This design comes from an exercise in tuning for small area, a short achievable clock period and few clock cycles per item on the open sky130 flow, not from production work. Where RTL was checked, it was by simulation tests only, not by an equivalence proof against the original. Some runs may be left out. An edit can pass the tests and still lose a function that they never use. No functional check of the RTL was part of runs 2, 5 and 6.

`run.sh`:
```
#!/bin/bash
# synth_recipe.tcl (not shown) runs the flow's synth.tcl, then flattens the netlist and writes it again
# the make line also repeats each setting of config.mk as NAME=value (left out here)
make -C /OpenROAD-flow-scripts/flow DESIGN_CONFIG=/design/flow/config.mk WORK_HOME=/design/flow/orfs CLKGATE_MAP_FILE= SYNTH_SCRIPT=/design/flow/synth_recipe.tcl finish
```
`config.mk`:
```
export PLATFORM = sky130hd
export DESIGN_NAME = FFT_Top
export DESIGN_NICKNAME = FFT_Top
export VERILOG_FILES = /design/flow/design.v
export SDC_FILE = /design/flow/constraint.sdc
export NUM_CORES = 4
export LEC_CHECK = 0
export CAP_MARGIN = 20
export CORE_MARGIN = 2
export CORE_UTILIZATION = 40
export PLACE_DENSITY = 0.6
export SLEW_MARGIN = 20
```
`constraint.sdc`:
```
create_clock -name core_clock -period 10.0 [get_ports {iCLK}]
set_input_delay 2.0000 -clock core_clock [delete_from_list [all_inputs] [get_ports {iCLK}]]
set_output_delay 2.0000 -clock core_clock [all_outputs]
set_load 0.01 [all_outputs]
```
`design.v`:
```
`timescale 1 ns / 100 ps
module D_REG(iRSTn,
             iCLK,
             iEN,
             iCLR,
             iDATA,
             oDATA);
    parameter WL = 8;
    input	iRSTn;
    input	iCLK;
    input	iEN;
    input	iCLR;
    input	[WL-1:0] iDATA;
    output	[WL-1:0] oDATA;
    reg 	[WL-1:0] oDATA;
    always @(posedge iCLK or negedge iRSTn)
    begin
        if (~iRSTn)
        begin
            oDATA <= 0;
        end
        else if (iCLR)
        begin
            oDATA <= 0;
        end
            else if (iEN)
            begin
            oDATA	 <= iDATA;
            end
        else
        begin
            oDATA	 <= oDATA;
        end
    end
endmodule
`timescale 1 ns / 100 ps
module COUNTER_VER3	(iCLK,
                     iRSTn,
                     iEN,
                     iCLR,
                     oCNT);
parameter WL  = 8;
parameter IV  = 0;  
parameter LSB = 2;
parameter ECV = 13;  
input	       		iCLK;
input	       		iRSTn;
input	     		iCLR;
input	       		iEN;
output	[WL-1:0]	oCNT;
reg		[WL-1:0]	oCNT;
always @(negedge iRSTn or posedge iCLK)
begin
    if (~iRSTn)
    begin
        oCNT <= IV ;
    end
    else if (iCLR)
    begin
        oCNT <= IV ;
    end
        else if (iEN)
        begin
        if (oCNT[WL-1:LSB] == ECV)
        begin
            oCNT <= IV;
        end
        else
        begin
            oCNT <= oCNT+1;
        end
        end
    else
    begin
        oCNT <= oCNT;
    end
end
endmodule
`timescale 1 ns / 100 ps
module BF(iDATA1,
          iDATA2,
          oDATA_add,
          oDATA_sub);
    parameter IL = 16;
    parameter OL = IL+1;
    input	[IL-1:0] 	iDATA1;
    input	[IL-1:0] 	iDATA2;
    output	[OL-1:0] 	oDATA_add;
    output	[OL-1:0] 	oDATA_sub;
    assign oDATA_add = {iDATA1[IL-1],iDATA1} + {iDATA2[IL-1],iDATA2};
    assign oDATA_sub = {iDATA1[IL-1],iDATA1} - {iDATA2[IL-1],iDATA2};
endmodule
`timescale 1 ns / 100 ps
module CLIP(iDATA,
            oDATA);
    parameter IL = 10;  
    parameter OL = 8;  
    input  [IL-1:0] iDATA;  
    output [OL-1:0] oDATA;  
    wire   [OL-1:0] oDATA;
    assign oDATA = (iDATA[IL-1]) ?
    ((((&iDATA[IL-2:OL-1]) == 0)|((|iDATA[OL-2:0]) == 0)) ?
    ({iDATA[IL-1],{(OL-2){1'b0}},{1'b1}}) :
    ({iDATA[IL-1],iDATA[OL-2:0]})) :  
    ((|(iDATA[IL-2:OL-1])) ?
    ({iDATA[IL-1],{(OL-1){1'b1}}}) : ({iDATA[IL-1],iDATA[OL-2:0]}));
endmodule
`timescale 1 ns / 100 ps
module ROUND_2B(iDATA,
                oDATA);
    parameter IL = 10;
    parameter OL = 7;
    parameter RL = IL - OL;
    input [IL-1:0] iDATA;
    output [OL-1:0] oDATA;
    wire [1:0] sel = iDATA[RL-1:RL-2];
    assign oDATA = (iDATA[IL-1] == 0) ?
    (&iDATA[IL-2:RL-1]) ?
    (iDATA[IL-1:RL]) :
    (iDATA[IL-1:RL]+iDATA[RL-1]) :
    (sel == 2'b00 || sel == 2'b01) ?
    (iDATA[IL-1:RL]) :
    (sel == 2'b10) ?
    (iDATA[IL-1:RL]+|(iDATA[RL-2:0])) : (iDATA[IL-1:RL]+1'b1);
endmodule
`timescale 1 ns / 100 ps
module CPX_MULT(iCLK,
                iRSTn,
                iEN,
                iCLR,
                iDATA_re_1,
                iDATA_im_1,
                iDATA_re_2,
                iDATA_im_2,
                oDATA_re,
                oDATA_im);
    parameter IL1 = 9;
    parameter IL2 = 10;
    parameter OL  = IL1+IL2;
    input 				iCLK;
    input				iRSTn;
    input				iEN;
    input				iCLR;
    input	[IL1-1:0]	iDATA_re_1;
    input	[IL1-1:0]	iDATA_im_1;
    input	[IL2-1:0]	iDATA_re_2;
    input	[IL2-1:0]	iDATA_im_2;
    output	[OL-1:0]	oDATA_re, oDATA_im;
    wire	[OL-2:0]	comp_re_1, comp_im_1;
    wire	[OL-2:0]	comp_re_2, comp_im_2;
    wire	[OL-1:0]	oDATA_re_tmp;
    wire	[OL-1:0]	oDATA_im_tmp;
    wire	[OL-2:0]	D_ff_re1, D_ff_im1,D_ff_re2, D_ff_im2;
    wire	[OL-2:0] 	iDATA1_re_ext  = {{(IL2-1){iDATA_re_1[IL1-1]}}, iDATA_re_1};
    wire 	[OL-2:0] 	iDATA2_re_ext = {{(IL1-1){iDATA_re_2[IL2-1]}}, iDATA_re_2};
    wire	[OL-2:0] 	iDATA1_im_ext  = {{(IL2-1){iDATA_im_1[IL1-1]}}, iDATA_im_1};
    wire	[OL-2:0] 	iDATA2_im_ext  = {{(IL1-1){iDATA_im_2[IL2-1]}}, iDATA_im_2};
    assign	comp_re_1 = iDATA1_re_ext*iDATA2_re_ext;
    assign	comp_re_2 = iDATA1_im_ext*iDATA2_im_ext;
    assign	comp_im_1 = iDATA1_re_ext*iDATA2_im_ext;
    assign	comp_im_2 = iDATA2_re_ext*iDATA1_im_ext;
    assign	oDATA_re_tmp = {{comp_re_1[OL-2],comp_re_1}}-{{comp_re_2[OL-2],comp_re_2}};
    assign	oDATA_im_tmp = {{comp_im_1[OL-2],comp_im_1}}+{{comp_im_2[OL-2],comp_im_2}};
    D_REG#(
    .WL(OL)
    )D_FF_oDATA_RE(
    .iCLK(iCLK),
    .iRSTn(iRSTn),
    .iEN(iEN),
    .iCLR(iCLR),
    .iDATA(oDATA_re_tmp),
    .oDATA(oDATA_re)
    );
    D_REG#(
    .WL(OL)
    )D_FF_oDATA_IM(
    .iCLK(iCLK),
    .iRSTn(iRSTn),
    .iEN(iEN),
    .iCLR(iCLR),
    .iDATA(oDATA_im_tmp),
    .oDATA(oDATA_im)
    );
endmodule
`timescale 1 ns / 100 ps
module TW_ROM(twiddle_addr,
              oDATA_RE,
              oDATA_IM);
    parameter WL = 10;
    parameter WN = 3;
    parameter paraP0000 = 10'b0000000000;  
    parameter paraP3827 = 10'b0011000100;  
    parameter paraN3827 = 10'b1100111100;  
    parameter paraP7071 = 10'b0101101010;  
    parameter paraN7071 = 10'b1010010110;  
    parameter paraP9239 = 10'b0111011001;  
    parameter paraN9239 = 10'b1000100110;  
    parameter paraP1000 = 10'b0111111111;  
    parameter paraN1000 = 10'b1000000001;  
    input		[WN-1:0]		twiddle_addr;
    output		[WL-1:0] 		oDATA_RE;
    output  	[WL-1:0] 		oDATA_IM;
    reg			[WL-1:0]		oDATA_RE;
    reg			[WL-1:0]		oDATA_IM;
    always @(*)
    begin
        case(twiddle_addr)	 
            'd00:
            begin
                oDATA_RE = paraP1000;
                oDATA_IM = paraP0000;
            end
            'd01:
            begin
                oDATA_RE = paraP9239;
                oDATA_IM = paraN3827;
            end
            'd02:
            begin
                oDATA_RE = paraP7071;
                oDATA_IM = paraN7071;
            end
            'd03:
            begin
                oDATA_RE = paraP3827;
                oDATA_IM = paraN9239;
            end
            'd04:
            begin
                oDATA_RE = paraP0000;
                oDATA_IM = paraN1000;
            end
            'd05:
            begin
                oDATA_RE = paraN3827;
                oDATA_IM = paraN9239;
            end
            'd06:
            begin
                oDATA_RE = paraN7071;
                oDATA_IM = paraN7071;
            end
            'd07:
            begin
                oDATA_RE = paraN9239;
                oDATA_IM = paraN3827;
            end
            default:
            begin
                oDATA_RE = 10'b0100000000;
                oDATA_IM = 10'b0000000000;
            end
        endcase
    end
endmodule
`timescale 1 ns / 100 ps
module SINGLE_BF(iRSTn,
                 iCLK,
                 iCLR,
                 iEN,
                 STATE,
                 iDATA,
                 oEN,
                 oDATA);
    parameter	STATE0	 = 3'b000;
    parameter	STATE1	 = 3'b001;
    parameter	STATE2	 = 3'b010;
    parameter	STATE3	 = 3'b011;
    parameter	STATE4	 = 3'b100;
    parameter	CNT	 = 	16;
    parameter	IL 	 = 	16;
    parameter	OL 	 = 	16;
    parameter	TW	  = 	10;
    input 					iRSTn;
    input 					iCLK;
    input 					iCLR;
    input					iEN;
    input	[2:0]			STATE;
    input	[2*IL-1:0]		iDATA;
    output 					oEN;
    output	[2*OL-1:0]		oDATA;
    wire	[IL-1:0]		iDATA_RE = iDATA[2*IL-1:IL];
    wire	[IL-1:0]		iDATA_IM = iDATA[IL-1:0];
    wire	[IL-1:0]		iDATA_RE_D;
    wire	[IL-1:0]		iDATA_IM_D;
    wire	[IL	 :0]		oDATA_RE_HIGH;
    wire	[IL	 :0]		oDATA_RE_LOW;
    wire	[IL	 :0]		oDATA_IM_HIGH;
    wire	[IL	 :0]		oDATA_IM_LOW;
    wire	[OL-1:0]		oDATA_RE_HIGH_C;
    wire	[OL-1:0]		oDATA_IM_HIGH_C;
    wire	[2*OL-1:0]		oDATA_HIGH;
    wire					Cnt_EN;
    wire	[3:0]			oCNT;
    wire	[2:0]			TW_ADDR;
    wire	[TW-1:0]		Tw_RE;
    wire	[TW-1:0]		Tw_IM;
    wire	[IL+TW:0]		oDATA_RE_LOW_TW;
    wire	[IL+TW:0]		oDATA_IM_LOW_TW;
    wire	[OL+1:0]		oDATA_RE_LOW_R;
    wire	[OL+1:0]		oDATA_IM_LOW_R;
    wire	[OL-1:0]		oDATA_RE_LOW_C;
    wire	[OL-1:0]		oDATA_IM_LOW_C;
    wire	[2*OL-1:0]		oDATA_LOW;
    wire	[2*OL-1:0]		oDATA_TMP;
    wire                    iEN_1D;
    wire                    iEN_2D;
    D_REG#(
    .WL(IL)
    )D_REG_BF1_RE(
    .iRSTn(iRSTn),
    .iCLK(iCLK),
    .iEN(iEN||oEN),
    .iCLR(iCLR),
    .iDATA(iDATA_RE),
    .oDATA(iDATA_RE_D)
    );
    D_REG#(
    .WL(IL)
    )D_REG_BF2_IM(
    .iRSTn(iRSTn),
    .iCLK(iCLK),
    .iEN(iEN||oEN),
    .iCLR(iCLR),
    .iDATA(iDATA_IM),
    .oDATA(iDATA_IM_D)
    );
    BF#(
    .IL(IL),
    .OL(IL+1)
    )BF_RE(
    .iDATA1(iDATA_RE_D),		 
    .iDATA2(iDATA_RE),
    .oDATA_add(oDATA_RE_HIGH),		 
    .oDATA_sub(oDATA_RE_LOW)
    );
    BF#(
    .IL(IL),
    .OL(IL+1)
    )BF_IM(
    .iDATA1	(iDATA_IM_D),
    .iDATA2	(iDATA_IM),
    .oDATA_add(oDATA_IM_HIGH),
    .oDATA_sub(oDATA_IM_LOW)
    );
    CLIP#(
    .IL(IL+1),
    .OL(OL)
    )CLIP_HIGH_RE(
    .iDATA(oDATA_RE_HIGH),
    .oDATA(oDATA_RE_HIGH_C)
    );
    CLIP#(
    .IL(IL+1),
    .OL(OL)
    )CLIP_HIGH_IM(
    .iDATA(oDATA_IM_HIGH),
    .oDATA(oDATA_IM_HIGH_C)
    );
    assign	oDATA_HIGH = {oDATA_RE_HIGH_C,oDATA_IM_HIGH_C};
    D_REG#(
    .WL(1'b1)
    )U_D_REG_EN_DELAY(
    .iRSTn(iRSTn),
    .iCLK(iCLK),
    .iEN(1'b1),
    .iCLR(iCLR),
    .iDATA(iEN),
    .oDATA(Cnt_EN)
    );
    COUNTER_VER3#(
    .WL(4),
    .IV(0),
    .LSB(0),
    .ECV(CNT-1)
    )U_COUNTER_V3_WC(
    .iCLK(iCLK),
    .iRSTn(iRSTn),
    .iEN(Cnt_EN),
    .iCLR(iCLR),
    .oCNT(oCNT)
    );
    assign TW_ADDR = (STATE == STATE1) ? {oCNT[3:1]} :
    (STATE == STATE2) ? {oCNT[2:1],1'b0} :
    (STATE == STATE3) ? {oCNT[3],2'b00} :
    (STATE == STATE4) ? {3'b000} : 0;
    TW_ROM U_TW_ROM(		 
    .twiddle_addr(TW_ADDR),
    .oDATA_RE(Tw_RE),
    .oDATA_IM(Tw_IM)
    );
    CPX_MULT#(
    .IL1(IL+1),
    .IL2(10)
    )CPX_MULT_LOW(
    .iCLK(iCLK),
    .iRSTn(iRSTn),
    .iEN(iEN||oEN),
    .iCLR(iCLR),
    .iDATA_re_1(oDATA_RE_LOW),
    .iDATA_im_1(oDATA_IM_LOW),
    .iDATA_re_2(Tw_RE),
    .iDATA_im_2(Tw_IM),
    .oDATA_re(oDATA_RE_LOW_TW),
    .oDATA_im(oDATA_IM_LOW_TW)
    );
    ROUND_2B#(
    .IL(IL+11),
    .OL(IL+2)
    )ROUND_2B_LOW_RE(
    .iDATA(oDATA_RE_LOW_TW),
    .oDATA(oDATA_RE_LOW_R)
    );
    ROUND_2B#(
    .IL(IL+11),
    .OL(IL+2)
    )ROUND_2B_LOW_IM(
    .iDATA(oDATA_IM_LOW_TW),
    .oDATA(oDATA_IM_LOW_R)
    );
    CLIP#(
    .IL(IL+2),
    .OL(OL)
    )CLIP_LOW_RE(
    .iDATA(oDATA_RE_LOW_R),
    .oDATA(oDATA_RE_LOW_C)
    );
    CLIP#(
    .IL(IL+2),
    .OL(OL)
    )CLIP_LOW_IM(
    .iDATA(oDATA_IM_LOW_R),
    .oDATA(oDATA_IM_LOW_C)
    );
    assign oDATA_LOW = {oDATA_RE_LOW_C,oDATA_IM_LOW_C};
    assign	oDATA_TMP = (oCNT[0] == 1) ?
    (oDATA_HIGH) :
    (oCNT[0] == 0) ?
    (oDATA_LOW) : (16'b0);
    D_REG#(
    .WL(1)
    )D_REG_iEN_1D(
    .iRSTn(iRSTn),
    .iCLK(iCLK),
    .iEN(1'b1),
    .iCLR(iCLR),
    .iDATA(iEN),
    .oDATA(iEN_1D)
    );
    D_REG#(
    .WL(1)
    )D_REG_iEN_2D(
    .iRSTn(iRSTn),
    .iCLK(iCLK),
    .iEN(1'b1),
    .iCLR(iCLR),
    .iDATA(iEN_1D),
    .oDATA(iEN_2D)
    );
    D_REG#(
    .WL(1)
    )D_REG_iEN_3D(
    .iRSTn(iRSTn),
    .iCLK(iCLK),
    .iEN(1'b1),
    .iCLR(iCLR),
    .iDATA(iEN_2D),
    .oDATA(oEN)
    );
    D_REG#(
    .WL(2*IL)
    )D_REG_BF_OUT(
    .iRSTn(iRSTn),
    .iCLK(iCLK),
    .iEN(iEN||oEN),
    .iCLR(iCLR),
    .iDATA(oDATA_TMP),
    .oDATA(oDATA)
    );
endmodule
`timescale 1 ns / 100 ps
module MEM_R_CTRL(iRSTn,
                  iCLK,
                  iStart_INT,
                  iCLR,
                  oEN_RC,
                  oEN,
                  RADDR,
                  STATE);
    parameter	STATE0	 = 3'b000;
    parameter	STATE1	 = 3'b001;
    parameter	STATE2	 = 3'b010;
    parameter	STATE3	 = 3'b011;
    parameter	STATE4	 = 3'b100;
    parameter	STATE5	 = 3'b101;
    parameter	CNT		   = 20;
    input 				iRSTn;
    input 				iCLK;
    input 				iStart_INT;
    input 				iCLR;
    output 				oEN_RC;
    output 				oEN;
    output	[6:0]		RADDR;
    output	[2:0]		STATE;
    reg		[2:0]		current_state;
    wire	[2:0]		next_state;
    wire				Cnt_EN;
    wire	[4:0]		oCNT;
    wire				oEN_FINAL;
    always @(posedge iCLK or negedge iRSTn)
    begin
        if (~iRSTn)
        begin
            current_state <= STATE0;
        end
        else if (iCLR)
        begin
            current_state <= STATE0;
        end
        else
        begin
            current_state <= next_state;
        end
    end
    assign next_state = (current_state == STATE0) ? ((iStart_INT == 1) ? STATE1 : STATE0) :
    (current_state == STATE1) ? ((oCNT == CNT-1) ?	STATE2 : STATE1) :
    (current_state == STATE2) ? ((oCNT == CNT-1) ? STATE3 : STATE2) :
    (current_state == STATE3) ? ((oCNT == CNT-1) ? STATE4 : STATE3) :
    (current_state == STATE4) ? ((oCNT == CNT-1) ? STATE5 : STATE4) :
    (current_state == STATE5) ? ((oCNT == CNT-1) ? STATE0 : STATE5) : STATE0;
    assign Cnt_EN = (current_state == STATE0) ? 1'b0 : 1'b1 ;
    COUNTER_VER3#(
    .WL(5),
    .IV(0),
    .LSB(0),
    .ECV(CNT-1)
    )U_COUNTER_V3_WC(
    .iCLK(iCLK),
    .iRSTn(iRSTn),
    .iEN(Cnt_EN),
    .iCLR(iCLR),
    .oCNT(oCNT)
    );
    assign	oEN_RC = (current_state == STATE1) ? ((oCNT < 5'd16) ? {1'b1} : 0) :
    (current_state == STATE2) ? ((oCNT < 5'd16) ? {1'b1} : 0) :
    (current_state == STATE3) ? ((oCNT < 5'd16) ? {1'b1} : 0) :
    (current_state == STATE4) ? ((oCNT < 5'd16) ? {1'b1} : 0) :
    (current_state == STATE5) ? ((oCNT < 5'd16) ? {1'b1} : 0) : 0;
    assign	RADDR = (current_state == STATE1) ? {3'b000,{oCNT[0]},{oCNT[3]},{oCNT[2]},{oCNT[1]}} :
    (current_state == STATE2) ? {3'b001,{oCNT[3]},{oCNT[0]},{oCNT[2]},{oCNT[1]}} :
    (current_state == STATE3) ? {3'b010,{oCNT[2]},{oCNT[1]},{oCNT[0]},{oCNT[3]}} :
    (current_state == STATE4) ? {3'b011,{oCNT[3:0]}} :
    (current_state == STATE5) ? {3'b100,{oCNT[3:0]}} :	0;
    assign	oEN_FINAL = 	(current_state == STATE5)	? ((oCNT < 5'd16) ? 1'b1 : 0) : 0;
    assign	STATE = current_state;
    D_REG#(
    .WL(1)
    )D_REG_oEN(
    .iRSTn(iRSTn),
    .iCLK(iCLK),
    .iCLR(iCLR),
    .iEN(1'b1),
    .iDATA(oEN_FINAL),
    .oDATA(oEN)
    );
endmodule
`timescale 1 ns / 100 ps
module MEM_W_CTRL(iRSTn,
                  iCLK,
                  iStart_W,
                  iCLR,
                  oEN_WC,
                  WADDR);
    parameter	STATE0		 = 3'b000;
    parameter	STATE1		 = 3'b001;
    parameter	STATE2		 = 3'b010;
    parameter	STATE3		 = 3'b011;
    parameter	STATE4		 = 3'b100;
    parameter	CNT			   = 20;
    input 				iRSTn;
    input 				iCLK;
    input 				iStart_W;
    input 				iCLR;
    output 				oEN_WC;
    output	[6:0]		WADDR;
    reg		[2:0]		current_state;
    wire				Cnt_EN;
    wire	[2:0]		next_state;
    wire	[4:0]		oCNT;
    always @(posedge iCLK or negedge iRSTn)
    begin
        if (~iRSTn)
        begin
            current_state <= STATE0;
        end
        else if (iCLR)
        begin
            current_state <= STATE0;
        end
        else
        begin
            current_state <= next_state;
        end
    end
    assign next_state = (current_state == STATE0) ? ((iStart_W == 1) ? STATE1 : STATE0) :
    (current_state == STATE1) ? ((oCNT == CNT-1) ? STATE2 : STATE1) :
    (current_state == STATE2) ? ((oCNT == CNT-1) ? STATE3 : STATE2) :
    (current_state == STATE3) ? ((oCNT == CNT-1) ? STATE4 : STATE3) :
    (current_state == STATE4) ? ((oCNT == CNT-1) ? STATE0 : STATE4) : STATE0;
    assign Cnt_EN = (current_state == STATE0) ? 1'b0 : 1'b1;
    COUNTER_VER3#(
    .WL(5),
    .IV(0),
    .LSB(0),
    .ECV(CNT-1)
    )U_COUNTER_V3_WC(
    .iCLK(iCLK),
    .iRSTn(iRSTn),
    .iEN(Cnt_EN),
    .iCLR(iCLR),
    .oCNT(oCNT)
    );
    assign	oEN_WC = (current_state == STATE1) ? ((oCNT < 5'd16) ? {1'b1} : 0) :
    (current_state == STATE2) ? ((oCNT < 5'd16) ? {1'b1} : 0) :
    (current_state == STATE3) ? ((oCNT < 5'd16) ? {1'b1} : 0) :
    (current_state == STATE4) ? ((oCNT < 5'd16) ? {1'b1} : 0) : 0;
    assign	WADDR = (current_state == STATE1) ? {3'b001,{oCNT[0]},{oCNT[3]},{oCNT[2]},{oCNT[1]}} :
    (current_state == STATE2) ? {3'b010,{oCNT[3]},{oCNT[0]},{oCNT[2]},{oCNT[1]}} :
    (current_state == STATE3) ? {3'b011,{oCNT[2]},{oCNT[1]},{oCNT[0]},{oCNT[3]}} :
    (current_state == STATE4) ? {3'b100,{oCNT[3:0]}} : 0;
endmodule
`timescale 1 ns / 100 ps
module MEMORY(clka,
              ena,
              wea,
              addra,
              dina,
              clkb,
              enb,
              addrb,
              doutb);
    input           clka;
    input           ena;
    input           wea;
    input   [6:0]   addra;
    input   [31:0]  dina;
    input           clkb;
    input           enb;
    input   [6:0]   addrb;
    output  [31:0]  doutb;
    reg     [31:0]  doutb;
    reg     [31:0]  mem [0:79];
    always @(posedge clka)
    begin
        if (ena && wea)
            mem[addra] <= dina;
    end
    always @(posedge clkb)
    begin
        if (enb)
            doutb <= mem[addrb];
    end
endmodule
`timescale 1 ns / 100 ps
module FFT_Top(iRSTn,
               iCLK,
               iStart_INT,
               iCLR,
               iWR_EN,
               iWR_ADDR,
               iWR_DATA,
               oREADY,
               oEN,
               oDATA_re,
               oDATA_im);
    parameter WL = 16;
    input 					iRSTn;
    input 					iCLK;
    input 					iStart_INT;
    input 					iCLR;
    input 					iWR_EN;
    input	[3:0]			iWR_ADDR;
    input	[2*WL-1:0]		iWR_DATA;
    output 					oREADY;
    output 					oEN;
    output	[WL-1:0]		oDATA_re;
    output	[WL-1:0]		oDATA_im;
    wire					oEN_RC;
    wire	[6:0]			RADDR;
    wire	[2:0]			STATE;
    wire	[2*WL-1:0]		MEM_OUT;
    wire					oEN_FFT;
    wire	[2*WL-1:0]		oDATA_FFT;
    wire					iStart_W;
    wire					oEN_WC;
    wire	[6:0]			WADDR;
    wire                   iDATA_RE_1D;
    wire                   iDATA_RE_2D;
    wire					MEM_WE;
    wire	[6:0]			MEM_WADDR;
    wire	[2*WL-1:0]		MEM_WDATA;
    assign	oREADY    = (STATE == 3'b000);
    assign	MEM_WE    = oEN_WC | (iWR_EN & oREADY);
    assign	MEM_WADDR = oEN_WC ? WADDR : {3'b000, iWR_ADDR};
    assign	MEM_WDATA = oEN_WC ? oDATA_FFT : iWR_DATA;
    MEM_R_CTRL uMEM_R_CTRL(
    .iRSTn(iRSTn),
    .iCLK(iCLK),
    .iStart_INT(iStart_INT),
    .iCLR(iCLR),
    .oEN_RC(oEN_RC),
    .oEN(oEN),
    .RADDR(RADDR),
    .STATE(STATE)
    );
    SINGLE_BF U_SINGLE_BF(
    .iRSTn(iRSTn),
    .iCLK(iCLK),
    .iCLR(iCLR),
    .iEN(oEN_RC),
    .STATE(STATE),
    .iDATA(MEM_OUT),
    .oEN(oEN_FFT),
    .oDATA(oDATA_FFT)
    );
    MEMORY U_MEMORY(
    .clka(iCLK),
    .ena(MEM_WE),
    .wea(MEM_WE),
    .addra(MEM_WADDR),
    .dina(MEM_WDATA),
    .clkb(iCLK),
    .enb(oEN_RC),
    .addrb(RADDR),
    .doutb(MEM_OUT)
    );
    MEM_W_CTRL uMEM_W_CTRL(
    .iRSTn(iRSTn),
    .iCLK(iCLK),
    .iStart_W(iStart_W),
    .iCLR(iCLR),
    .oEN_WC(oEN_WC),
    .WADDR(WADDR)
    );
    assign		oDATA_re = MEM_OUT[2*WL-1:WL];
    assign		oDATA_im = MEM_OUT[WL-1:0];
    D_REG#(
    .WL(1)
    )D_REG_Write_Start_1D(
    .iRSTn(iRSTn),
    .iCLK(iCLK),
    .iEN(1'b1),
    .iCLR(iCLR),
    .iDATA(iStart_INT),
    .oDATA(iDATA_RE_1D)
    );
    D_REG#(
    .WL(1)
    )D_REG_Write_Start_2D(
    .iRSTn(iRSTn),
    .iCLK(iCLK),
    .iEN(1'b1),
    .iCLR(iCLR),
    .iDATA(iDATA_RE_1D),
    .oDATA(iDATA_RE_2D)
    );
    D_REG#(
    .WL(1)
    )D_REG_Write_Start_3D(
    .iRSTn(iRSTn),
    .iCLK(iCLK),
    .iEN(1'b1),
    .iCLR(iCLR),
    .iDATA(iDATA_RE_2D),
    .oDATA(iStart_W)
    );
endmodule
```
### Met1 routing, run 1

Bar = 200 µm. Supply wires on this layer in grey.
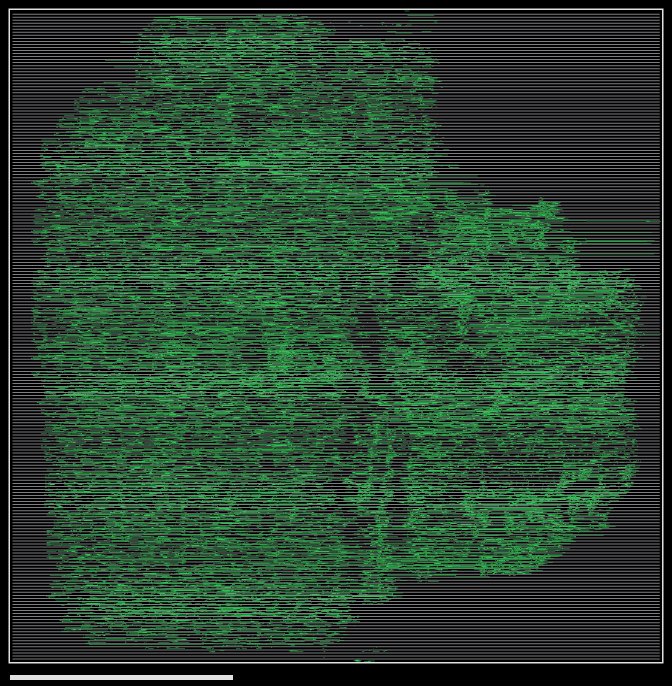
longest straight run: 205 µm
share of all routed wire: 40%
nets with wire on the layer: 9,645
main direction: horizontal
Via Count: 78,775
GRT met1 Usage: 30.1%

### Met2 routing, run 1

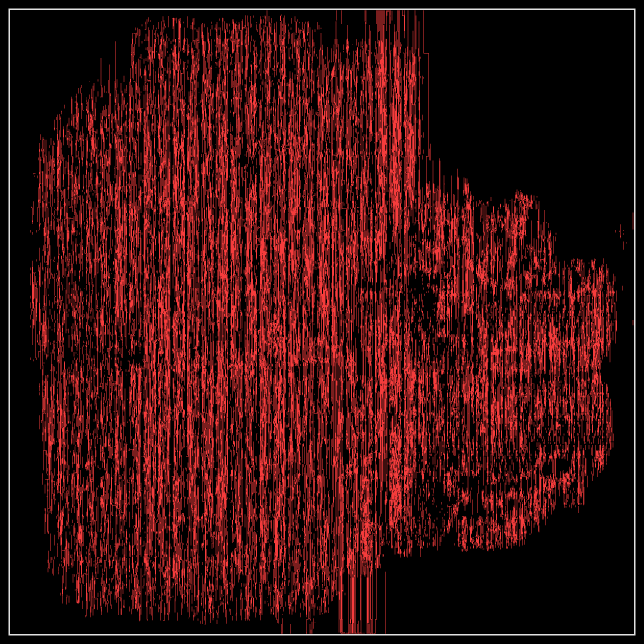
share of all routed wire: 49%
longest straight run: 340 µm
wire length on this layer: 187 mm
nets with wire on the layer: 8,825
DRT Wirelength: 385 mm
routing usage on met2: 37.2%

==> impl_metrics.json, run 1 <==
{
  "io_buffers": 74,
  "nClkBuffers": 343,
  "fin_nets": 10094,
  "syn_inst": 8923,
  "inv_count": 878,
  "fin_cells": 13856,
  "critical_path_required_ns": 10.76,
  "die_h_um": 586,
  "maxCapViolCount": 0,
  "cts_buffer_depth": 4,
  "crit_arrival_ns": 10.15,
  "whs_ns": 0.480,
  "wl_met1_mm": 155,
  "remaining_drc_errors": 0,
  "via_per_inst": 5.69,
  "synth_common_cells": "2,592 x edfxtp_1, 914 x nand2_1, 874 x inv_1",
  "busiest_layer": "met2",
  "wl_met3_mm": 27.6,
  "slew_violations": 0,
  "clock-root-buffer": "clkbuf_16",
  "path_buf_inv": 6,
  "muxShareOfSynthArea_pct": 11.1,
  "clk_share_pct": 6.03,
  "nWellTaps": 4515,
  "seq_share_pct": 53.5,
  "status": "timing/DRC/antenna clean",
  "synth_edf_count": 2592,
  "rows": 213,
  "synth-seq-cells": 2737,
  "die_area_um2": 343000,
  "post-place-ws_ns": 0.331,
  "layout.area.top_class": "registers",
  "top_register": "U_MEMORY.mem",
  "setup.worst_path.class": "reg -> reg",
  "initial_utilization_pct": 40.2,
  "layout_commonest_cell": "edfxtp_1",
  "synthToLayoutAreaGrowth_pct": 12.5,
  "antenna_found_initial": 16,
  "n_fill_cell": 29327,
  "crit_cells": 33,
  "highest_layer": "met5",
  "post-route-util_pct": 45.2,
  "seq_cell_count": 2737,
  "final.setup.tns_ns": 0,
  "critical_path_peak_fanout": 29,
  "crit_top_cell": "inv_1",
  "worst_slew_pin_slew_ns": 1.15,
  "ff_latch_area_um2": 81500,
  "syn_area_per_cell_um2": 15.2,
  "period_minus_slack_ns": 9.40,
  "dpl_cell_area_um2": 143000,
  "first_pass_iters": 7,
  "gp_congestion": 0.886,
  "ant_nets": 0,
  "final_cell_mix": "2,592 x edfxtp_1, 913 x nand2_1, 874 x inv_1",
  "syn_area_um2": 135000,
  "hold_viol": 0,
  "fmax_mhz": 106,
  "wl_per_cell_um": 27.8,
  "yosysMostFrequentCell": "edfxtp_1",
  "yosysSeqAreaShare_pct": 60.2,
  "drive_gt1_share_pct": 16.2,
  "slowest_delay_ns": 0.82,
  "cp-startpoint": "uMEM_R_CTRL.current_state[0]",
  "initialDrtViolationCount": 8156,
  "multiInputGateArea_um2": 49900,
  "grt_first_pass_wirelength_mm": 559,
  "critPathTopFamily": "compound AO/OA/AOI/OAI gates",
  "synth.area.top_cells": "edfxtp_1 57%, mux4_2 11%, fa_1 8.0%, ha_1 3.8%, dfrtp_1 2.7%",
  "cts_max_level": 5,
  "cts-buffers-inserted": 291,
  "cp-end-kind": "flop",
  "finalClockSkew_ns": 0.0581,
  "synth_fa_ha_area_share_pct": 11.8,
  "grt_pass1_vias": 80774,
  "min_from": "U_SINGLE_BF.CPX_MULT_LOW.D_FF_oDATA_RE.oDATA[1]",
  "grt_max_degree": 129,
  "largestRegisters": "U_MEMORY.mem: 2560 flops, U_MEMORY.doutb: 32 flops, U_SINGLE_BF.D_REG_BF_OUT.oDATA: 32 flops",
  "synth_top_area_share_pct": 57.5,
  "cts_setup_buffers": 0,
  "synth-async-reset-ratio_pct": 5.30,
  "reg2reg_to": "U_SINGLE_BF.CPX_MULT_LOW.D_FF_oDATA_IM.oDATA[25]",
  "reg2reg_depth": 33,
  "synth_ff_type": "edfxtp_1",
  "cts_tree": "yes",
  "cts_hold_buf": 0,
  "dpl.cell_count": 13325,
  "wl_met2_mm": 187,
  "cts.reportedPaths.clkPinSlew_ns": 0.06,
  "gr-total-overflow": 0,
  "yosys.area_share.simple_pct": 6.50,
  "max_slew_margin_pct": 22.4,
  "antenna_cells_inserted": 11,
  "hpwlAfterDp_mm": 241,
  "min_path_cells": 2,
  "synth_top_family_by_area": "adder cells",
  "finalCritPeriodShare_pct": 94.0,
  "largest_reg_flops": 2560
}
Testbench counts for the RTL of run 1, summed over its fixed seeds: cycles 22,240, items 192.
### The metal 3 layer, run 1

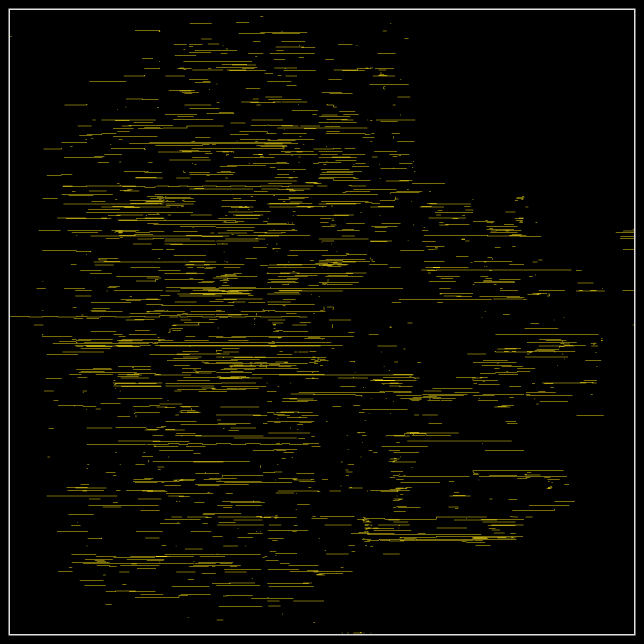
longest straight run: 209 µm
main direction: horizontal
nets with wire on the layer: 705
wire length on this layer: 27.6 mm
share of all routed wire: 7.2%
GR Util met3: 3.23%

### The metal 4 layer, run 1

Supply wires on this layer in grey.
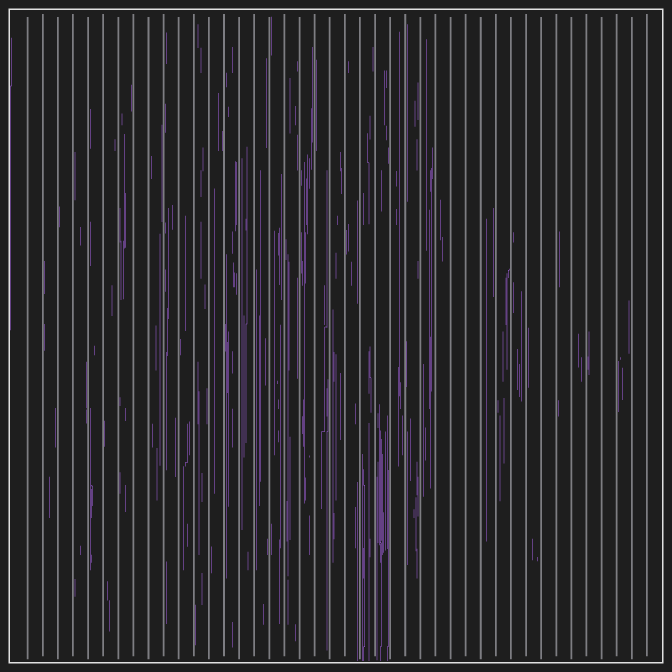
share of all routed wire: 4.0%
wire length on this layer: 15,300 µm
nets with wire on the layer: 156

### Cell placement, run 1

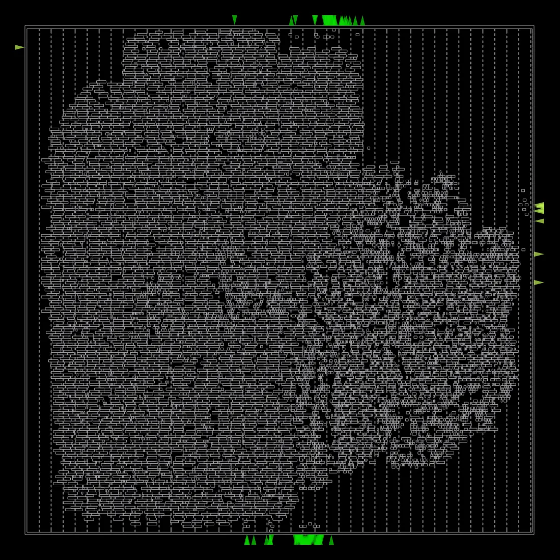

==> inputs of run 2 (changes only) <==
--- a/design.v
+++ b/design.v
@@ -675,103 +675,531 @@
                oDATA_im);
-    parameter WL = 16;
-    input 					iRSTn;
-    input 					iCLK;
-    input 					iStart_INT;
-    input 					iCLR;
-    input 					iWR_EN;
-    input	[3:0]			iWR_ADDR;
-    input	[2*WL-1:0]		iWR_DATA;
-    output 					oREADY;
-    output 					oEN;
-    output	[WL-1:0]		oDATA_re;
-    output	[WL-1:0]		oDATA_im;
-    wire					oEN_RC;
-    wire	[6:0]			RADDR;
-    wire	[2:0]			STATE;
-    wire	[2*WL-1:0]		MEM_OUT;
-    wire					oEN_FFT;
-    wire	[2*WL-1:0]		oDATA_FFT;
-    wire					iStart_W;
-    wire					oEN_WC;
-    wire	[6:0]			WADDR;
-    wire                   iDATA_RE_1D;
-    wire                   iDATA_RE_2D;
-    wire					MEM_WE;
-    wire	[6:0]			MEM_WADDR;
-    wire	[2*WL-1:0]		MEM_WDATA;
-    assign	oREADY    = (STATE == 3'b000);
-    assign	MEM_WE    = oEN_WC | (iWR_EN & oREADY);
-    assign	MEM_WADDR = oEN_WC ? WADDR : {3'b000, iWR_ADDR};
-    assign	MEM_WDATA = oEN_WC ? oDATA_FFT : iWR_DATA;
-    MEM_R_CTRL uMEM_R_CTRL(
-    .iRSTn(iRSTn),
-    .iCLK(iCLK),
-    .iStart_INT(iStart_INT),
-    .iCLR(iCLR),
-    .oEN_RC(oEN_RC),
-    .oEN(oEN),
-    .RADDR(RADDR),
-    .STATE(STATE)
-    );
-    SINGLE_BF U_SINGLE_BF(
-    .iRSTn(iRSTn),
-    .iCLK(iCLK),
-    .iCLR(iCLR),
-    .iEN(oEN_RC),
-    .STATE(STATE),
-    .iDATA(MEM_OUT),
-    .oEN(oEN_FFT),
-    .oDATA(oDATA_FFT)
-    );
-    MEMORY U_MEMORY(
-    .clka(iCLK),
-    .ena(MEM_WE),
-    .wea(MEM_WE),
-    .addra(MEM_WADDR),
-    .dina(MEM_WDATA),
-    .clkb(iCLK),
-    .enb(oEN_RC),
-    .addrb(RADDR),
-    .doutb(MEM_OUT)
-    );
-    MEM_W_CTRL uMEM_W_CTRL(
-    .iRSTn(iRSTn),
-    .iCLK(iCLK),
-    .iStart_W(iStart_W),
-    .iCLR(iCLR),
-    .oEN_WC(oEN_WC),
-    .WADDR(WADDR)
-    );
-    assign		oDATA_re = MEM_OUT[2*WL-1:WL];
-    assign		oDATA_im = MEM_OUT[WL-1:0];
-    D_REG#(
-    .WL(1)
-    )D_REG_Write_Start_1D(
-    .iRSTn(iRSTn),
-    .iCLK(iCLK),
-    .iEN(1'b1),
-    .iCLR(iCLR),
-    .iDATA(iStart_INT),
-    .oDATA(iDATA_RE_1D)
-    );
-    D_REG#(
-    .WL(1)
-    )D_REG_Write_Start_2D(
-    .iRSTn(iRSTn),
-    .iCLK(iCLK),
-    .iEN(1'b1),
-    .iCLR(iCLR),
-    .iDATA(iDATA_RE_1D),
-    .oDATA(iDATA_RE_2D)
-    );
-    D_REG#(
-    .WL(1)
-    )D_REG_Write_Start_3D(
-    .iRSTn(iRSTn),
-    .iCLK(iCLK),
-    .iEN(1'b1),
-    .iCLR(iCLR),
-    .iDATA(iDATA_RE_2D),
-    .oDATA(iStart_W)
-    );
+    input               iRSTn;
+    input               iCLK;
+    input               iStart_INT;
+    input               iCLR;
+    input               iWR_EN;
+    input   [3:0]       iWR_ADDR;
+    input   [31:0]      iWR_DATA;
+    output              oREADY;
+    output              oEN;
+    output  [15:0]      oDATA_re;
+    output  [15:0]      oDATA_im;
+    reg                 ir_we, ir_st;
+    reg     [3:0]       ir_a;
+    reg     [31:0]      ir_d;
+    always @(posedge iCLK or negedge iRSTn)
+    begin
+        if (~iRSTn) begin
+            ir_we <= 1'b0;
+            ir_st <= 1'b0;
+        end
+        else begin
+            ir_we <= iWR_EN;
+            ir_st <= iStart_INT & ~iCLR;
+        end
+    end
+    always @(posedge iCLK)
+    begin
+        ir_a <= iWR_ADDR;
+        ir_d <= iWR_DATA;
+    end
+    reg                 rdy;
+    always @(posedge iCLK or negedge iRSTn)
+    begin
+        if (~iRSTn) rdy <= 1'b0;
+        else        rdy <= 1'b1;
+    end
+    assign oREADY = rdy;
+    reg                 fresh;       
+    reg     [3:0]       nf;          
+    reg     [3:0]       fi;          
+    reg     [15:0]      asg;         
+    reg     [63:0]      wmap;        
+    reg     [63:0]      rmap;        
+    wire    [3:0]       wm_a  = wmap[ir_a*4 +: 4];
+    wire                rew   = asg[ir_a];
+    wire    [3:0]       rm_f  = fresh ? fi : rmap[fi*4 +: 4];
+    wire    [3:0]       wm0_n = (ir_we && ir_a == 4'd0) ? nf : wmap[3:0];
+    reg     [63:0]      wmap_n;
+    integer             q;
+    always @(*)
+    begin
+        wmap_n = wmap;
+        if (ir_we) wmap_n[ir_a*4 +: 4] = nf;
+    end
+    always @(posedge iCLK or negedge iRSTn)
+    begin
+        if (~iRSTn) begin
+            fresh <= 1'b1;
+            nf    <= 4'd0;
+            fi    <= 4'd1;
+            asg   <= 16'd0;
+        end
+        else if (iCLR) begin
+            fresh <= 1'b1;
+            nf    <= 4'd0;
+            fi    <= 4'd1;
+            asg   <= 16'd0;
+        end
+        else if (ir_st) begin
+            fresh <= 1'b0;
+            nf    <= wm0_n;
+            fi    <= 4'd1;
+            asg   <= 16'd0;
+        end
+        else if (ir_we) begin
+            asg[ir_a] <= 1'b1;
+            if (rew)
+                nf <= wm_a;
+            else begin
+                nf <= rm_f;
+                fi <= fi + 4'd1;
+            end
+        end
+    end
+    always @(posedge iCLK)
+    begin
+        wmap <= wmap_n;
+        if (ir_st) rmap <= wmap_n;
+    end
+    reg     [511:0]     mem;
+    genvar              g;
+    generate
+        for (g = 0; g < 16; g = g + 1) begin : G_MEM
+            always @(posedge iCLK)
+                if (ir_we && nf == g) mem[g*32 +: 32] <= ir_d;
+        end
+    endgenerate
+    reg                 rd_act;
+    reg     [3:0]       rd_t;
+    reg     [3:0]       rs;
+    always @(posedge iCLK or negedge iRSTn)
+    begin
+        if (~iRSTn) begin
+            rd_act <= 1'b0;
+            rd_t   <= 4'd0;
+        end
+        else if (iCLR) begin
+            rd_act <= 1'b0;
+            rd_t   <= 4'd0;
+        end
+        else if (ir_st) begin
+            rd_act <= 1'b1;
+            rd_t   <= 4'd0;
+        end
+        else if (rd_act) begin
+            rd_t   <= rd_t + 4'd1;
+            if (rd_t == 4'd15) rd_act <= 1'b0;
+        end
+    end
+    wire    [3:0]       rd_t1 = rd_t + 4'd1;
+    always @(posedge iCLK)
+        rs <= ir_st ? wm0_n : rmap[rd_t1*4 +: 4];
+    reg     [31:0]      fd;
+    reg                 fv;
+    reg     [3:0]       fidx;
+    always @(posedge iCLK)
+    begin
+        fd   <= mem[rs*32 +: 32];
+        fidx <= rd_t;
+    end
+    always @(posedge iCLK or negedge iRSTn)
+    begin
+        if (~iRSTn)     fv <= 1'b0;
+        else if (iCLR)  fv <= 1'b0;
+        else            fv <= rd_act;
+    end
+    wire    [31:0]      y1, y2, y3, y4;
+    wire                v1, v2, v3, v4;
+    wire    [3:0]       i1, i2, i3, i4;
+    SDF_S1 U_S1(.clk(iCLK), .rstn(iRSTn), .clr(iCLR), .x(fd), .xv(fv), .xi(fidx), .y(y1), .yv(v1), .yi(i1));
+    SDF_S2 U_S2(.clk(iCLK), .rstn(iRSTn), .clr(iCLR), .x(y1), .xv(v1), .xi(i1), .y(y2), .yv(v2), .yi(i2));
+    SDF_S3 U_S3(.clk(iCLK), .rstn(iRSTn), .clr(iCLR), .x(y2), .xv(v2), .xi(i2), .y(y3), .yv(v3), .yi(i3));
+    SDF_S4 U_S4(.clk(iCLK), .rstn(iRSTn), .clr(iCLR), .x(y3), .xv(v3), .xi(i3), .y(y4), .yv(v4), .yi(i4));
+    assign oEN      = v4;
+    assign oDATA_re = y4[31:16];
+    assign oDATA_im = y4[15:0];
+endmodule
+module TAGD(clk, rstn, clr, iv, ii, ov, oi);
+    parameter N = 1;
+    input               clk, rstn, clr;
+    input               iv;
+    input   [3:0]       ii;
+    output  [N-1:0]     ov;          
+    output  [4*N-1:0]   oi;
+    reg     [N-1:0]     v;
+    reg     [4*N-1:0]   t;
+    always @(posedge clk or negedge rstn)
+    begin
+        if (~rstn)      v <= {N{1'b0}};
+        else if (clr)   v <= {N{1'b0}};
+        else if (N > 1) v <= {v[N-2:0], iv};
+        else            v <= iv;
+    end
+    always @(posedge clk)
+    begin
+        if (N > 1) t <= {t[4*N-5:0], ii};
+        else       t <= ii;
+    end
+    assign ov = v;
+    assign oi = t;
+endmodule
+module SAT17(s, y);
+    input   [16:0]  s;
+    output  [15:0]  y;
+    assign y = (s[16] != s[15]) ? (s[16] ? 16'h8001 : 16'h7fff) :
+               (s[15:0] == 16'h8000) ? 16'h8001 : s[15:0];
+endmodule
+module SAT18(s, y);
+    input   [17:0]  s;
+    output  [15:0]  y;
+    wire            ov = s[17] ? ~(&s[16:15]) : (|s[16:15]);
+    assign y = ov ? (s[17] ? 16'h8001 : 16'h7fff) :
+               (s[15:0] == 16'h8000) ? 16'h8001 : s[15:0];
+endmodule
+module R511(d, r);
+    input   [16:0]  d;
+    output  [17:0]  r;
+    wire            c = d[8] & (d[16] | (|d[7:0]));
+    assign r = {d[16], d} + {{10{~d[16]}}, ~d[16:9]} + {17'd0, ~c};
+endmodule
+module BFTOP(a, b, y);
+    input   [31:0]  a, b;
+    output  [31:0]  y;
+    wire    [16:0]  sr = {a[31], a[31:16]} + {b[31], b[31:16]};
+    wire    [16:0]  si = {a[15], a[15:0]}  + {b[15], b[15:0]};
+    SAT17 U_R(.s(sr), .y(y[31:16]));
+    SAT17 U_I(.s(si), .y(y[15:0]));
+endmodule
+module BFSUB(a, b, rot, dr, di);
+    input   [31:0]  a, b;
+    input           rot;
+    output  [16:0]  dr, di;
+    wire    [15:0]  ar = a[31:16], ai = a[15:0], br = b[31:16], bi = b[15:0];
+    wire    [15:0]  p1 = rot ? ai : ar;
+    wire    [15:0]  q1 = rot ? bi : br;
+    wire    [15:0]  p2 = rot ? br : ai;
+    wire    [15:0]  q2 = rot ? ar : bi;
+    assign dr = {p1[15], p1} - {q1[15], q1};
+    assign di = {p2[15], p2} - {q2[15], q2};
+endmodule
+module CSA27(a, b, c, s, y);
+    input   [26:0]  a, b, c;
+    output  [26:0]  s, y;
+    wire    [26:0]  m = (a & b) | (a & c) | (b & c);
+    assign s = a ^ b ^ c;
+    assign y = {m[25:0], 1'b0};
+endmodule
+module SDF_S1(clk, rstn, clr, x, xv, xi, y, yv, yi);
+    input               clk, rstn, clr;
+    input   [31:0]      x;
+    input               xv;
+    input   [3:0]       xi;
+    output  [31:0]      y;
+    output              yv;
+    output  [3:0]       yi;
+    localparam D = 8;
+    wire    [8:0]       tv;
+    wire    [35:0]      ti;
+    TAGD #(.N(9)) U_TAG(.clk(clk), .rstn(rstn), .clr(clr), .iv(xv), .ii(xi), .ov(tv), .oi(ti));
+    wire                osel = ti[4*7+3];
+    assign yv = tv[8];
+    assign yi = ti[35:32];
+    reg     [255:0]     sr;          
+    wire    [31:0]      a = sr[255:224];
+    wire                bf = xv & xi[3];
+    wire    [31:0]      top;
+    BFTOP U_TOP(.a(a), .b(x), .y(top));
+    wire    [16:0]      dr, di;
+    BFSUB U_SUB(.a(a), .b(x), .rot(xi[2]), .dr(dr), .di(di));
+    reg     [16:0]      d1r, d1i;
+    reg     [1:0]       k1;
+    reg                 s1;
+    reg     [3:0]       bp;
+    always @(posedge clk)
+    begin
+        d1r <= dr;
+        d1i <= di;
+        k1  <= xi[1:0];
+        s1  <= xi[0] & (xi[2] | xi[1]);      
+        bp  <= {bp[2:0], bf};
+    end
+    wire    [17:0]      e1r = {d1r[16], d1r};
+    wire    [17:0]      e1i = {d1i[16], d1i};
+    wire    [17:0]      sx = e1r + e1i;
+    wire    [17:0]      sy = e1i - e1r;
+    reg     [17:0]      x2, y2;
+    reg     [1:0]       k2;
+    reg                 s2;
+    always @(posedge clk)
+    begin
+        x2 <= (k1 == 2'd2) ? sx : e1r;
+        y2 <= (k1 == 2'd2) ? sy : e1i;
+        k2 <= k1;
+        s2 <= s1;
+    end
+    wire    [26:0]      xe = {{9{x2[17]}}, x2};
+    wire    [26:0]      ye = {{9{y2[17]}}, y2};
+    wire    [26:0]      wr = (k2 == 2'd3) ? ye : (k2 == 2'd2) ? {xe[25:0], 1'b0} : xe;
+    wire    [26:0]      vr = k2[1] ? xe : ye;
+    wire    [26:0]      wi = (k2 == 2'd3) ? xe : (k2 == 2'd2) ? {ye[25:0], 1'b0} : ye;
+    wire    [26:0]      vi = k2[1] ? ye : xe;
+    wire                nw = (k2 == 2'd3);
+    wire                nv = (k2 == 2'd1);
+    wire    [26:0]      cr, ci, ar_, br_, ai_, bi_;
+    S1ROWS U_RR(.w(wr), .v(vr), .k(k2), .s(s2), .nw(1'b0), .nv(1'b0), .ps(ar_), .pc(br_));
+    S1ROWS U_RI(.w(wi), .v(vi), .k(k2), .s(s2), .nw(nw),   .nv(nv),   .ps(ai_), .pc(bi_));
+    reg     [26:0]      c3rs, c3rc, c3is, c3ic;
+    always @(posedge clk)
+    begin
+        c3rs <= ar_;
+        c3rc <= br_;
+        c3is <= ai_;
+        c3ic <= bi_;
+    end
+    wire    [26:0]      qr = c3rs + c3rc;
+    wire    [26:0]      qi = c3is + c3ic;
+    reg     [17:0]      q4r, q4i;
+    reg                 f4r, f4i;
+    always @(posedge clk)
+    begin
+        q4r <= qr[26:9];
+        q4i <= qi[26:9];
+        f4r <= (&qr[8:0]) & ~qr[26];
+        f4i <= (&qi[8:0]) & ~qi[26];
+    end
+    wire    [17:0]      rr = q4r + {17'd0, f4r};
+    wire    [17:0]      ri = q4i + {17'd0, f4i};
+    wire    [31:0]      bot;
+    SAT18 U_CR(.s(rr), .y(bot[31:16]));
+    SAT18 U_CI(.s(ri), .y(bot[15:0]));
+    always @(posedge clk)
+    begin
+        sr[31:0]    <= x;
+        sr[127:32]  <= sr[95:0];
+        sr[159:128] <= bp[3] ? bot : sr[127:96];
+        sr[255:160] <= sr[223:128];
+    end
+    reg     [31:0]      yr;
+    always @(posedge clk)
+        yr <= osel ? a : top;
+    assign y = yr;
+endmodule
+module S1ROWS(w, v, k, s, nw, nv, ps, pc);
+    input   [26:0]  w, v;
+    input   [1:0]   k;
+    input           s;               
+    input           nw, nv;          
+    output  [26:0]  ps, pc;
+    wire            k0 = (k == 2'd0);
+    wire            k2 = (k == 2'd2);
+    wire            eA = ~k2;
+    wire            eB = ~k0;
+    wire            gA = nw;
+    wire            gB = k[0] ^ nw;
+    wire            gC = 1'b1 ^ nw;
+    wire            gD = ~k[0] ^ nw;
+    wire            gE = nv;
+    wire            gF = k[0] ^ nv;
+    wire            gG = ~k[0] ^ nv;
+    wire    [26:0]  rA = eA ? ({w[17:0], 9'd0} ^ {27{gA}}) : 27'd0;
+    wire    [26:0]  rB = eB ? ({w[21:0], 5'd0} ^ {27{gB}}) : 27'd0;
+    wire    [26:0]  rC = eB ? ({w[23:0], 3'd0} ^ {27{gC}}) : 27'd0;
+    wire    [26:0]  rD = (s ? {w[25:0], 1'b0} : w) ^ {27{gD}};
+    wire    [26:0]  rE = eB ? ({v[18:0], 8'd0} ^ {27{gE}}) : 27'd0;
+    wire    [26:0]  rF = eB ? ({v[20:0], 6'd0} ^ {27{gF}}) : 27'd0;
+    wire    [26:0]  rG = eB ? ({v[24:0], 2'd0} ^ {27{gG}}) : 27'd0;
+    wire    [3:0]   nneg = {3'd0, eA & gA} + {3'd0, eB & gB} + {3'd0, eB & gC} + {3'd0, gD}
+                         + {3'd0, eB & gE} + {3'd0, eB & gF} + {3'd0, eB & gG};
+    wire    [26:0]  rK = 27'd255 + {23'd0, nneg};
+    wire    [26:0]  s1, c1, s2, c2, s3, c3, s4, c4, s5, c5, s6, c6;
+    CSA27 U1(.a(rA), .b(rB), .c(rC), .s(s1), .y(c1));
+    CSA27 U2(.a(rD), .b(rE), .c(rF), .s(s2), .y(c2));
+    CSA27 U3(.a(s1), .b(c1), .c(s2), .s(s3), .y(c3));
+    CSA27 U4(.a(c2), .b(rG), .c(rK), .s(s4), .y(c4));
+    CSA27 U5(.a(s3), .b(c3), .c(s4), .s(s5), .y(c5));
+    CSA27 U6(.a(s5), .b(c5), .c(c4), .s(s6), .y(c6));
+    assign ps = s6;
+    assign pc = c6;
+endmodule
+module SDF_S2(clk, rstn, clr, x, xv, xi, y, yv, yi);
+    input               clk, rstn, clr;
+    input   [31:0]      x;
+    input               xv;
+    input   [3:0]       xi;
+    output  [31:0]      y;
+    output              yv;
+    output  [3:0]       yi;
+    wire    [4:0]       tv;
+    wire    [19:0]      ti;
+    TAGD #(.N(5)) U_TAG(.clk(clk), .rstn(rstn), .clr(clr), .iv(xv), .ii(xi), .ov(tv), .oi(ti));
+    wire                osel = ti[4*3+2];
+    assign yv = tv[4];
+    assign yi = ti[19:16];
+    reg     [127:0]     sr;
+    wire    [31:0]      a = sr[127:96];
+    wire                bf = xv & xi[2];
+    wire    [31:0]      top;
+    BFTOP U_TOP(.a(a), .b(x), .y(top));
+    wire    [16:0]      dr, di;
+    BFSUB U_SUB(.a(a), .b(x), .rot(xi[1]), .dr(dr), .di(di));
+    reg     [16:0]      d1r, d1i;
+    reg                 w1;
+    reg     [2:0]       bp;
+    always @(posedge clk)
+    begin
+        d1r <= dr;
+        d1i <= di;
+        w1  <= xi[0];
+        bp  <= {bp[1:0], bf};
+    end
+    wire    [17:0]      e1r = {d1r[16], d1r};
+    wire    [17:0]      e1i = {d1i[16], d1i};
+    wire    [17:0]      sx = e1r + e1i;
+    wire    [17:0]      sy = e1i - e1r;
+    reg     [17:0]      x2, y2;
+    reg                 w2;
+    always @(posedge clk)
+    begin
+        x2 <= w1 ? sx : e1r;
+        y2 <= w1 ? sy : e1i;
+        w2 <= w1;
+    end
+    wire    [26:0]      pr_s, pr_c, pi_s, pi_c;
+    S2ROWS U_RR(.z(x2), .w(w2), .ps(pr_s), .pc(pr_c));
+    S2ROWS U_RI(.z(y2), .w(w2), .ps(pi_s), .pc(pi_c));
+    reg     [26:0]      c3rs, c3rc, c3is, c3ic;
+    always @(posedge clk)
+    begin
+        c3rs <= pr_s;
+        c3rc <= pr_c;
+        c3is <= pi_s;
+        c3ic <= pi_c;
+    end
+    wire    [26:0]      qr = c3rs + c3rc;
+    wire    [26:0]      qi = c3is + c3ic;
+    wire    [31:0]      bot;
+    SAT18 U_CR(.s(qr[26:9]), .y(bot[31:16]));
+    SAT18 U_CI(.s(qi[26:9]), .y(bot[15:0]));
+    always @(posedge clk)
+    begin
+        sr[31:0]   <= x;
+        sr[95:32]  <= sr[63:0];
+        sr[127:96] <= bp[2] ? bot : sr[95:64];
+    end
+    reg     [31:0]      yr;
+    always @(posedge clk)
+        yr <= osel ? a : top;
+    assign y = yr;
+endmodule
+module S2ROWS(z, w, ps, pc);
+    input   [17:0]  z;
+    input           w;
+    output  [26:0]  ps, pc;
+    wire    [26:0]  ze = {{9{z[17]}}, z};
+    wire    [26:0]  r1 = {ze[17:0], 9'd0};
+    wire    [26:0]  r2 = ~(w ? {ze[19:0], 7'd0} : ze);
+    wire    [26:0]  r3 = w ? ~{ze[21:0], 5'd0} : 27'd0;
+    wire    [26:0]  r4 = w ? {ze[23:0], 3'd0} : 27'd0;
+    wire    [26:0]  r5 = w ? {ze[25:0], 1'b0} : 27'd0;
+    wire    [26:0]  rk = w ? (27'd257 + {26'd0, ~z[17]}) : (27'd256 + {26'd0, ~z[17]});
+    wire    [26:0]  s1, c1, s2, c2, s3, c3, s4, c4;
+    CSA27 U1(.a(r1), .b(r2), .c(r3), .s(s1), .y(c1));
+    CSA27 U2(.a(r4), .b(r5), .c(rk), .s(s2), .y(c2));
+    CSA27 U3(.a(s1), .b(c1), .c(s2), .s(s3), .y(c3));
+    CSA27 U4(.a(s3), .b(c3), .c(c2), .s(s4), .y(c4));
+    assign ps = s4;
+    assign pc = c4;
+endmodule
+module SDF_S3(clk, rstn, clr, x, xv, xi, y, yv, yi);
+    input               clk, rstn, clr;
+    input   [31:0]      x;
+    input               xv;
+    input   [3:0]       xi;
+    output  [31:0]      y;
+    output              yv;
+    output  [3:0]       yi;
+    wire    [2:0]       tv;
+    wire    [11:0]      ti;
+    TAGD #(.N(3)) U_TAG(.clk(clk), .rstn(rstn), .clr(clr), .iv(xv), .ii(xi), .ov(tv), .oi(ti));
+    wire                osel = ti[4*1+1];
+    assign yv = tv[2];
+    assign yi = ti[11:8];
+    reg     [63:0]      sr;
+    wire    [31:0]      a = sr[63:32];
+    wire    [31:0]      top;
+    BFTOP U_TOP(.a(a), .b(x), .y(top));
+    wire    [16:0]      dr, di;
+    BFSUB U_SUB(.a(a), .b(x), .rot(xi[0]), .dr(dr), .di(di));
+    reg     [16:0]      d1r, d1i;
+    always @(posedge clk)
+    begin
+        d1r <= dr;
+        d1i <= di;
+    end
+    wire    [17:0]      mr, mi;
+    R511 U_MR(.d(d1r), .r(mr));
+    R511 U_MI(.d(d1i), .r(mi));
+    reg     [17:0]      m2r, m2i;
+    always @(posedge clk)
+    begin
+        m2r <= mr;
+        m2i <= mi;
+    end
+    wire    [31:0]      bot;
+    SAT18 U_CR(.s(m2r), .y(bot[31:16]));
+    SAT18 U_CI(.s(m2i), .y(bot[15:0]));
+    always @(posedge clk)
+        sr <= {sr[31:0], x};
+    reg     [31:0]      yr;
+    always @(posedge clk)
+        yr <= osel ? bot : top;
+    assign y = yr;
+endmodule
+module SDF_S4(clk, rstn, clr, x, xv, xi, y, yv, yi);
+    input               clk, rstn, clr;
+    input   [31:0]      x;
+    input               xv;
+    input   [3:0]       xi;
+    output  [31:0]      y;
+    output              yv;
+    output  [3:0]       yi;
+    wire    [2:0]       tv;
+    wire    [11:0]      ti;
+    TAGD #(.N(3)) U_TAG(.clk(clk), .rstn(rstn), .clr(clr), .iv(xv), .ii(xi), .ov(tv), .oi(ti));
+    wire                osel = ti[4*1+0];
+    assign yv = tv[2];
+    assign yi = ti[11:8];
+    reg     [31:0]      sr;
+    wire    [31:0]      a = sr;
+    wire    [31:0]      top;
+    BFTOP U_TOP(.a(a), .b(x), .y(top));
+    reg     [31:0]      t1;
+    wire    [16:0]      dr, di;
+    BFSUB U_SUB(.a(a), .b(x), .rot(1'b0), .dr(dr), .di(di));
+    reg     [16:0]      d1r, d1i;
+    always @(posedge clk)
+    begin
+        t1  <= top;
+        d1r <= dr;
+        d1i <= di;
+    end
+    wire    [17:0]      mr, mi;
+    R511 U_MR(.d(d1r), .r(mr));
+    R511 U_MI(.d(d1i), .r(mi));
+    reg     [17:0]      m2r, m2i;
+    always @(posedge clk)
+    begin
+        m2r <= mr;
+        m2i <= mi;
+    end
+    wire    [31:0]      bot;
+    SAT18 U_CR(.s(m2r), .y(bot[31:16]));
+    SAT18 U_CI(.s(m2i), .y(bot[15:0]));
+    always @(posedge clk)
+        sr <= x;
+    reg     [31:0]      yr;
+    always @(posedge clk)
+        yr <= osel ? bot : t1;
+    assign y = yr;
 endmodule
### Cell placement, run 2

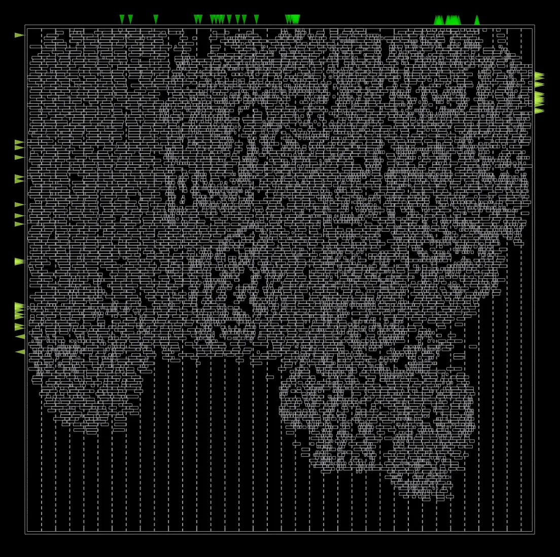
Tap Count: 3,202
Filler cells: 22,273
fin util: 45.1%

### Routing congestion map, run 2

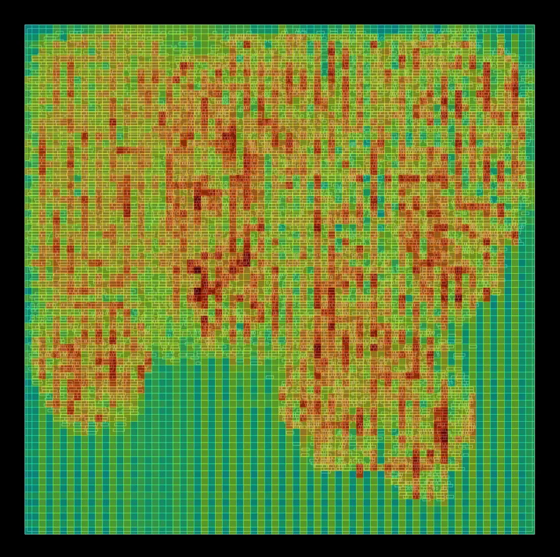
wire per inst: 20.2 µm
busiest grt layer: met2
GRT met1 Usage: 25.0%
routing usage on met2: 33.8%

### Met2 routing, run 2

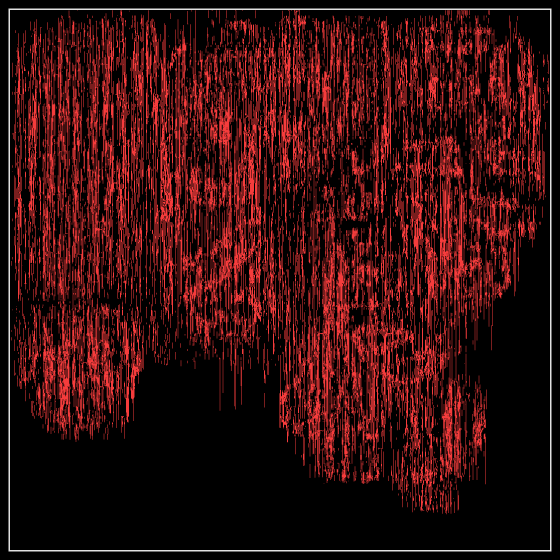
longest straight run: 194 µm
nets with wire on the layer: 8,312
wire length on this layer: 121 mm
DRT Wirelength: 244 mm
Via Count: 63,829

==> run 2 against run 1 <==
Wire length decreased by 37%. Setup slack improved by 3.7 ns. Critical path depth shrank 18. Highest routed layer unchanged. Global-route usage decreased by 3.0 points. Clock skew up 0.051 ns. Via count fell by 19%. Cell area decreased by 28%. Synthesized cell count down 3.4%.
==> impl_metrics.json, run 2 <==
{
  "status": "timing/DRC/antenna clean",
  "rows": 181,
  "cts-buffers-inserted": 204,
  "first_pass_iters": 6,
  "synth-async-reset-ratio_pct": 2.70,
  "fmax_mhz": 176,
  "io_buffers": 74,
  "syn_inst": 8621,
  "post-place-ws_ns": 4.34,
  "critPathTopFamily": "adder cells",
  "period_minus_slack_ns": 5.69,
  "synthToLayoutAreaGrowth_pct": 12.0,
  "fin_nets": 9714,
  "grt_max_degree": 101,
  "synth.area.top_cells": "dfxtp_1 28%, edfxtp_1 18%, ha_1 8.0%, fa_1 7.8%, mux4_2 4.8%",
  "cts_max_level": 4,
  "synth_common_cells": "1,367 x dfxtp_1, 695 x inv_1, 635 x nor2_1",
  "gr-total-overflow": 0,
  "synth_fa_ha_area_share_pct": 16.3,
  "ant_nets": 0,
  "path_buf_inv": 4,
  "synth_edf_count": 576,
  "drive_gt1_share_pct": 9.87,
  "grt_first_pass_wirelength_mm": 377,
  "max_slew_margin_pct": 27.7,
  "crit_arrival_ns": 6.47,
  "hold_viol": 0,
  "worst_slew_pin_slew_ns": 1.08,
  "yosysMostFrequentCell": "dfxtp_1",
  "top_register": "mem",
  "synth_top_area_share_pct": 28.0,
  "cts_tree": "yes",
  "slowest_delay_ns": 0.70,
  "cts.reportedPaths.clkPinSlew_ns": 0.06,
  "multiInputGateArea_um2": 48300,
  "final_cell_mix": "1,351 x dfxtp_1, 693 x inv_1, 623 x nor2_1",
  "layout.area.top_class": "multi-input combinational cells",
  "cts_hold_buf": 0,
  "min_path_cells": 0,
  "muxShareOfSynthArea_pct": 8.74,
  "yosysSeqAreaShare_pct": 47.0,
  "clock-root-buffer": "clkbuf_16",
  "seq_cell_count": 1997,
  "antenna_found_initial": 16,
  "yosys.area_share.simple_pct": 9.77
}
### The metal 4 layer, run 2

Supply wires on this layer in grey.
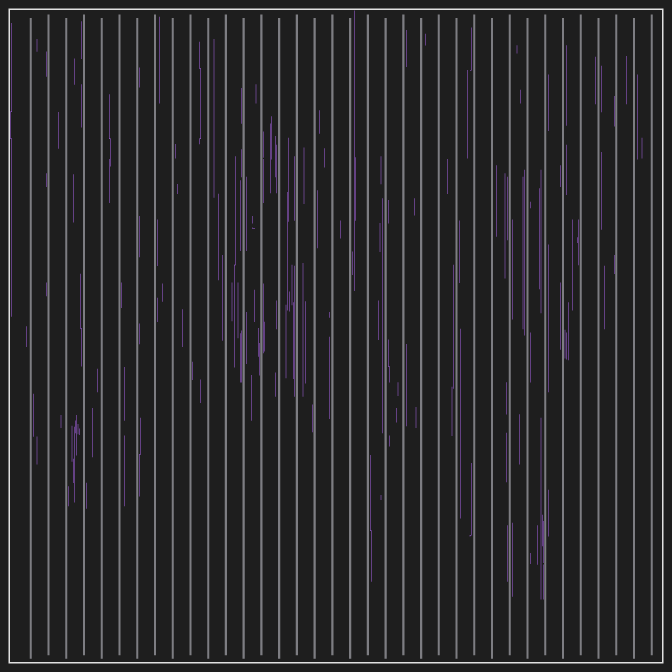

==> inputs of run 3 (changes only) <==
--- a/design.v
+++ b/design.v
@@ -686,2 +686,9 @@
     output  [15:0]      oDATA_im;
+    reg                 fresh;       
+    reg     [3:0]       nf;          
+    reg     [3:0]       fi;          
+    reg     [15:0]      asg;         
+    reg     [63:0]      wmap;        
+    reg     [63:0]      rmap;        
+    wire    [3:0]       ws;
     reg                 ir_we, ir_st;
@@ -700,6 +707,11 @@
     end
+    reg                 ir_rew;
+    reg     [3:0]       ir_wm;
+    wire                byp   = ir_we && (ir_a == iWR_ADDR);
     always @(posedge iCLK)
     begin
-        ir_a <= iWR_ADDR;
-        ir_d <= iWR_DATA;
+        ir_a   <= iWR_ADDR;
+        ir_d   <= iWR_DATA;
+        ir_rew <= ~iCLR & ~ir_st & (asg[iWR_ADDR] | byp);
+        ir_wm  <= byp ? ws : wmap[iWR_ADDR*4 +: 4];
     end
@@ -712,12 +724,7 @@
     assign oREADY = rdy;
-    reg                 fresh;       
-    reg     [3:0]       nf;          
-    reg     [3:0]       fi;          
-    reg     [15:0]      asg;         
-    reg     [63:0]      wmap;        
-    reg     [63:0]      rmap;        
-    wire    [3:0]       wm_a  = wmap[ir_a*4 +: 4];
-    wire                rew   = asg[ir_a];
+    wire    [3:0]       wm_a  = ir_wm;
+    wire                rew   = ir_rew;
     wire    [3:0]       rm_f  = fresh ? fi : rmap[fi*4 +: 4];
-    wire    [3:0]       wm0_n = (ir_we && ir_a == 4'd0) ? nf : wmap[3:0];
+    assign              ws    = rew ? wm_a : nf;    
+    wire    [3:0]       wm0_n = (ir_we && ir_a == 4'd0) ? ws : wmap[3:0];
     reg     [63:0]      wmap_n;
@@ -727,3 +734,3 @@
         wmap_n = wmap;
-        if (ir_we) wmap_n[ir_a*4 +: 4] = nf;
+        if (ir_we) wmap_n[ir_a*4 +: 4] = ws;
     end
@@ -751,5 +758,3 @@
             asg[ir_a] <= 1'b1;
-            if (rew)
-                nf <= wm_a;
-            else begin
+            if (~rew) begin
                 nf <= rm_f;
@@ -769,3 +774,3 @@
             always @(posedge iCLK)
-                if (ir_we && nf == g) mem[g*32 +: 32] <= ir_d;
+                if (ir_we && ws == g) mem[g*32 +: 32] <= ir_d;
         end
@@ -930,23 +935,39 @@
     wire    [17:0]      sy = e1i - e1r;
-    reg     [17:0]      x2, y2;
-    reg     [1:0]       k2;
-    reg                 s2;
+    wire    [17:0]      xx = (k1 == 2'd2) ? sx : e1r;
+    wire    [17:0]      yy = (k1 == 2'd2) ? sy : e1i;
+    reg     [18:0]      w2r, w2i;
+    reg     [17:0]      v2r, v2i;
+    reg                 eA2, eB2, gBr, gDr, gFr, gGr, gAi, gBi, gCi, gDi, gEi, gFi, gGi, s2;
+    reg     [8:0]       kr2, ki2;
+    wire                k1_0 = (k1 == 2'd0), k1_1 = (k1 == 2'd1), k1_2 = (k1 == 2'd2), k1_3 = (k1 == 2'd3);
     always @(posedge clk)
     begin
-        x2 <= (k1 == 2'd2) ? sx : e1r;
-        y2 <= (k1 == 2'd2) ? sy : e1i;
-        k2 <= k1;
-        s2 <= s1;
-    end
-    wire    [26:0]      xe = {{9{x2[17]}}, x2};
-    wire    [26:0]      ye = {{9{y2[17]}}, y2};
-    wire    [26:0]      wr = (k2 == 2'd3) ? ye : (k2 == 2'd2) ? {xe[25:0], 1'b0} : xe;
-    wire    [26:0]      vr = k2[1] ? xe : ye;
-    wire    [26:0]      wi = (k2 == 2'd3) ? xe : (k2 == 2'd2) ? {ye[25:0], 1'b0} : ye;
-    wire    [26:0]      vi = k2[1] ? ye : xe;
-    wire                nw = (k2 == 2'd3);
-    wire                nv = (k2 == 2'd1);
-    wire    [26:0]      cr, ci, ar_, br_, ai_, bi_;
-    S1ROWS U_RR(.w(wr), .v(vr), .k(k2), .s(s2), .nw(1'b0), .nv(1'b0), .ps(ar_), .pc(br_));
-    S1ROWS U_RI(.w(wi), .v(vi), .k(k2), .s(s2), .nw(nw),   .nv(nv),   .ps(ai_), .pc(bi_));
+        w2r <= k1_3 ? {yy[17], yy} : k1_2 ? {xx, 1'b0} : {xx[17], xx};
+        v2r <= k1[1] ? xx : yy;
+        w2i <= k1_3 ? {xx[17], xx} : k1_2 ? {yy, 1'b0} : {yy[17], yy};
+        v2i <= k1[1] ? yy : xx;
+        eA2 <= ~k1_2;
+        eB2 <= ~k1_0;
+        s2  <= s1;
+        gBr <= k1[0];
+        gDr <= ~k1[0];
+        gFr <= k1[0];
+        gGr <= ~k1[0];
+        gAi <= k1_3;
+        gBi <= k1[0] ^ k1_3;
+        gCi <= ~k1_3;
+        gDi <= ~k1[0] ^ k1_3;
+        gEi <= k1_1;
+        gFi <= k1[0] ^ k1_1;
+        gGi <= ~k1[0] ^ k1_1;
+        kr2 <= k1_0 ? 9'd256 : 9'd258;
+        ki2 <= k1_0 ? 9'd256 : k1_1 ? 9'd259 : 9'd258;
+    end
+    wire    [26:0]      ar_, br_, ai_, bi_;
+    S1ROWS U_RR(.w(w2r), .v(v2r), .s(s2), .eA(eA2), .eB(eB2),
+                .gA(1'b0), .gB(gBr), .gC(1'b1), .gD(gDr), .gE(1'b0), .gF(gFr), .gG(gGr),
+                .kc(kr2), .ps(ar_), .pc(br_));
+    S1ROWS U_RI(.w(w2i), .v(v2i), .s(s2), .eA(eA2), .eB(eB2),
+                .gA(gAi), .gB(gBi), .gC(gCi), .gD(gDi), .gE(gEi), .gF(gFi), .gG(gGi),
+                .kc(ki2), .ps(ai_), .pc(bi_));
     reg     [26:0]      c3rs, c3rc, c3is, c3ic;
@@ -987,29 +1008,20 @@
 endmodule
-module S1ROWS(w, v, k, s, nw, nv, ps, pc);
-    input   [26:0]  w, v;
-    input   [1:0]   k;
+module S1ROWS(w, v, s, eA, eB, gA, gB, gC, gD, gE, gF, gG, kc, ps, pc);
+    input   [18:0]  w;
+    input   [17:0]  v;
     input           s;               
-    input           nw, nv;          
+    input           eA, eB;          
+    input           gA, gB, gC, gD, gE, gF, gG;      
+    input   [8:0]   kc;              
     output  [26:0]  ps, pc;
-    wire            k0 = (k == 2'd0);
-    wire            k2 = (k == 2'd2);
-    wire            eA = ~k2;
-    wire            eB = ~k0;
-    wire            gA = nw;
-    wire            gB = k[0] ^ nw;
-    wire            gC = 1'b1 ^ nw;
-    wire            gD = ~k[0] ^ nw;
-    wire            gE = nv;
-    wire            gF = k[0] ^ nv;
-    wire            gG = ~k[0] ^ nv;
-    wire    [26:0]  rA = eA ? ({w[17:0], 9'd0} ^ {27{gA}}) : 27'd0;
-    wire    [26:0]  rB = eB ? ({w[21:0], 5'd0} ^ {27{gB}}) : 27'd0;
-    wire    [26:0]  rC = eB ? ({w[23:0], 3'd0} ^ {27{gC}}) : 27'd0;
-    wire    [26:0]  rD = (s ? {w[25:0], 1'b0} : w) ^ {27{gD}};
-    wire    [26:0]  rE = eB ? ({v[18:0], 8'd0} ^ {27{gE}}) : 27'd0;
-    wire    [26:0]  rF = eB ? ({v[20:0], 6'd0} ^ {27{gF}}) : 27'd0;
-    wire    [26:0]  rG = eB ? ({v[24:0], 2'd0} ^ {27{gG}}) : 27'd0;
-    wire    [3:0]   nneg = {3'd0, eA & gA} + {3'd0, eB & gB} + {3'd0, eB & gC} + {3'd0, gD}
-                         + {3'd0, eB & gE} + {3'd0, eB & gF} + {3'd0, eB & gG};
-    wire    [26:0]  rK = 27'd255 + {23'd0, nneg};
+    wire    [26:0]  we = {{8{w[18]}}, w};
+    wire    [26:0]  ve = {{9{v[17]}}, v};
+    wire    [26:0]  rA = eA ? ({we[17:0], 9'd0} ^ {27{gA}}) : 27'd0;
+    wire    [26:0]  rB = eB ? ({we[21:0], 5'd0} ^ {27{gB}}) : 27'd0;
+    wire    [26:0]  rC = eB ? ({we[23:0], 3'd0} ^ {27{gC}}) : 27'd0;
+    wire    [26:0]  rD = (s ? {we[25:0], 1'b0} : we) ^ {27{gD}};
+    wire    [26:0]  rE = eB ? ({ve[18:0], 8'd0} ^ {27{gE}}) : 27'd0;
+    wire    [26:0]  rF = eB ? ({ve[20:0], 6'd0} ^ {27{gF}}) : 27'd0;
+    wire    [26:0]  rG = eB ? ({ve[24:0], 2'd0} ^ {27{gG}}) : 27'd0;
+    wire    [26:0]  rK = {18'd0, kc};
     wire    [26:0]  s1, c1, s2, c2, s3, c3, s4, c4, s5, c5, s6, c6;
--- a/config.mk
+++ b/config.mk
@@ -7,2 +7,3 @@
 export LEC_CHECK = 0
+export ABC_CLOCK_PERIOD_IN_PS = 3000
 export CAP_MARGIN = 20
@@ -11,2 +12,3 @@
 export PLACE_DENSITY = 0.6
+export SETUP_SLACK_MARGIN = 5
 export SLEW_MARGIN = 20
### The metal 4 layer, run 3

Supply wires on this layer in grey.
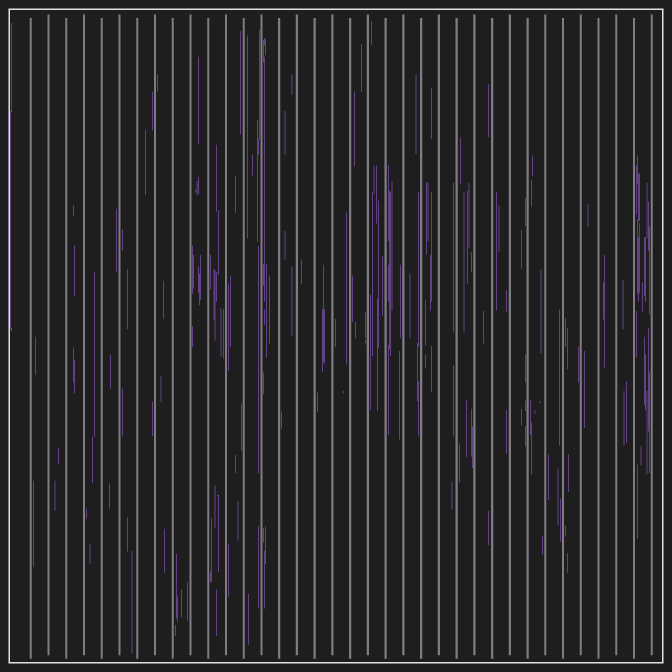
main direction: vertical
wire length on this layer: 8,710 µm
nets with wire on the layer: 135
longest straight run: 173 µm
Via Count: 62,362
DRT Wirelength: 237 mm

### Met1 routing, run 3

Bar = 100 µm. Supply wires on this layer in grey.
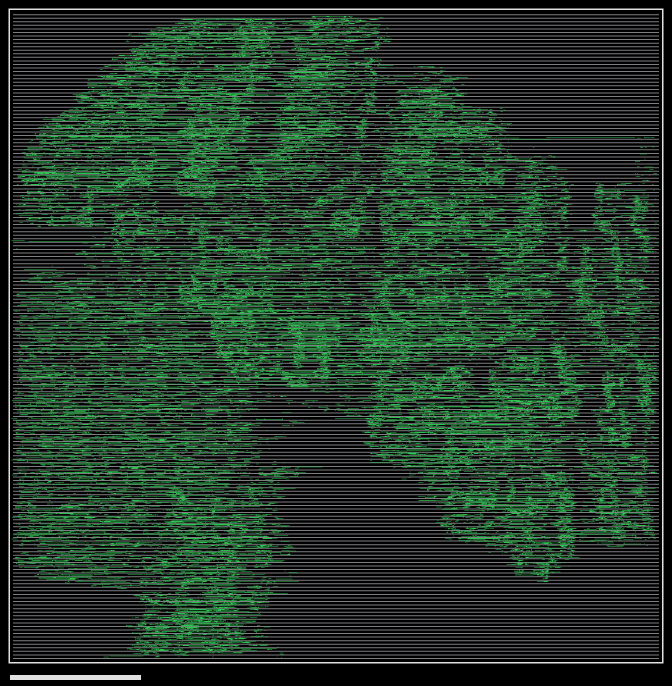
GRT met1 Usage: 24.1%

### Routing congestion map, run 3

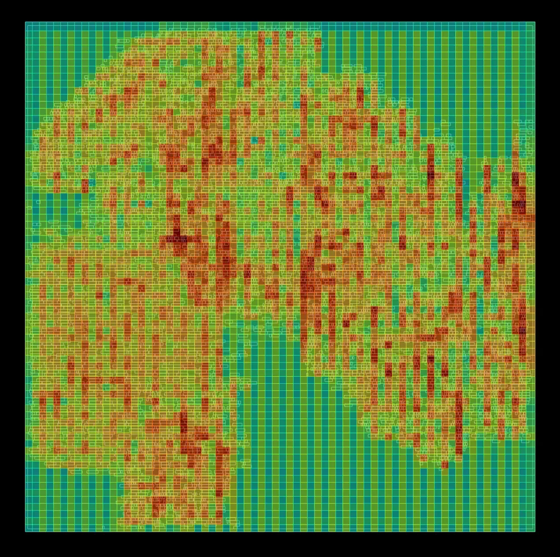
fin util: 45.2%
gr usage total: 18.9%

==> run 3 against run 2 <==
Still clean. Area after synthesis is essentially flat. Cell area grew 0.23%. Flip-flop and latch count rose by 53. Register-to-register slack improved by 1.3 ns. Synthesized cell count decreased by 0.93%. Final cell count decreased by 0.51%. Die area about the same. Utilization up 0.10 points. Largest cell class unchanged.
==> impl_metrics.json, run 3 <==
{
  "cts_max_level": 4,
  "dpl.cell_count": 11596,
  "finalCritPeriodShare_pct": 43.9,
  "remaining_drc_errors": 0,
  "die_h_um": 499,
  "drive_gt1_share_pct": 9.92,
  "multiInputGateArea_um2": 47100,
  "cp-startpoint": "U_S1.U_TAG.t[33]",
  "status": "timing/DRC/antenna clean",
  "inv_count": 720,
  "synth_top_area_share_pct": 29.0,
  "crit_arrival_ns": 5.07,
  "layout_commonest_cell": "dfxtp_1",
  "min_path_cells": 0,
  "path_buf_inv": 0,
  "via_per_inst": 5.20,
  "ant_nets": 0,
  "rows": 181,
  "fmax_mhz": 228,
  "cts_hold_buf": 0,
  "busiest_layer": "met2",
  "ff_latch_area_um2": 47100,
  "layout.area.top_class": "multi-input combinational cells",
  "critPathTopFamily": "compound AO/OA/AOI/OAI gates",
  "highest_layer": "met5",
  "wl_met3_mm": 9.28,
  "synth_edf_count": 576,
  "finalClockSkew_ns": 0.103,
  "maxCapViolCount": 0,
  "dpl_cell_area_um2": 102000,
  "grt_pass1_vias": 63541,
  "syn_area_per_cell_um2": 11.5,
  "cp-end-kind": "flop",
  "worst_slew_pin_slew_ns": 1.12,
  "die_area_um2": 249000,
  "nClkBuffers": 280,
  "synth-seq-cells": 2050,
  "syn_inst": 8541,
  "top_register": "mem",
  "seq_cell_count": 2050,
  "cts_setup_buffers": 0,
  "nWellTaps": 3202,
  "largestRegisters": "mem: 512 flops, U_S1.sr: 256 flops, U_S2.sr: 128 flops",
  "cts-buffers-inserted": 211,
  "n_fill_cell": 22204,
  "grt_max_degree": 93,
  "grt_first_pass_wirelength_mm": 367,
  "wl_met1_mm": 103,
  "syn_area_um2": 97900,
  "reg2reg_depth": 14,
  "post-place-ws_ns": 5.32,
  "muxShareOfSynthArea_pct": 8.01,
  "wl_met2_mm": 116,
  "fin_nets": 9640,
  "gr-total-overflow": 0,
  "synth.area.top_cells": "dfxtp_1 29%, edfxtp_1 18%, ha_1 8.0%, fa_1 7.5%, mux4_2 5.1%",
  "synthToLayoutAreaGrowth_pct": 12.3,
  "final.setup.tns_ns": 0,
  "antenna_found_initial": 3
}
Testbench counts for the RTL of run 3, summed over its fixed seeds: cycles 3,368, items 192.
### Met2 routing, run 3

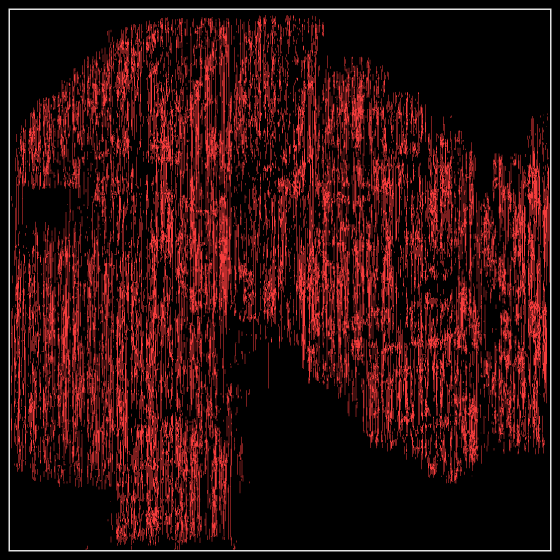

==> inputs of run 4 (changes only) <==
==> flow/run.sh (new file) <==
#!/bin/bash
set -euo pipefail
bash standard.sh SETUP_SLACK_MARGIN=6.5 TNS_END_PERCENT=100 finish > orfs_make.log 2>&1
==> standard.sh (new file) <==
#!/bin/bash
# synth_recipe.tcl (not shown) runs the flow's synth.tcl, then flattens the netlist and writes it again
# the make line also repeats each setting of config.mk as NAME=value (left out here)
make -C /OpenROAD-flow-scripts/flow DESIGN_CONFIG=/design/flow/config.mk WORK_HOME=/design/flow/orfs CLKGATE_MAP_FILE= SYNTH_SCRIPT=/design/flow/synth_recipe.tcl "${@:-finish}"
--- a/config.mk
+++ b/config.mk
@@ -7,3 +7,2 @@
 export LEC_CHECK = 0
-export ABC_CLOCK_PERIOD_IN_PS = 3000
 export CAP_MARGIN = 20
@@ -12,3 +11,2 @@
 export PLACE_DENSITY = 0.6
-export SETUP_SLACK_MARGIN = 5
 export SLEW_MARGIN = 20
removed: run.sh
### Met2 routing, run 4

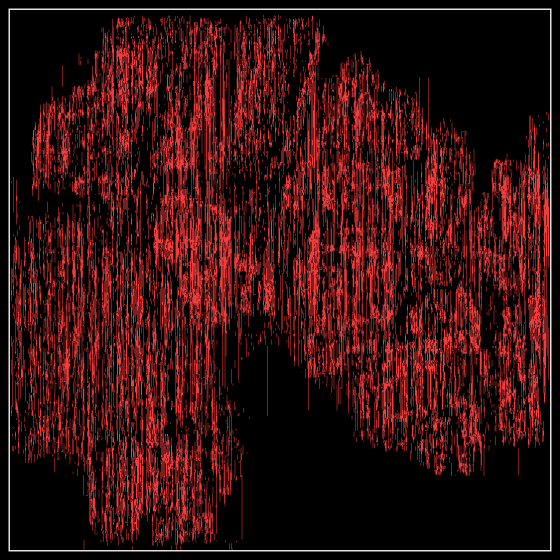
DRT Wirelength: 241 mm
Via Count: 62,985

### Routing congestion map, run 4

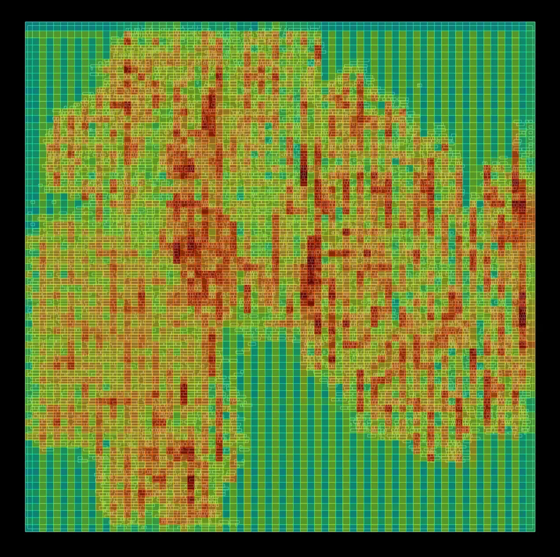
fin util: 45.9%
gr usage total: 19.0%
wire per inst: 19.9 µm

==> run 4 against run 3 <==
Still clean. Die area unchanged. Final cell count up 0.73%. Non-clock buffer count up 86. Sequential share of layout area down 0.65 points. Area after synthesis unchanged. Clock skew down 0.025 ns. Clock-buffer cell count up 13. Fmax up 26%. Synthesized cell count unchanged. Critical path depth up 1. Largest cell class unchanged.
==> impl_metrics.json, run 4 <==
{
  "inv_count": 720,
  "syn_inst": 8541,
  "fmax_mhz": 286,
  "dpl_cell_area_um2": 102000,
  "hpwlAfterDp_mm": 170,
  "globalRouteMet3Util_pct": 2.37,
  "cts_tree": "yes",
  "highest_layer": "met4",
  "final.setup.tns_ns": 0,
  "slew_violations": 0,
  "synth_edf_count": 576,
  "finalCritPeriodShare_pct": 34.9,
  "seq_share_pct": 42.2,
  "synth_top_area_share_pct": 29.0,
  "nWellTaps": 3202,
  "setup.worst_path.class": "reg -> reg",
  "die_h_um": 499,
  "synth_common_cells": "1,420 x dfxtp_1, 716 x inv_1, 623 x ha_1",
  "fin_nets": 9729,
  "die_area_um2": 249000,
  "synth_top_family_by_area": "adder cells",
  "yosysMostFrequentCell": "dfxtp_1",
  "dpl.cell_count": 11600,
  "cts_max_level": 4,
  "critical_path_required_ns": 10.74,
  "yosysSeqAreaShare_pct": 48.1,
  "maxCapViolCount": 0,
  "ant_nets": 0,
  "path_buf_inv": 0,
  "cp-end-kind": "flop",
  "muxShareOfSynthArea_pct": 8.01,
  "post-place-ws_ns": 5.31,
  "crit_top_cell": "o21ai_2",
  "via_per_inst": 5.21,
  "syn_area_um2": 97900,
  "grt_first_pass_wirelength_mm": 369,
  "antenna_cells_inserted": 2,
  "critPathTopFamily": "compound AO/OA/AOI/OAI gates",
  "finalClockSkew_ns": 0.0785,
  "antenna_found_initial": 7,
  "fin_cells": 12086,
  "drive_gt1_share_pct": 12.9,
  "nClkBuffers": 293,
  "hold_viol": 0,
  "io_buffers": 74,
  "synth.area.top_cells": "dfxtp_1 29%, edfxtp_1 18%, ha_1 8.0%, fa_1 7.5%, mux4_2 5.1%",
  "largestRegisters": "mem: 512 flops, U_S1.sr: 256 flops, U_S2.sr: 128 flops",
  "status": "timing/DRC/antenna clean",
  "remaining_drc_errors": 0,
  "cts-buffers-inserted": 212,
  "initialDrtViolationCount": 4569,
  "min_path_cells": 0,
  "ff_latch_area_um2": 47200,
  "reg2reg_depth": 15,
  "layout.area.top_class": "multi-input combinational cells",
  "synth_fa_ha_area_share_pct": 16.2,
  "wl_met3_mm": 10.1,
  "slowest_delay_ns": 0.43,
  "busiest_layer": "met2",
  "seq_cell_count": 2050,
  "crit_arrival_ns": 4.23,
  "met2_usage_pct": 32.6,
  "synthToLayoutAreaGrowth_pct": 14.1,
  "yosys.area_share.simple_pct": 8.97,
  "gr-total-overflow": 0,
  "wl_met1_mm": 105,
  "crit_cells": 15
}
### Met1 routing, run 4

Bar = 100 µm. Supply wires on this layer in grey.
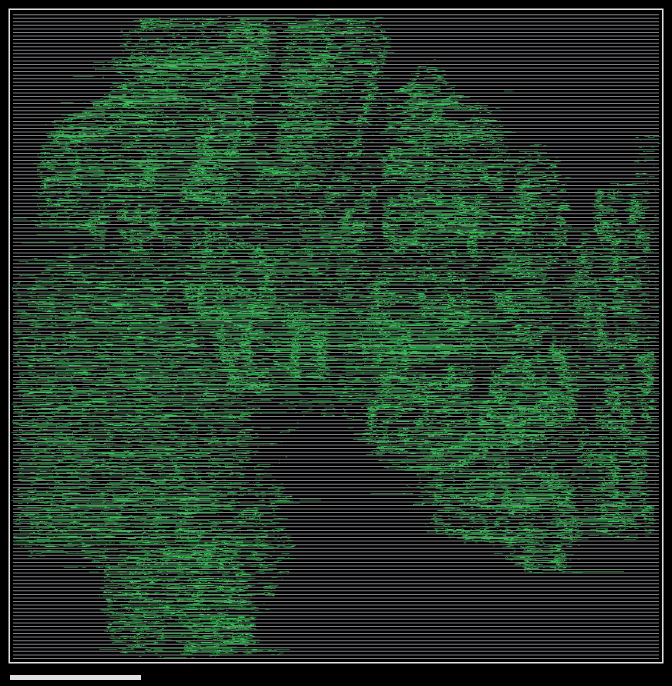
GRT met1 Usage: 24.5%

### The metal 4 layer, run 4

Supply wires on this layer in grey.
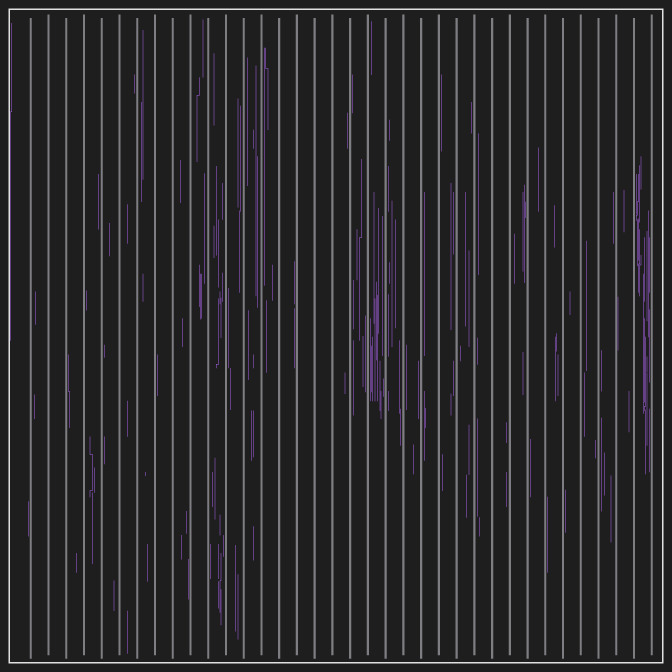

==> inputs of run 5 (changes only) <==
--- a/design.v
+++ b/design.v
@@ -779,3 +779,2 @@
     reg     [3:0]       rd_t;
-    reg     [3:0]       rs;
     always @(posedge iCLK or negedge iRSTn)
@@ -800,4 +799,14 @@
     wire    [3:0]       rd_t1 = rd_t + 4'd1;
+    wire    [3:0]       rs_n  = ir_st ? wm0_n : rmap[rd_t1*4 +: 4];
+    reg     [15:0]      rsh;         
     always @(posedge iCLK)
-        rs <= ir_st ? wm0_n : rmap[rd_t1*4 +: 4];
+        rsh <= 16'd1 << rs_n;
+    reg     [31:0]      rdat;
+    integer             m;
+    always @(*)
+    begin
+        rdat = 32'd0;
+        for (m = 0; m < 16; m = m + 1)
+            rdat = rdat | (mem[m*32 +: 32] & {32{rsh[m]}});
+    end
     reg     [31:0]      fd;
@@ -807,3 +816,3 @@
     begin
-        fd   <= mem[rs*32 +: 32];
+        fd   <= rdat;
         fidx <= rd_t;
@@ -864,2 +873,64 @@
 endmodule
+module ADDKS(a, b, ci, s, co);
+    parameter N = 17;
+    input   [N-1:0] a, b;
+    input           ci;
+    output  [N-1:0] s;
+    output          co;
+    reg     [N:0]   G, P, Gn, Pn;
+    integer         l, i;
+    always @(*)
+    begin
+        G = {a & b, ci};
+        P = {a ^ b, 1'b0};
+        for (l = 1; l < N + 1; l = l * 2) begin
+            Gn = G;
+            Pn = P;
+            for (i = l; i < N + 1; i = i + 1) begin
+                Gn[i] = G[i] | (P[i] & G[i - l]);
+                Pn[i] = P[i] & P[i - l];
+            end
+            G = Gn;
+            P = Pn;
+        end
+    end
+    assign s  = (a ^ b) ^ G[N-1:0];
+    assign co = G[N];
+endmodule
+module ADDBK(a, b, ci, s, co);
+    parameter N = 17;
+    input   [N-1:0] a, b;
+    input           ci;
+    output  [N-1:0] s;
+    output          co;
+    function integer toppow;
+        input integer n;
+        integer t;
+        begin
+            t = 1;
+            while (t * 2 < n) t = t * 2;
+            toppow = t;
+        end
+    endfunction
+    localparam TOP = toppow(N + 1);
+    reg     [N:0]   G, P;
+    integer         l, i;
+    always @(*)
+    begin
+        G = {a & b, ci};
+        P = {a ^ b, 1'b0};
+        for (l = 1; l <= TOP; l = l * 2)
+            for (i = 2 * l - 1; i < N + 1; i = i + 2 * l) begin
+                G[i] = G[i] | (P[i] & G[i - l]);
+                P[i] = P[i] & P[i - l];
+            end
+        for (l = TOP / 2; l >= 1; l = l / 2)
+            for (i = 3 * l - 1; i < N + 1; i = i + 2 * l) begin
+                G[i] = G[i] | (P[i] & G[i - l]);
+                P[i] = P[i] & P[i - l];
+            end
+    end
+    assign s  = (a ^ b) ^ G[N-1:0];
+    assign co = G[N];
+endmodule
 module R511(d, r);
@@ -868,3 +939,4 @@
     wire            c = d[8] & (d[16] | (|d[7:0]));
-    assign r = {d[16], d} + {{10{~d[16]}}, ~d[16:9]} + {17'd0, ~c};
+    wire            co;
+    ADDKS #(.N(18)) U_A(.a({d[16], d}), .b({{10{~d[16]}}, ~d[16:9]}), .ci(~c), .s(r), .co(co));
 endmodule
@@ -873,4 +945,6 @@
     output  [31:0]  y;
-    wire    [16:0]  sr = {a[31], a[31:16]} + {b[31], b[31:16]};
-    wire    [16:0]  si = {a[15], a[15:0]}  + {b[15], b[15:0]};
+    wire    [16:0]  sr, si;
+    wire            cr, ci;
+    ADDKS #(.N(17)) U_AR(.a({a[31], a[31:16]}), .b({b[31], b[31:16]}), .ci(1'b0), .s(sr), .co(cr));
+    ADDKS #(.N(17)) U_AI(.a({a[15], a[15:0]}),  .b({b[15], b[15:0]}),  .ci(1'b0), .s(si), .co(ci));
     SAT17 U_R(.s(sr), .y(y[31:16]));
@@ -887,4 +961,5 @@
     wire    [15:0]  q2 = rot ? ar : bi;
-    assign dr = {p1[15], p1} - {q1[15], q1};
-    assign di = {p2[15], p2} - {q2[15], q2};
+    wire            cr, ci;
+    ADDKS #(.N(17)) U_AR(.a({p1[15], p1}), .b(~{q1[15], q1}), .ci(1'b1), .s(dr), .co(cr));
+    ADDKS #(.N(17)) U_AI(.a({p2[15], p2}), .b(~{q2[15], q2}), .ci(1'b1), .s(di), .co(ci));
 endmodule
@@ -933,4 +1008,6 @@
     wire    [17:0]      e1i = {d1i[16], d1i};
-    wire    [17:0]      sx = e1r + e1i;
-    wire    [17:0]      sy = e1i - e1r;
+    wire    [17:0]      sx, sy;
+    wire                cx, cy;
+    ADDKS #(.N(18)) U_PX(.a(e1r), .b(e1i),  .ci(1'b0), .s(sx), .co(cx));
+    ADDKS #(.N(18)) U_PY(.a(e1i), .b(~e1r), .ci(1'b1), .s(sy), .co(cy));
     wire    [17:0]      xx = (k1 == 2'd2) ? sx : e1r;
@@ -940,3 +1017,2 @@
     reg                 eA2, eB2, gBr, gDr, gFr, gGr, gAi, gBi, gCi, gDi, gEi, gFi, gGi, s2;
-    reg     [8:0]       kr2, ki2;
     wire                k1_0 = (k1 == 2'd0), k1_1 = (k1 == 2'd1), k1_2 = (k1 == 2'd2), k1_3 = (k1 == 2'd3);
@@ -962,12 +1038,13 @@
         gGi <= ~k1[0] ^ k1_1;
-        kr2 <= k1_0 ? 9'd256 : 9'd258;
-        ki2 <= k1_0 ? 9'd256 : k1_1 ? 9'd259 : 9'd258;
     end
+    reg     [1:0]       k2;
+    always @(posedge clk)
+        k2 <= k1;
     wire    [26:0]      ar_, br_, ai_, bi_;
-    S1ROWS U_RR(.w(w2r), .v(v2r), .s(s2), .eA(eA2), .eB(eB2),
+    S1ROWS #(.PI(0)) U_RR(.w(w2r), .v(v2r), .k(k2), .s(s2), .eA(eA2), .eB(eB2),
                 .gA(1'b0), .gB(gBr), .gC(1'b1), .gD(gDr), .gE(1'b0), .gF(gFr), .gG(gGr),
-                .kc(kr2), .ps(ar_), .pc(br_));
-    S1ROWS U_RI(.w(w2i), .v(v2i), .s(s2), .eA(eA2), .eB(eB2),
+                .ps(ar_), .pc(br_));
+    S1ROWS #(.PI(1)) U_RI(.w(w2i), .v(v2i), .k(k2), .s(s2), .eA(eA2), .eB(eB2),
                 .gA(gAi), .gB(gBi), .gC(gCi), .gD(gDi), .gE(gEi), .gF(gFi), .gG(gGi),
-                .kc(ki2), .ps(ai_), .pc(bi_));
+                .ps(ai_), .pc(bi_));
     reg     [26:0]      c3rs, c3rc, c3is, c3ic;
@@ -980,4 +1057,6 @@
     end
-    wire    [26:0]      qr = c3rs + c3rc;
-    wire    [26:0]      qi = c3is + c3ic;
+    wire    [26:0]      qr, qi;
+    wire                cqr, cqi;
+    ADDKS #(.N(27)) U_QR(.a(c3rs), .b(c3rc), .ci(1'b0), .s(qr), .co(cqr));
+    ADDKS #(.N(27)) U_QI(.a(c3is), .b(c3ic), .ci(1'b0), .s(qi), .co(cqi));
     reg     [17:0]      q4r, q4i;
@@ -991,4 +1070,6 @@
     end
-    wire    [17:0]      rr = q4r + {17'd0, f4r};
-    wire    [17:0]      ri = q4i + {17'd0, f4i};
+    wire    [17:0]      rr, ri;
+    wire                crr, cri;
+    ADDKS #(.N(18)) U_FR(.a(q4r), .b(18'd0), .ci(f4r), .s(rr), .co(crr));
+    ADDKS #(.N(18)) U_FI(.a(q4i), .b(18'd0), .ci(f4i), .s(ri), .co(cri));
     wire    [31:0]      bot;
@@ -1008,5 +1089,7 @@
 endmodule
-module S1ROWS(w, v, s, eA, eB, gA, gB, gC, gD, gE, gF, gG, kc, ps, pc);
+module S1ROWS(w, v, k, s, eA, eB, gA, gB, gC, gD, gE, gF, gG, ps, pc);
+    parameter PI = 0;
     input   [18:0]  w;
     input   [17:0]  v;
+    input   [1:0]   k;
     input           s;               
@@ -1014,14 +1097,42 @@
     input           gA, gB, gC, gD, gE, gF, gG;      
-    input   [8:0]   kc;              
     output  [26:0]  ps, pc;
-    wire    [26:0]  we = {{8{w[18]}}, w};
-    wire    [26:0]  ve = {{9{v[17]}}, v};
-    wire    [26:0]  rA = eA ? ({we[17:0], 9'd0} ^ {27{gA}}) : 27'd0;
-    wire    [26:0]  rB = eB ? ({we[21:0], 5'd0} ^ {27{gB}}) : 27'd0;
-    wire    [26:0]  rC = eB ? ({we[23:0], 3'd0} ^ {27{gC}}) : 27'd0;
-    wire    [26:0]  rD = (s ? {we[25:0], 1'b0} : we) ^ {27{gD}};
-    wire    [26:0]  rE = eB ? ({ve[18:0], 8'd0} ^ {27{gE}}) : 27'd0;
-    wire    [26:0]  rF = eB ? ({ve[20:0], 6'd0} ^ {27{gF}}) : 27'd0;
-    wire    [26:0]  rG = eB ? ({ve[24:0], 2'd0} ^ {27{gG}}) : 27'd0;
-    wire    [26:0]  rK = {18'd0, kc};
+    wire    [18:0]  tA = w ^ {19{gA}}, tB = w ^ {19{gB}}, tC = w ^ {19{gC}}, tD = w ^ {19{gD}};
+    wire    [17:0]  tE = v ^ {18{gE}}, tF = v ^ {18{gF}}, tG = v ^ {18{gG}};
+    wire    [18:0]  uA = eA ? {~tA[18], tA[17:0]} : 19'd0;
+    wire    [18:0]  uB = eB ? {~tB[18], tB[17:0]} : 19'd0;
+    wire    [18:0]  uC = eB ? {~tC[18], tC[17:0]} : 19'd0;
+    wire    [18:0]  uD = {~tD[18], tD[17:0]};
+    wire    [17:0]  uE = eB ? {~tE[17], tE[16:0]} : 18'd0;
+    wire    [17:0]  uF = eB ? {~tF[17], tF[16:0]} : 18'd0;
+    wire    [17:0]  uG = eB ? {~tG[17], tG[16:0]} : 18'd0;
+    wire    [26:0]  rA = {uA[17:0], 9'd0};
+    wire    [26:0]  rB = {3'd0, uB, 5'd0};
+    wire    [26:0]  rC = {5'd0, uC, 3'd0};
+    wire    [26:0]  rD = s ? {7'd0, uD, 1'b0} : {8'd0, uD};
+    wire    [26:0]  rE = {1'd0, uE, 8'd0};
+    wire    [26:0]  rF = {3'd0, uF, 6'd0};
+    wire    [26:0]  rG = {7'd0, uG, 2'd0};
+    reg     [26:0]  rK;
+    reg             fA, fB, fC, fD, fE, fF, fG, xA, xB, xE;
+    always @(*)
+    begin
+        xA = (k != 2'd2);
+        xB = (k != 2'd0);
+        fA = PI ? (k == 2'd3) : 1'b0;
+        fB = k[0] ^ (PI ? (k == 2'd3) : 1'b0);
+        fC = PI ? (k != 2'd3) : 1'b1;
+        fD = ~k[0] ^ (PI ? (k == 2'd3) : 1'b0);
+        fE = PI ? (k == 2'd1) : 1'b0;
+        fF = k[0] ^ (PI ? (k == 2'd1) : 1'b0);
+        fG = ~k[0] ^ (PI ? (k == 2'd1) : 1'b0);
+        rK = 27'd255;
+        if (xA) rK = rK + (fA ? 27'd512 : 27'd0);                          
+        if (xB) rK = rK + (fB ? 27'd32  : 27'd0) - 27'd8388608;            
+        if (xB) rK = rK + (fC ? 27'd8   : 27'd0) - 27'd2097152;            
+        if (s)  rK = rK + (fD ? 27'd2   : 27'd0) - 27'd524288;             
+        else    rK = rK + (fD ? 27'd1   : 27'd0) - 27'd262144;             
+        if (xB) rK = rK + (fE ? 27'd256 : 27'd0) - 27'd33554432;           
+        if (xB) rK = rK + (fF ? 27'd64  : 27'd0) - 27'd8388608;            
+        if (xB) rK = rK + (fG ? 27'd4   : 27'd0) - 27'd524288;             
+    end
     wire    [26:0]  s1, c1, s2, c2, s3, c3, s4, c4, s5, c5, s6, c6;
@@ -1069,4 +1180,6 @@
     wire    [17:0]      e1i = {d1i[16], d1i};
-    wire    [17:0]      sx = e1r + e1i;
-    wire    [17:0]      sy = e1i - e1r;
+    wire    [17:0]      sx, sy;
+    wire                cx, cy;
+    ADDKS #(.N(18)) U_PX(.a(e1r), .b(e1i),  .ci(1'b0), .s(sx), .co(cx));
+    ADDKS #(.N(18)) U_PY(.a(e1i), .b(~e1r), .ci(1'b1), .s(sy), .co(cy));
     reg     [17:0]      x2, y2;
@@ -1082,15 +1195,24 @@
     S2ROWS U_RI(.z(y2), .w(w2), .ps(pi_s), .pc(pi_c));
-    reg     [26:0]      c3rs, c3rc, c3is, c3ic;
-    always @(posedge clk)
-    begin
-        c3rs <= pr_s;
-        c3rc <= pr_c;
-        c3is <= pi_s;
-        c3ic <= pi_c;
-    end
-    wire    [26:0]      qr = c3rs + c3rc;
-    wire    [26:0]      qi = c3is + c3ic;
+    wire    [8:0]       lr, li;
+    wire                lcr, lci;
+    ADDKS #(.N(9)) U_LR(.a(pr_s[8:0]), .b(pr_c[8:0]), .ci(1'b0), .s(lr), .co(lcr));
+    ADDKS #(.N(9)) U_LI(.a(pi_s[8:0]), .b(pi_c[8:0]), .ci(1'b0), .s(li), .co(lci));
+    reg     [17:0]      c3rs, c3rc, c3is, c3ic;
+    reg                 c3rk, c3ik;
+    always @(posedge clk)
+    begin
+        c3rs <= pr_s[26:9];
+        c3rc <= pr_c[26:9];
+        c3is <= pi_s[26:9];
+        c3ic <= pi_c[26:9];
+        c3rk <= lcr;
+        c3ik <= lci;
+    end
+    wire    [17:0]      qr, qi;
+    wire                cqr, cqi;
+    ADDKS #(.N(18)) U_QR(.a(c3rs), .b(c3rc), .ci(c3rk), .s(qr), .co(cqr));
+    ADDKS #(.N(18)) U_QI(.a(c3is), .b(c3ic), .ci(c3ik), .s(qi), .co(cqi));
     wire    [31:0]      bot;
-    SAT18 U_CR(.s(qr[26:9]), .y(bot[31:16]));
-    SAT18 U_CI(.s(qi[26:9]), .y(bot[15:0]));
+    SAT18 U_CR(.s(qr), .y(bot[31:16]));
+    SAT18 U_CI(.s(qi), .y(bot[15:0]));
     always @(posedge clk)
@@ -1110,9 +1232,13 @@
     output  [26:0]  ps, pc;
-    wire    [26:0]  ze = {{9{z[17]}}, z};
-    wire    [26:0]  r1 = {ze[17:0], 9'd0};
-    wire    [26:0]  r2 = ~(w ? {ze[19:0], 7'd0} : ze);
-    wire    [26:0]  r3 = w ? ~{ze[21:0], 5'd0} : 27'd0;
-    wire    [26:0]  r4 = w ? {ze[23:0], 3'd0} : 27'd0;
-    wire    [26:0]  r5 = w ? {ze[25:0], 1'b0} : 27'd0;
-    wire    [26:0]  rk = w ? (27'd257 + {26'd0, ~z[17]}) : (27'd256 + {26'd0, ~z[17]});
+    wire    [17:0]  up = {~z[17], z[16:0]};      
+    wire    [17:0]  un = {z[17], ~z[16:0]};      
+    wire    [26:0]  r1 = {up, 9'd0};
+    wire    [26:0]  r2 = w ? {2'd0, un, 7'd0} : {9'd0, un};
+    wire    [26:0]  r3 = w ? {4'd0, un, 5'd0} : 27'd0;
+    wire    [26:0]  r4 = w ? {6'd0, up, 3'd0} : 27'd0;
+    wire    [26:0]  r5 = w ? {8'd0, up, 1'b0} : 27'd0;
+    wire    [26:0]  kw = 27'd255 - 27'd67108864 + 27'd128 - 27'd16777216
+                   + 27'd32 - 27'd4194304 - 27'd1048576 - 27'd262144;
+    wire    [26:0]  kn = 27'd255 - 27'd67108864 + 27'd1 - 27'd131072;
+    wire    [26:0]  rk = (w ? kw : kn) + {26'd0, ~z[17]};
     wire    [26:0]  s1, c1, s2, c2, s3, c3, s4, c4;
==> flow/run.sh (replaced) <==
#!/bin/bash
set -euo pipefail
bash standard.sh SETUP_SLACK_MARGIN=7 TNS_END_PERCENT=100 finish > orfs_make.log 2>&1
### The metal 4 layer, run 5

Supply wires on this layer in grey.
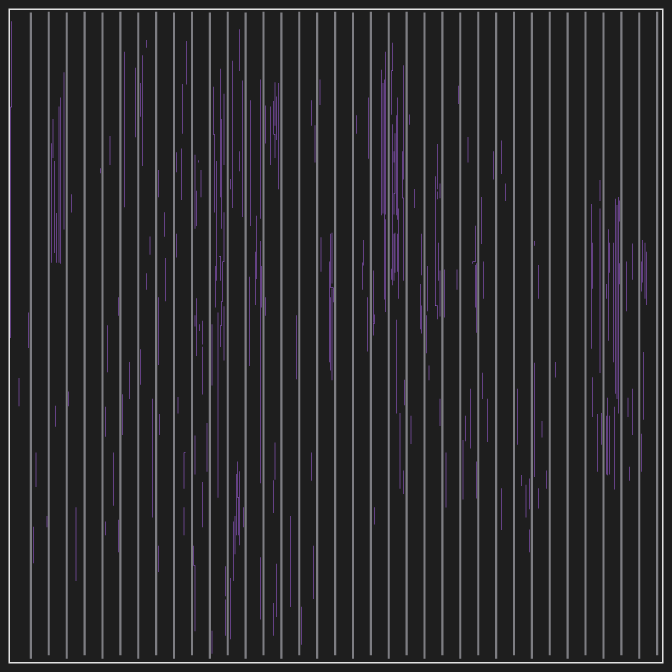
wire length on this layer: 10,100 µm
share of all routed wire: 3.8%
longest straight run: 184 µm
Via Count: 67,891
DRT Wirelength: 267 mm

### The metal 3 layer, run 5

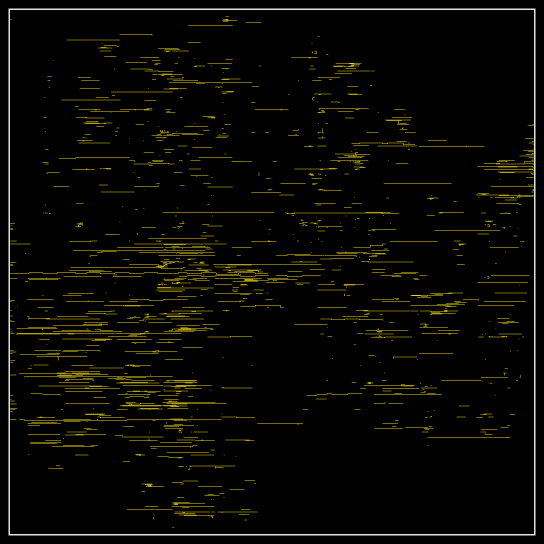
wire length on this layer: 14,800 µm
main direction: horizontal
share of all routed wire: 5.5%
longest straight run: 155 µm
nets with wire on the layer: 693
GR Util met3: 3.03%

==> run 5 against run 4 <==
Still clean. Cell area is 4.6% higher. First-iteration DRC count up 7.6%. Wire length grew 11%. Utilization increased by 2.8 points. Global-route usage increased by 2.2 points. Via count grew 7.8%. Final cell count increased by 4.5%. Critical path type unchanged. Critical endpoint is now U_S2.sr[112].
==> impl_metrics.json, run 5 <==
{
  "status": "timing/DRC/antenna clean",
  "crit_top_cell": "or4_1",
  "cts_buffer_depth": 3,
  "synth.area.top_cells": "dfxtp_1 29%, edfxtp_1 18%, ha_1 8.4%, fa_1 6.7%, xnor2_1 3.0%",
  "layout.area.top_class": "multi-input combinational cells",
  "critPathTopFamily": "simple AND/OR/NAND/NOR gates",
  "initial_utilization_pct": 40.1,
  "initialDrtViolationCount": 4917,
  "die_area_um2": 245000,
  "largest_reg_flops": 512,
  "grt_pass1_vias": 67588,
  "antenna_cells_inserted": 8,
  "io_buffers": 74,
  "crit_arrival_ns": 4.48,
  "critical_path_peak_fanout": 2,
  "ff_latch_area_um2": 47000,
  "post-place-ws_ns": 5.40,
  "ant_nets": 0,
  "top_register": "mem",
  "hold_viol": 0,
  "seq_share_pct": 40.3,
  "synth_ff_type": "dfxtp_1",
  "post-route-util_pct": 48.7,
  "reg2reg_depth": 10,
  "synth_edf_count": 576,
  "min_to": "U_S1.sr[82]",
  "fin_cells": 12628,
  "first_pass_iters": 7,
  "gr-total-overflow": 0,
  "seq_cell_count": 2034,
  "busiest_layer": "met2",
  "wl_met1_mm": 115,
  "synth-seq-cells": 2034,
  "cts_tree": "yes",
  "grt_max_degree": 83,
  "crit_cells": 10,
  "synth_common_cells": "1,404 x dfxtp_1, 661 x inv_1, 644 x ha_1",
  "min_from": "U_S1.sr[50]",
  "n_fill_cell": 21141,
  "whs_ns": 0.246,
  "multiInputGateArea_um2": 50200,
  "critical_path_required_ns": 10.77,
  "wl_met2_mm": 127,
  "max_slew_margin_pct": 18.4,
  "synth_top_area_share_pct": 29.2,
  "yosysSeqAreaShare_pct": 48.6,
  "finalCritPeriodShare_pct": 37.0,
  "highest_layer": "met4",
  "maxCapViolCount": 0,
  "slew_violations": 0,
  "cts_hold_buf": 0,
  "min_path_cells": 0,
  "gp_congestion": 0.886,
  "synth_fa_ha_area_share_pct": 15.2,
  "setup.worst_path.class": "reg -> reg",
  "synth_top_family_by_area": "adder cells",
  "die_h_um": 495,
  "nWellTaps": 3185,
  "wl_met3_mm": 14.8,
  "cts_setup_buffers": 245,
  "fmax_mhz": 270,
  "inv_count": 664,
  "cts.reportedPaths.clkPinSlew_ns": 0.07,
  "drive_gt1_share_pct": 20.3,
  "syn_area_um2": 96200,
  "wl_per_cell_um": 21.2,
  "cts_max_level": 4,
  "dpl.cell_count": 11808,
  "yosys.area_share.simple_pct": 10.2,
  "remaining_drc_errors": 0,
  "final.setup.tns_ns": 0,
  "muxShareOfSynthArea_pct": 4.38,
  "period_minus_slack_ns": 3.70,
  "nClkBuffers": 290,
  "cts-buffers-inserted": 210,
  "yosysMostFrequentCell": "dfxtp_1",
  "synthToLayoutAreaGrowth_pct": 21.4,
  "track_usage_pct": 21.2,
  "cp-end-kind": "flop",
  "rows": 180,
  "fin_nets": 10256,
  "layout_commonest_cell": "dfxtp_1",
  "final_cell_mix": "1,284 x dfxtp_1, 595 x inv_1, 577 x ha_1",
  "hpwlAfterDp_mm": 176,
  "dpl_cell_area_um2": 101000,
  "met2_usage_pct": 35.2,
  "antenna_found_initial": 13,
  "cp-startpoint": "U_S2.c3rs[0]",
  "multi_input_area_share_pct": 42.9,
  "syn_area_per_cell_um2": 11.0,
  "reg2reg_to": "U_S2.sr[112]",
  "worst_slew_pin_slew_ns": 1.21,
  "clk_share_pct": 6.36
}
### Met1 routing, run 5

Bar = 100 µm. Supply wires on this layer in grey.
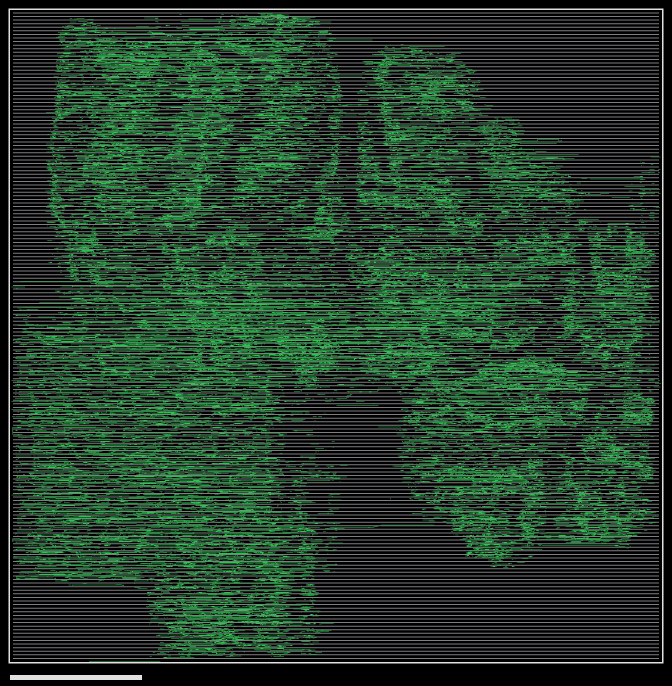
nets with wire on the layer: 9,814
wire length on this layer: 115 mm
share of all routed wire: 43%
longest straight run: 122 µm
GRT met1 Usage: 27.8%

### Routing congestion map, run 5

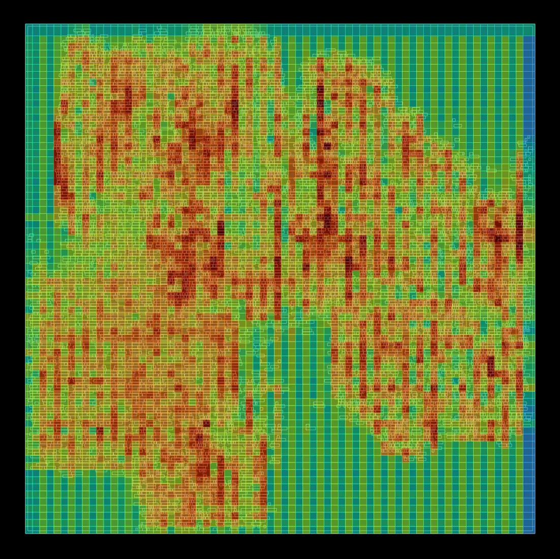

==> inputs of run 6 (changes only) <==
--- a/design.v
+++ b/design.v
@@ -717,9 +717,2 @@
     end
-    reg                 rdy;
-    always @(posedge iCLK or negedge iRSTn)
-    begin
-        if (~iRSTn) rdy <= 1'b0;
-        else        rdy <= 1'b1;
-    end
-    assign oREADY = rdy;
     wire    [3:0]       wm_a  = ir_wm;
@@ -798,2 +791,9 @@
     end
+    reg                 rdy;
+    always @(posedge iCLK or negedge iRSTn)
+    begin
+        if (~iRSTn) rdy <= 1'b1;
+        else        rdy <= ~(ir_st & rd_act & (rd_t != 4'd15));
+    end
+    assign oREADY = rdy;
     wire    [3:0]       rd_t1 = rd_t + 4'd1;
@@ -1267,2 +1267,3 @@
     wire    [31:0]      a = sr[63:32];
+    wire                bf = xv & xi[1];
     wire    [31:0]      top;
@@ -1272,2 +1273,3 @@
     reg     [16:0]      d1r, d1i;
+    reg                 b1;
     always @(posedge clk)
@@ -1276,2 +1278,3 @@
         d1i <= di;
+        b1  <= bf;
     end
@@ -1280,16 +1283,13 @@
     R511 U_MI(.d(d1i), .r(mi));
-    reg     [17:0]      m2r, m2i;
+    wire    [31:0]      bot;
+    SAT18 U_CR(.s(mr), .y(bot[31:16]));
+    SAT18 U_CI(.s(mi), .y(bot[15:0]));
     always @(posedge clk)
     begin
-        m2r <= mr;
-        m2i <= mi;
+        sr[31:0]  <= x;
+        sr[63:32] <= b1 ? bot : sr[31:0];
     end
-    wire    [31:0]      bot;
-    SAT18 U_CR(.s(m2r), .y(bot[31:16]));
-    SAT18 U_CI(.s(m2i), .y(bot[15:0]));
-    always @(posedge clk)
-        sr <= {sr[31:0], x};
     reg     [31:0]      yr;
     always @(posedge clk)
-        yr <= osel ? bot : top;
+        yr <= osel ? a : top;
     assign y = yr;
@@ -1304,8 +1304,8 @@
     output  [3:0]       yi;
-    wire    [2:0]       tv;
-    wire    [11:0]      ti;
-    TAGD #(.N(3)) U_TAG(.clk(clk), .rstn(rstn), .clr(clr), .iv(xv), .ii(xi), .ov(tv), .oi(ti));
-    wire                osel = ti[4*1+0];
-    assign yv = tv[2];
-    assign yi = ti[11:8];
+    wire    [1:0]       tv;
+    wire    [7:0]       ti;
+    TAGD #(.N(2)) U_TAG(.clk(clk), .rstn(rstn), .clr(clr), .iv(xv), .ii(xi), .ov(tv), .oi(ti));
+    wire                osel = ti[4*0+0];
+    assign yv = tv[1];
+    assign yi = ti[7:4];
     reg     [31:0]      sr;
@@ -1314,3 +1314,2 @@
     BFTOP U_TOP(.a(a), .b(x), .y(top));
-    reg     [31:0]      t1;
     wire    [16:0]      dr, di;
@@ -1320,3 +1319,2 @@
     begin
-        t1  <= top;
         d1r <= dr;
@@ -1327,11 +1325,5 @@
     R511 U_MI(.d(d1i), .r(mi));
-    reg     [17:0]      m2r, m2i;
-    always @(posedge clk)
-    begin
-        m2r <= mr;
-        m2i <= mi;
-    end
     wire    [31:0]      bot;
-    SAT18 U_CR(.s(m2r), .y(bot[31:16]));
-    SAT18 U_CI(.s(m2i), .y(bot[15:0]));
+    SAT18 U_CR(.s(mr), .y(bot[31:16]));
+    SAT18 U_CI(.s(mi), .y(bot[15:0]));
     always @(posedge clk)
@@ -1340,3 +1332,3 @@
     always @(posedge clk)
-        yr <= osel ? bot : t1;
+        yr <= osel ? bot : top;
     assign y = yr;
==> flow/run.sh (replaced) <==
#!/bin/bash
set -euo pipefail
bash standard.sh SETUP_SLACK_MARGIN=6.5 TNS_END_PERCENT=100 finish > orfs_make.log 2>&1
### Routing congestion map, run 6

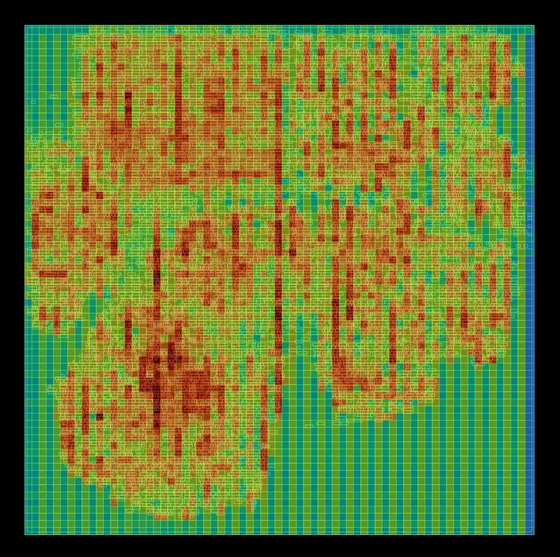
wire per inst: 21.4 µm
gr usage total: 21.0%
GRT met1 Usage: 27.7%
routing usage on met2: 35.1%

### Met1 routing, run 6

Bar = 100 µm. Supply wires on this layer in grey.
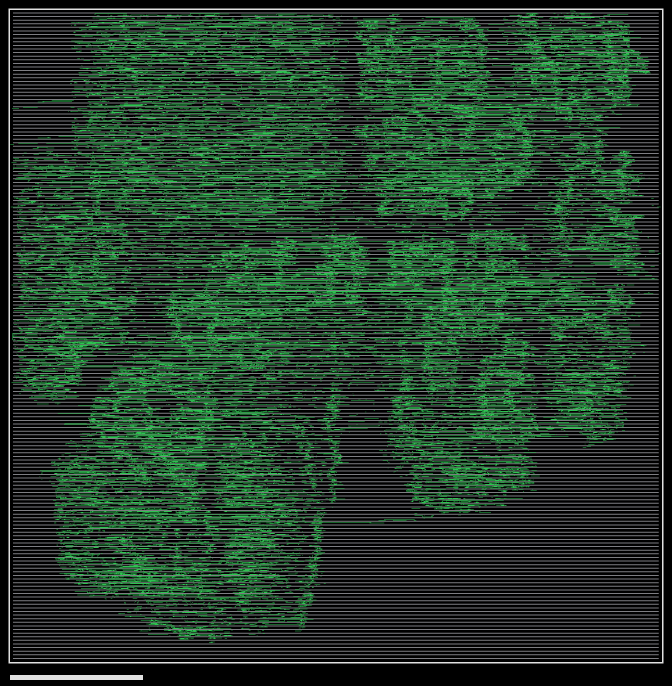
wire length on this layer: 114 mm
main direction: horizontal
Via Count: 66,174
DRT Wirelength: 262 mm

### The metal 4 layer, run 6

Supply wires on this layer in grey.
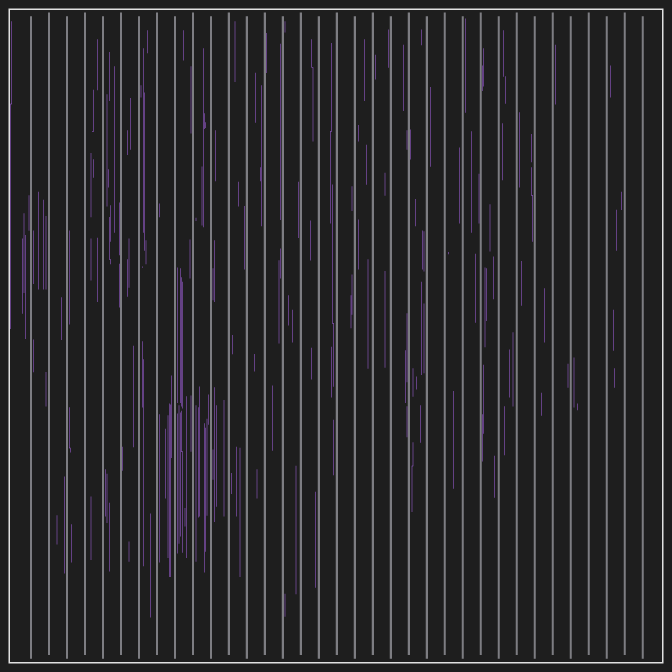

==> run 6 against run 5 <==
Worst hold slack improved by 0.048 ns. Synthesized cell count fell by 0.32%. Global-route usage fell by 0.20 points. Critical endpoint is now U_S3.sr[32]. Highest routed layer is now met5.
==> impl_metrics.json, run 6 <==
{
  "status": "timing/DRC/antenna clean",
  "grt_pass1_vias": 65762,
  "muxShareOfSynthArea_pct": 4.18,
  "largest_reg_flops": 512,
  "cts_setup_buffers": 37,
  "max_slew_margin_pct": 30.4,
  "ant_nets": 0,
  "seq_share_pct": 41.1,
  "crit_cells": 13,
  "grt_max_degree": 112,
  "crit_arrival_ns": 4.30,
  "period_minus_slack_ns": 3.60,
  "inv_count": 681,
  "wl_met3_mm": 14.2,
  "yosysSeqAreaShare_pct": 46.9,
  "seq_cell_count": 1929,
  "cp-start-kind": "flop",
  "cts_tree": "yes",
  "highest_layer": "met5",
  "whs_ns": 0.294,
  "ff_latch_area_um2": 44700,
  "finalCritPeriodShare_pct": 36.0,
  "wl_met2_mm": 124,
  "antenna_found_initial": 12,
  "critPathTopFamily": "compound AO/OA/AOI/OAI gates",
  "largestRegisters": "mem: 512 flops, U_S1.sr: 256 flops, U_S2.sr: 128 flops",
  "synth_top_family_by_area": "adder cells",
  "finalClockSkew_ns": 0.0993,
  "grt_first_pass_wirelength_mm": 394,
  "cts-buffers-inserted": 203,
  "cp-end-kind": "flop",
  "wl_met1_mm": 114,
  "final.setup.tns_ns": 0,
  "die_area_um2": 242000,
  "min_to": "U_S1.sr[191]",
  "initial_utilization_pct": 40.1,
  "io_buffers": 74,
  "reg2reg_to": "U_S3.sr[32]",
  "setup.worst_path.class": "reg -> reg",
  "multiInputGateArea_um2": 48200,
  "nWellTaps": 3167,
  "synth_fa_ha_area_share_pct": 15.3,
  "busiest_layer": "met2",
  "hpwlAfterDp_mm": 182,
  "yosysMostFrequentCell": "dfxtp_1",
  "n_fill_cell": 21649,
  "remaining_drc_errors": 0,
  "top_register": "mem",
  "post-route-util_pct": 45.9,
  "cts_hold_buf": 0,
  "critical_path_peak_fanout": 5,
  "dpl.cell_count": 11752,
  "yosys.area_share.simple_pct": 10.7,
  "min_from": "U_S1.sr[159]",
  "multi_input_area_share_pct": 44.3,
  "rows": 179,
  "gp_congestion": 0.908,
  "reg2reg_depth": 13,
  "layout_commonest_cell": "dfxtp_1",
  "worst_slew_pin_slew_ns": 1.04,
  "die_h_um": 492,
  "path_buf_inv": 0,
  "gr-total-overflow": 0,
  "layout.area.top_class": "multi-input combinational cells",
  "synth_top_area_share_pct": 27.3,
  "synth.area.top_cells": "dfxtp_1 27%, edfxtp_1 18%, ha_1 8.5%, fa_1 6.8%, xor2_1 2.8%",
  "cts_buffer_depth": 3,
  "antenna_cells_inserted": 2,
  "cts_max_level": 4,
  "synth_ff_type": "dfxtp_1",
  "synth-seq-cells": 1929,
  "clock-root-buffer": "clkbuf_16",
  "final_cell_mix": "1,250 x dfxtp_1, 672 x inv_1, 632 x ha_1",
  "fmax_mhz": 278,
  "via_per_inst": 5.42,
  "synthToLayoutAreaGrowth_pct": 14.4,
  "slew_violations": 0,
  "dpl_cell_area_um2": 99500,
  "fin_nets": 9880,
  "slowest_delay_ns": 0.55,
  "drive_gt1_share_pct": 11.1,
  "syn_inst": 8741,
  "syn_area_per_cell_um2": 10.9,
  "post-place-ws_ns": 5.62,
  "synth_edf_count": 576,
  "globalRouteMet3Util_pct": 2.69,
  "maxCapViolCount": 0,
  "cts.reportedPaths.clkPinSlew_ns": 0.06,
  "syn_area_um2": 95200
}

re-timing with driven ports:
Ports are ideal in the flow. The routed layouts listed here were re-timed in OpenROAD.
Step 1 assumes that a clkbuf_16 drives the clock port and a buf_2 every other input.
Step 2 moves the port delays by t, midway between the first and last clock arrival at a register: inputs arrive t later, outputs are due t later. That takes back most of the time a late clock gives input paths.
a / b / c = no drivers / after step 1 / after step 2; a / b = the first two.
run	t, ns	setup WS [ns]	worst slew at a driven data input, ns
run 1	0.968	0.605 / 0.605 / 0.605	0.14
run 2	0.946	4.314 / 4.314 / 4.314	0.36
run 3	0.939	5.608 / 5.608 / 5.393	0.06
run 4	0.949	6.507 / 6.498 / 5.780	0.06
run 5	0.966	6.296 / 6.296 / 6.166	0.05
run 6	0.935	6.400 / 6.367 / 5.852	0.14
After both steps every run listed still meets setup and hold. The setup slack of run 4, which loses most, moves by -0.009 ns with the drivers and by -0.727 ns with both steps.
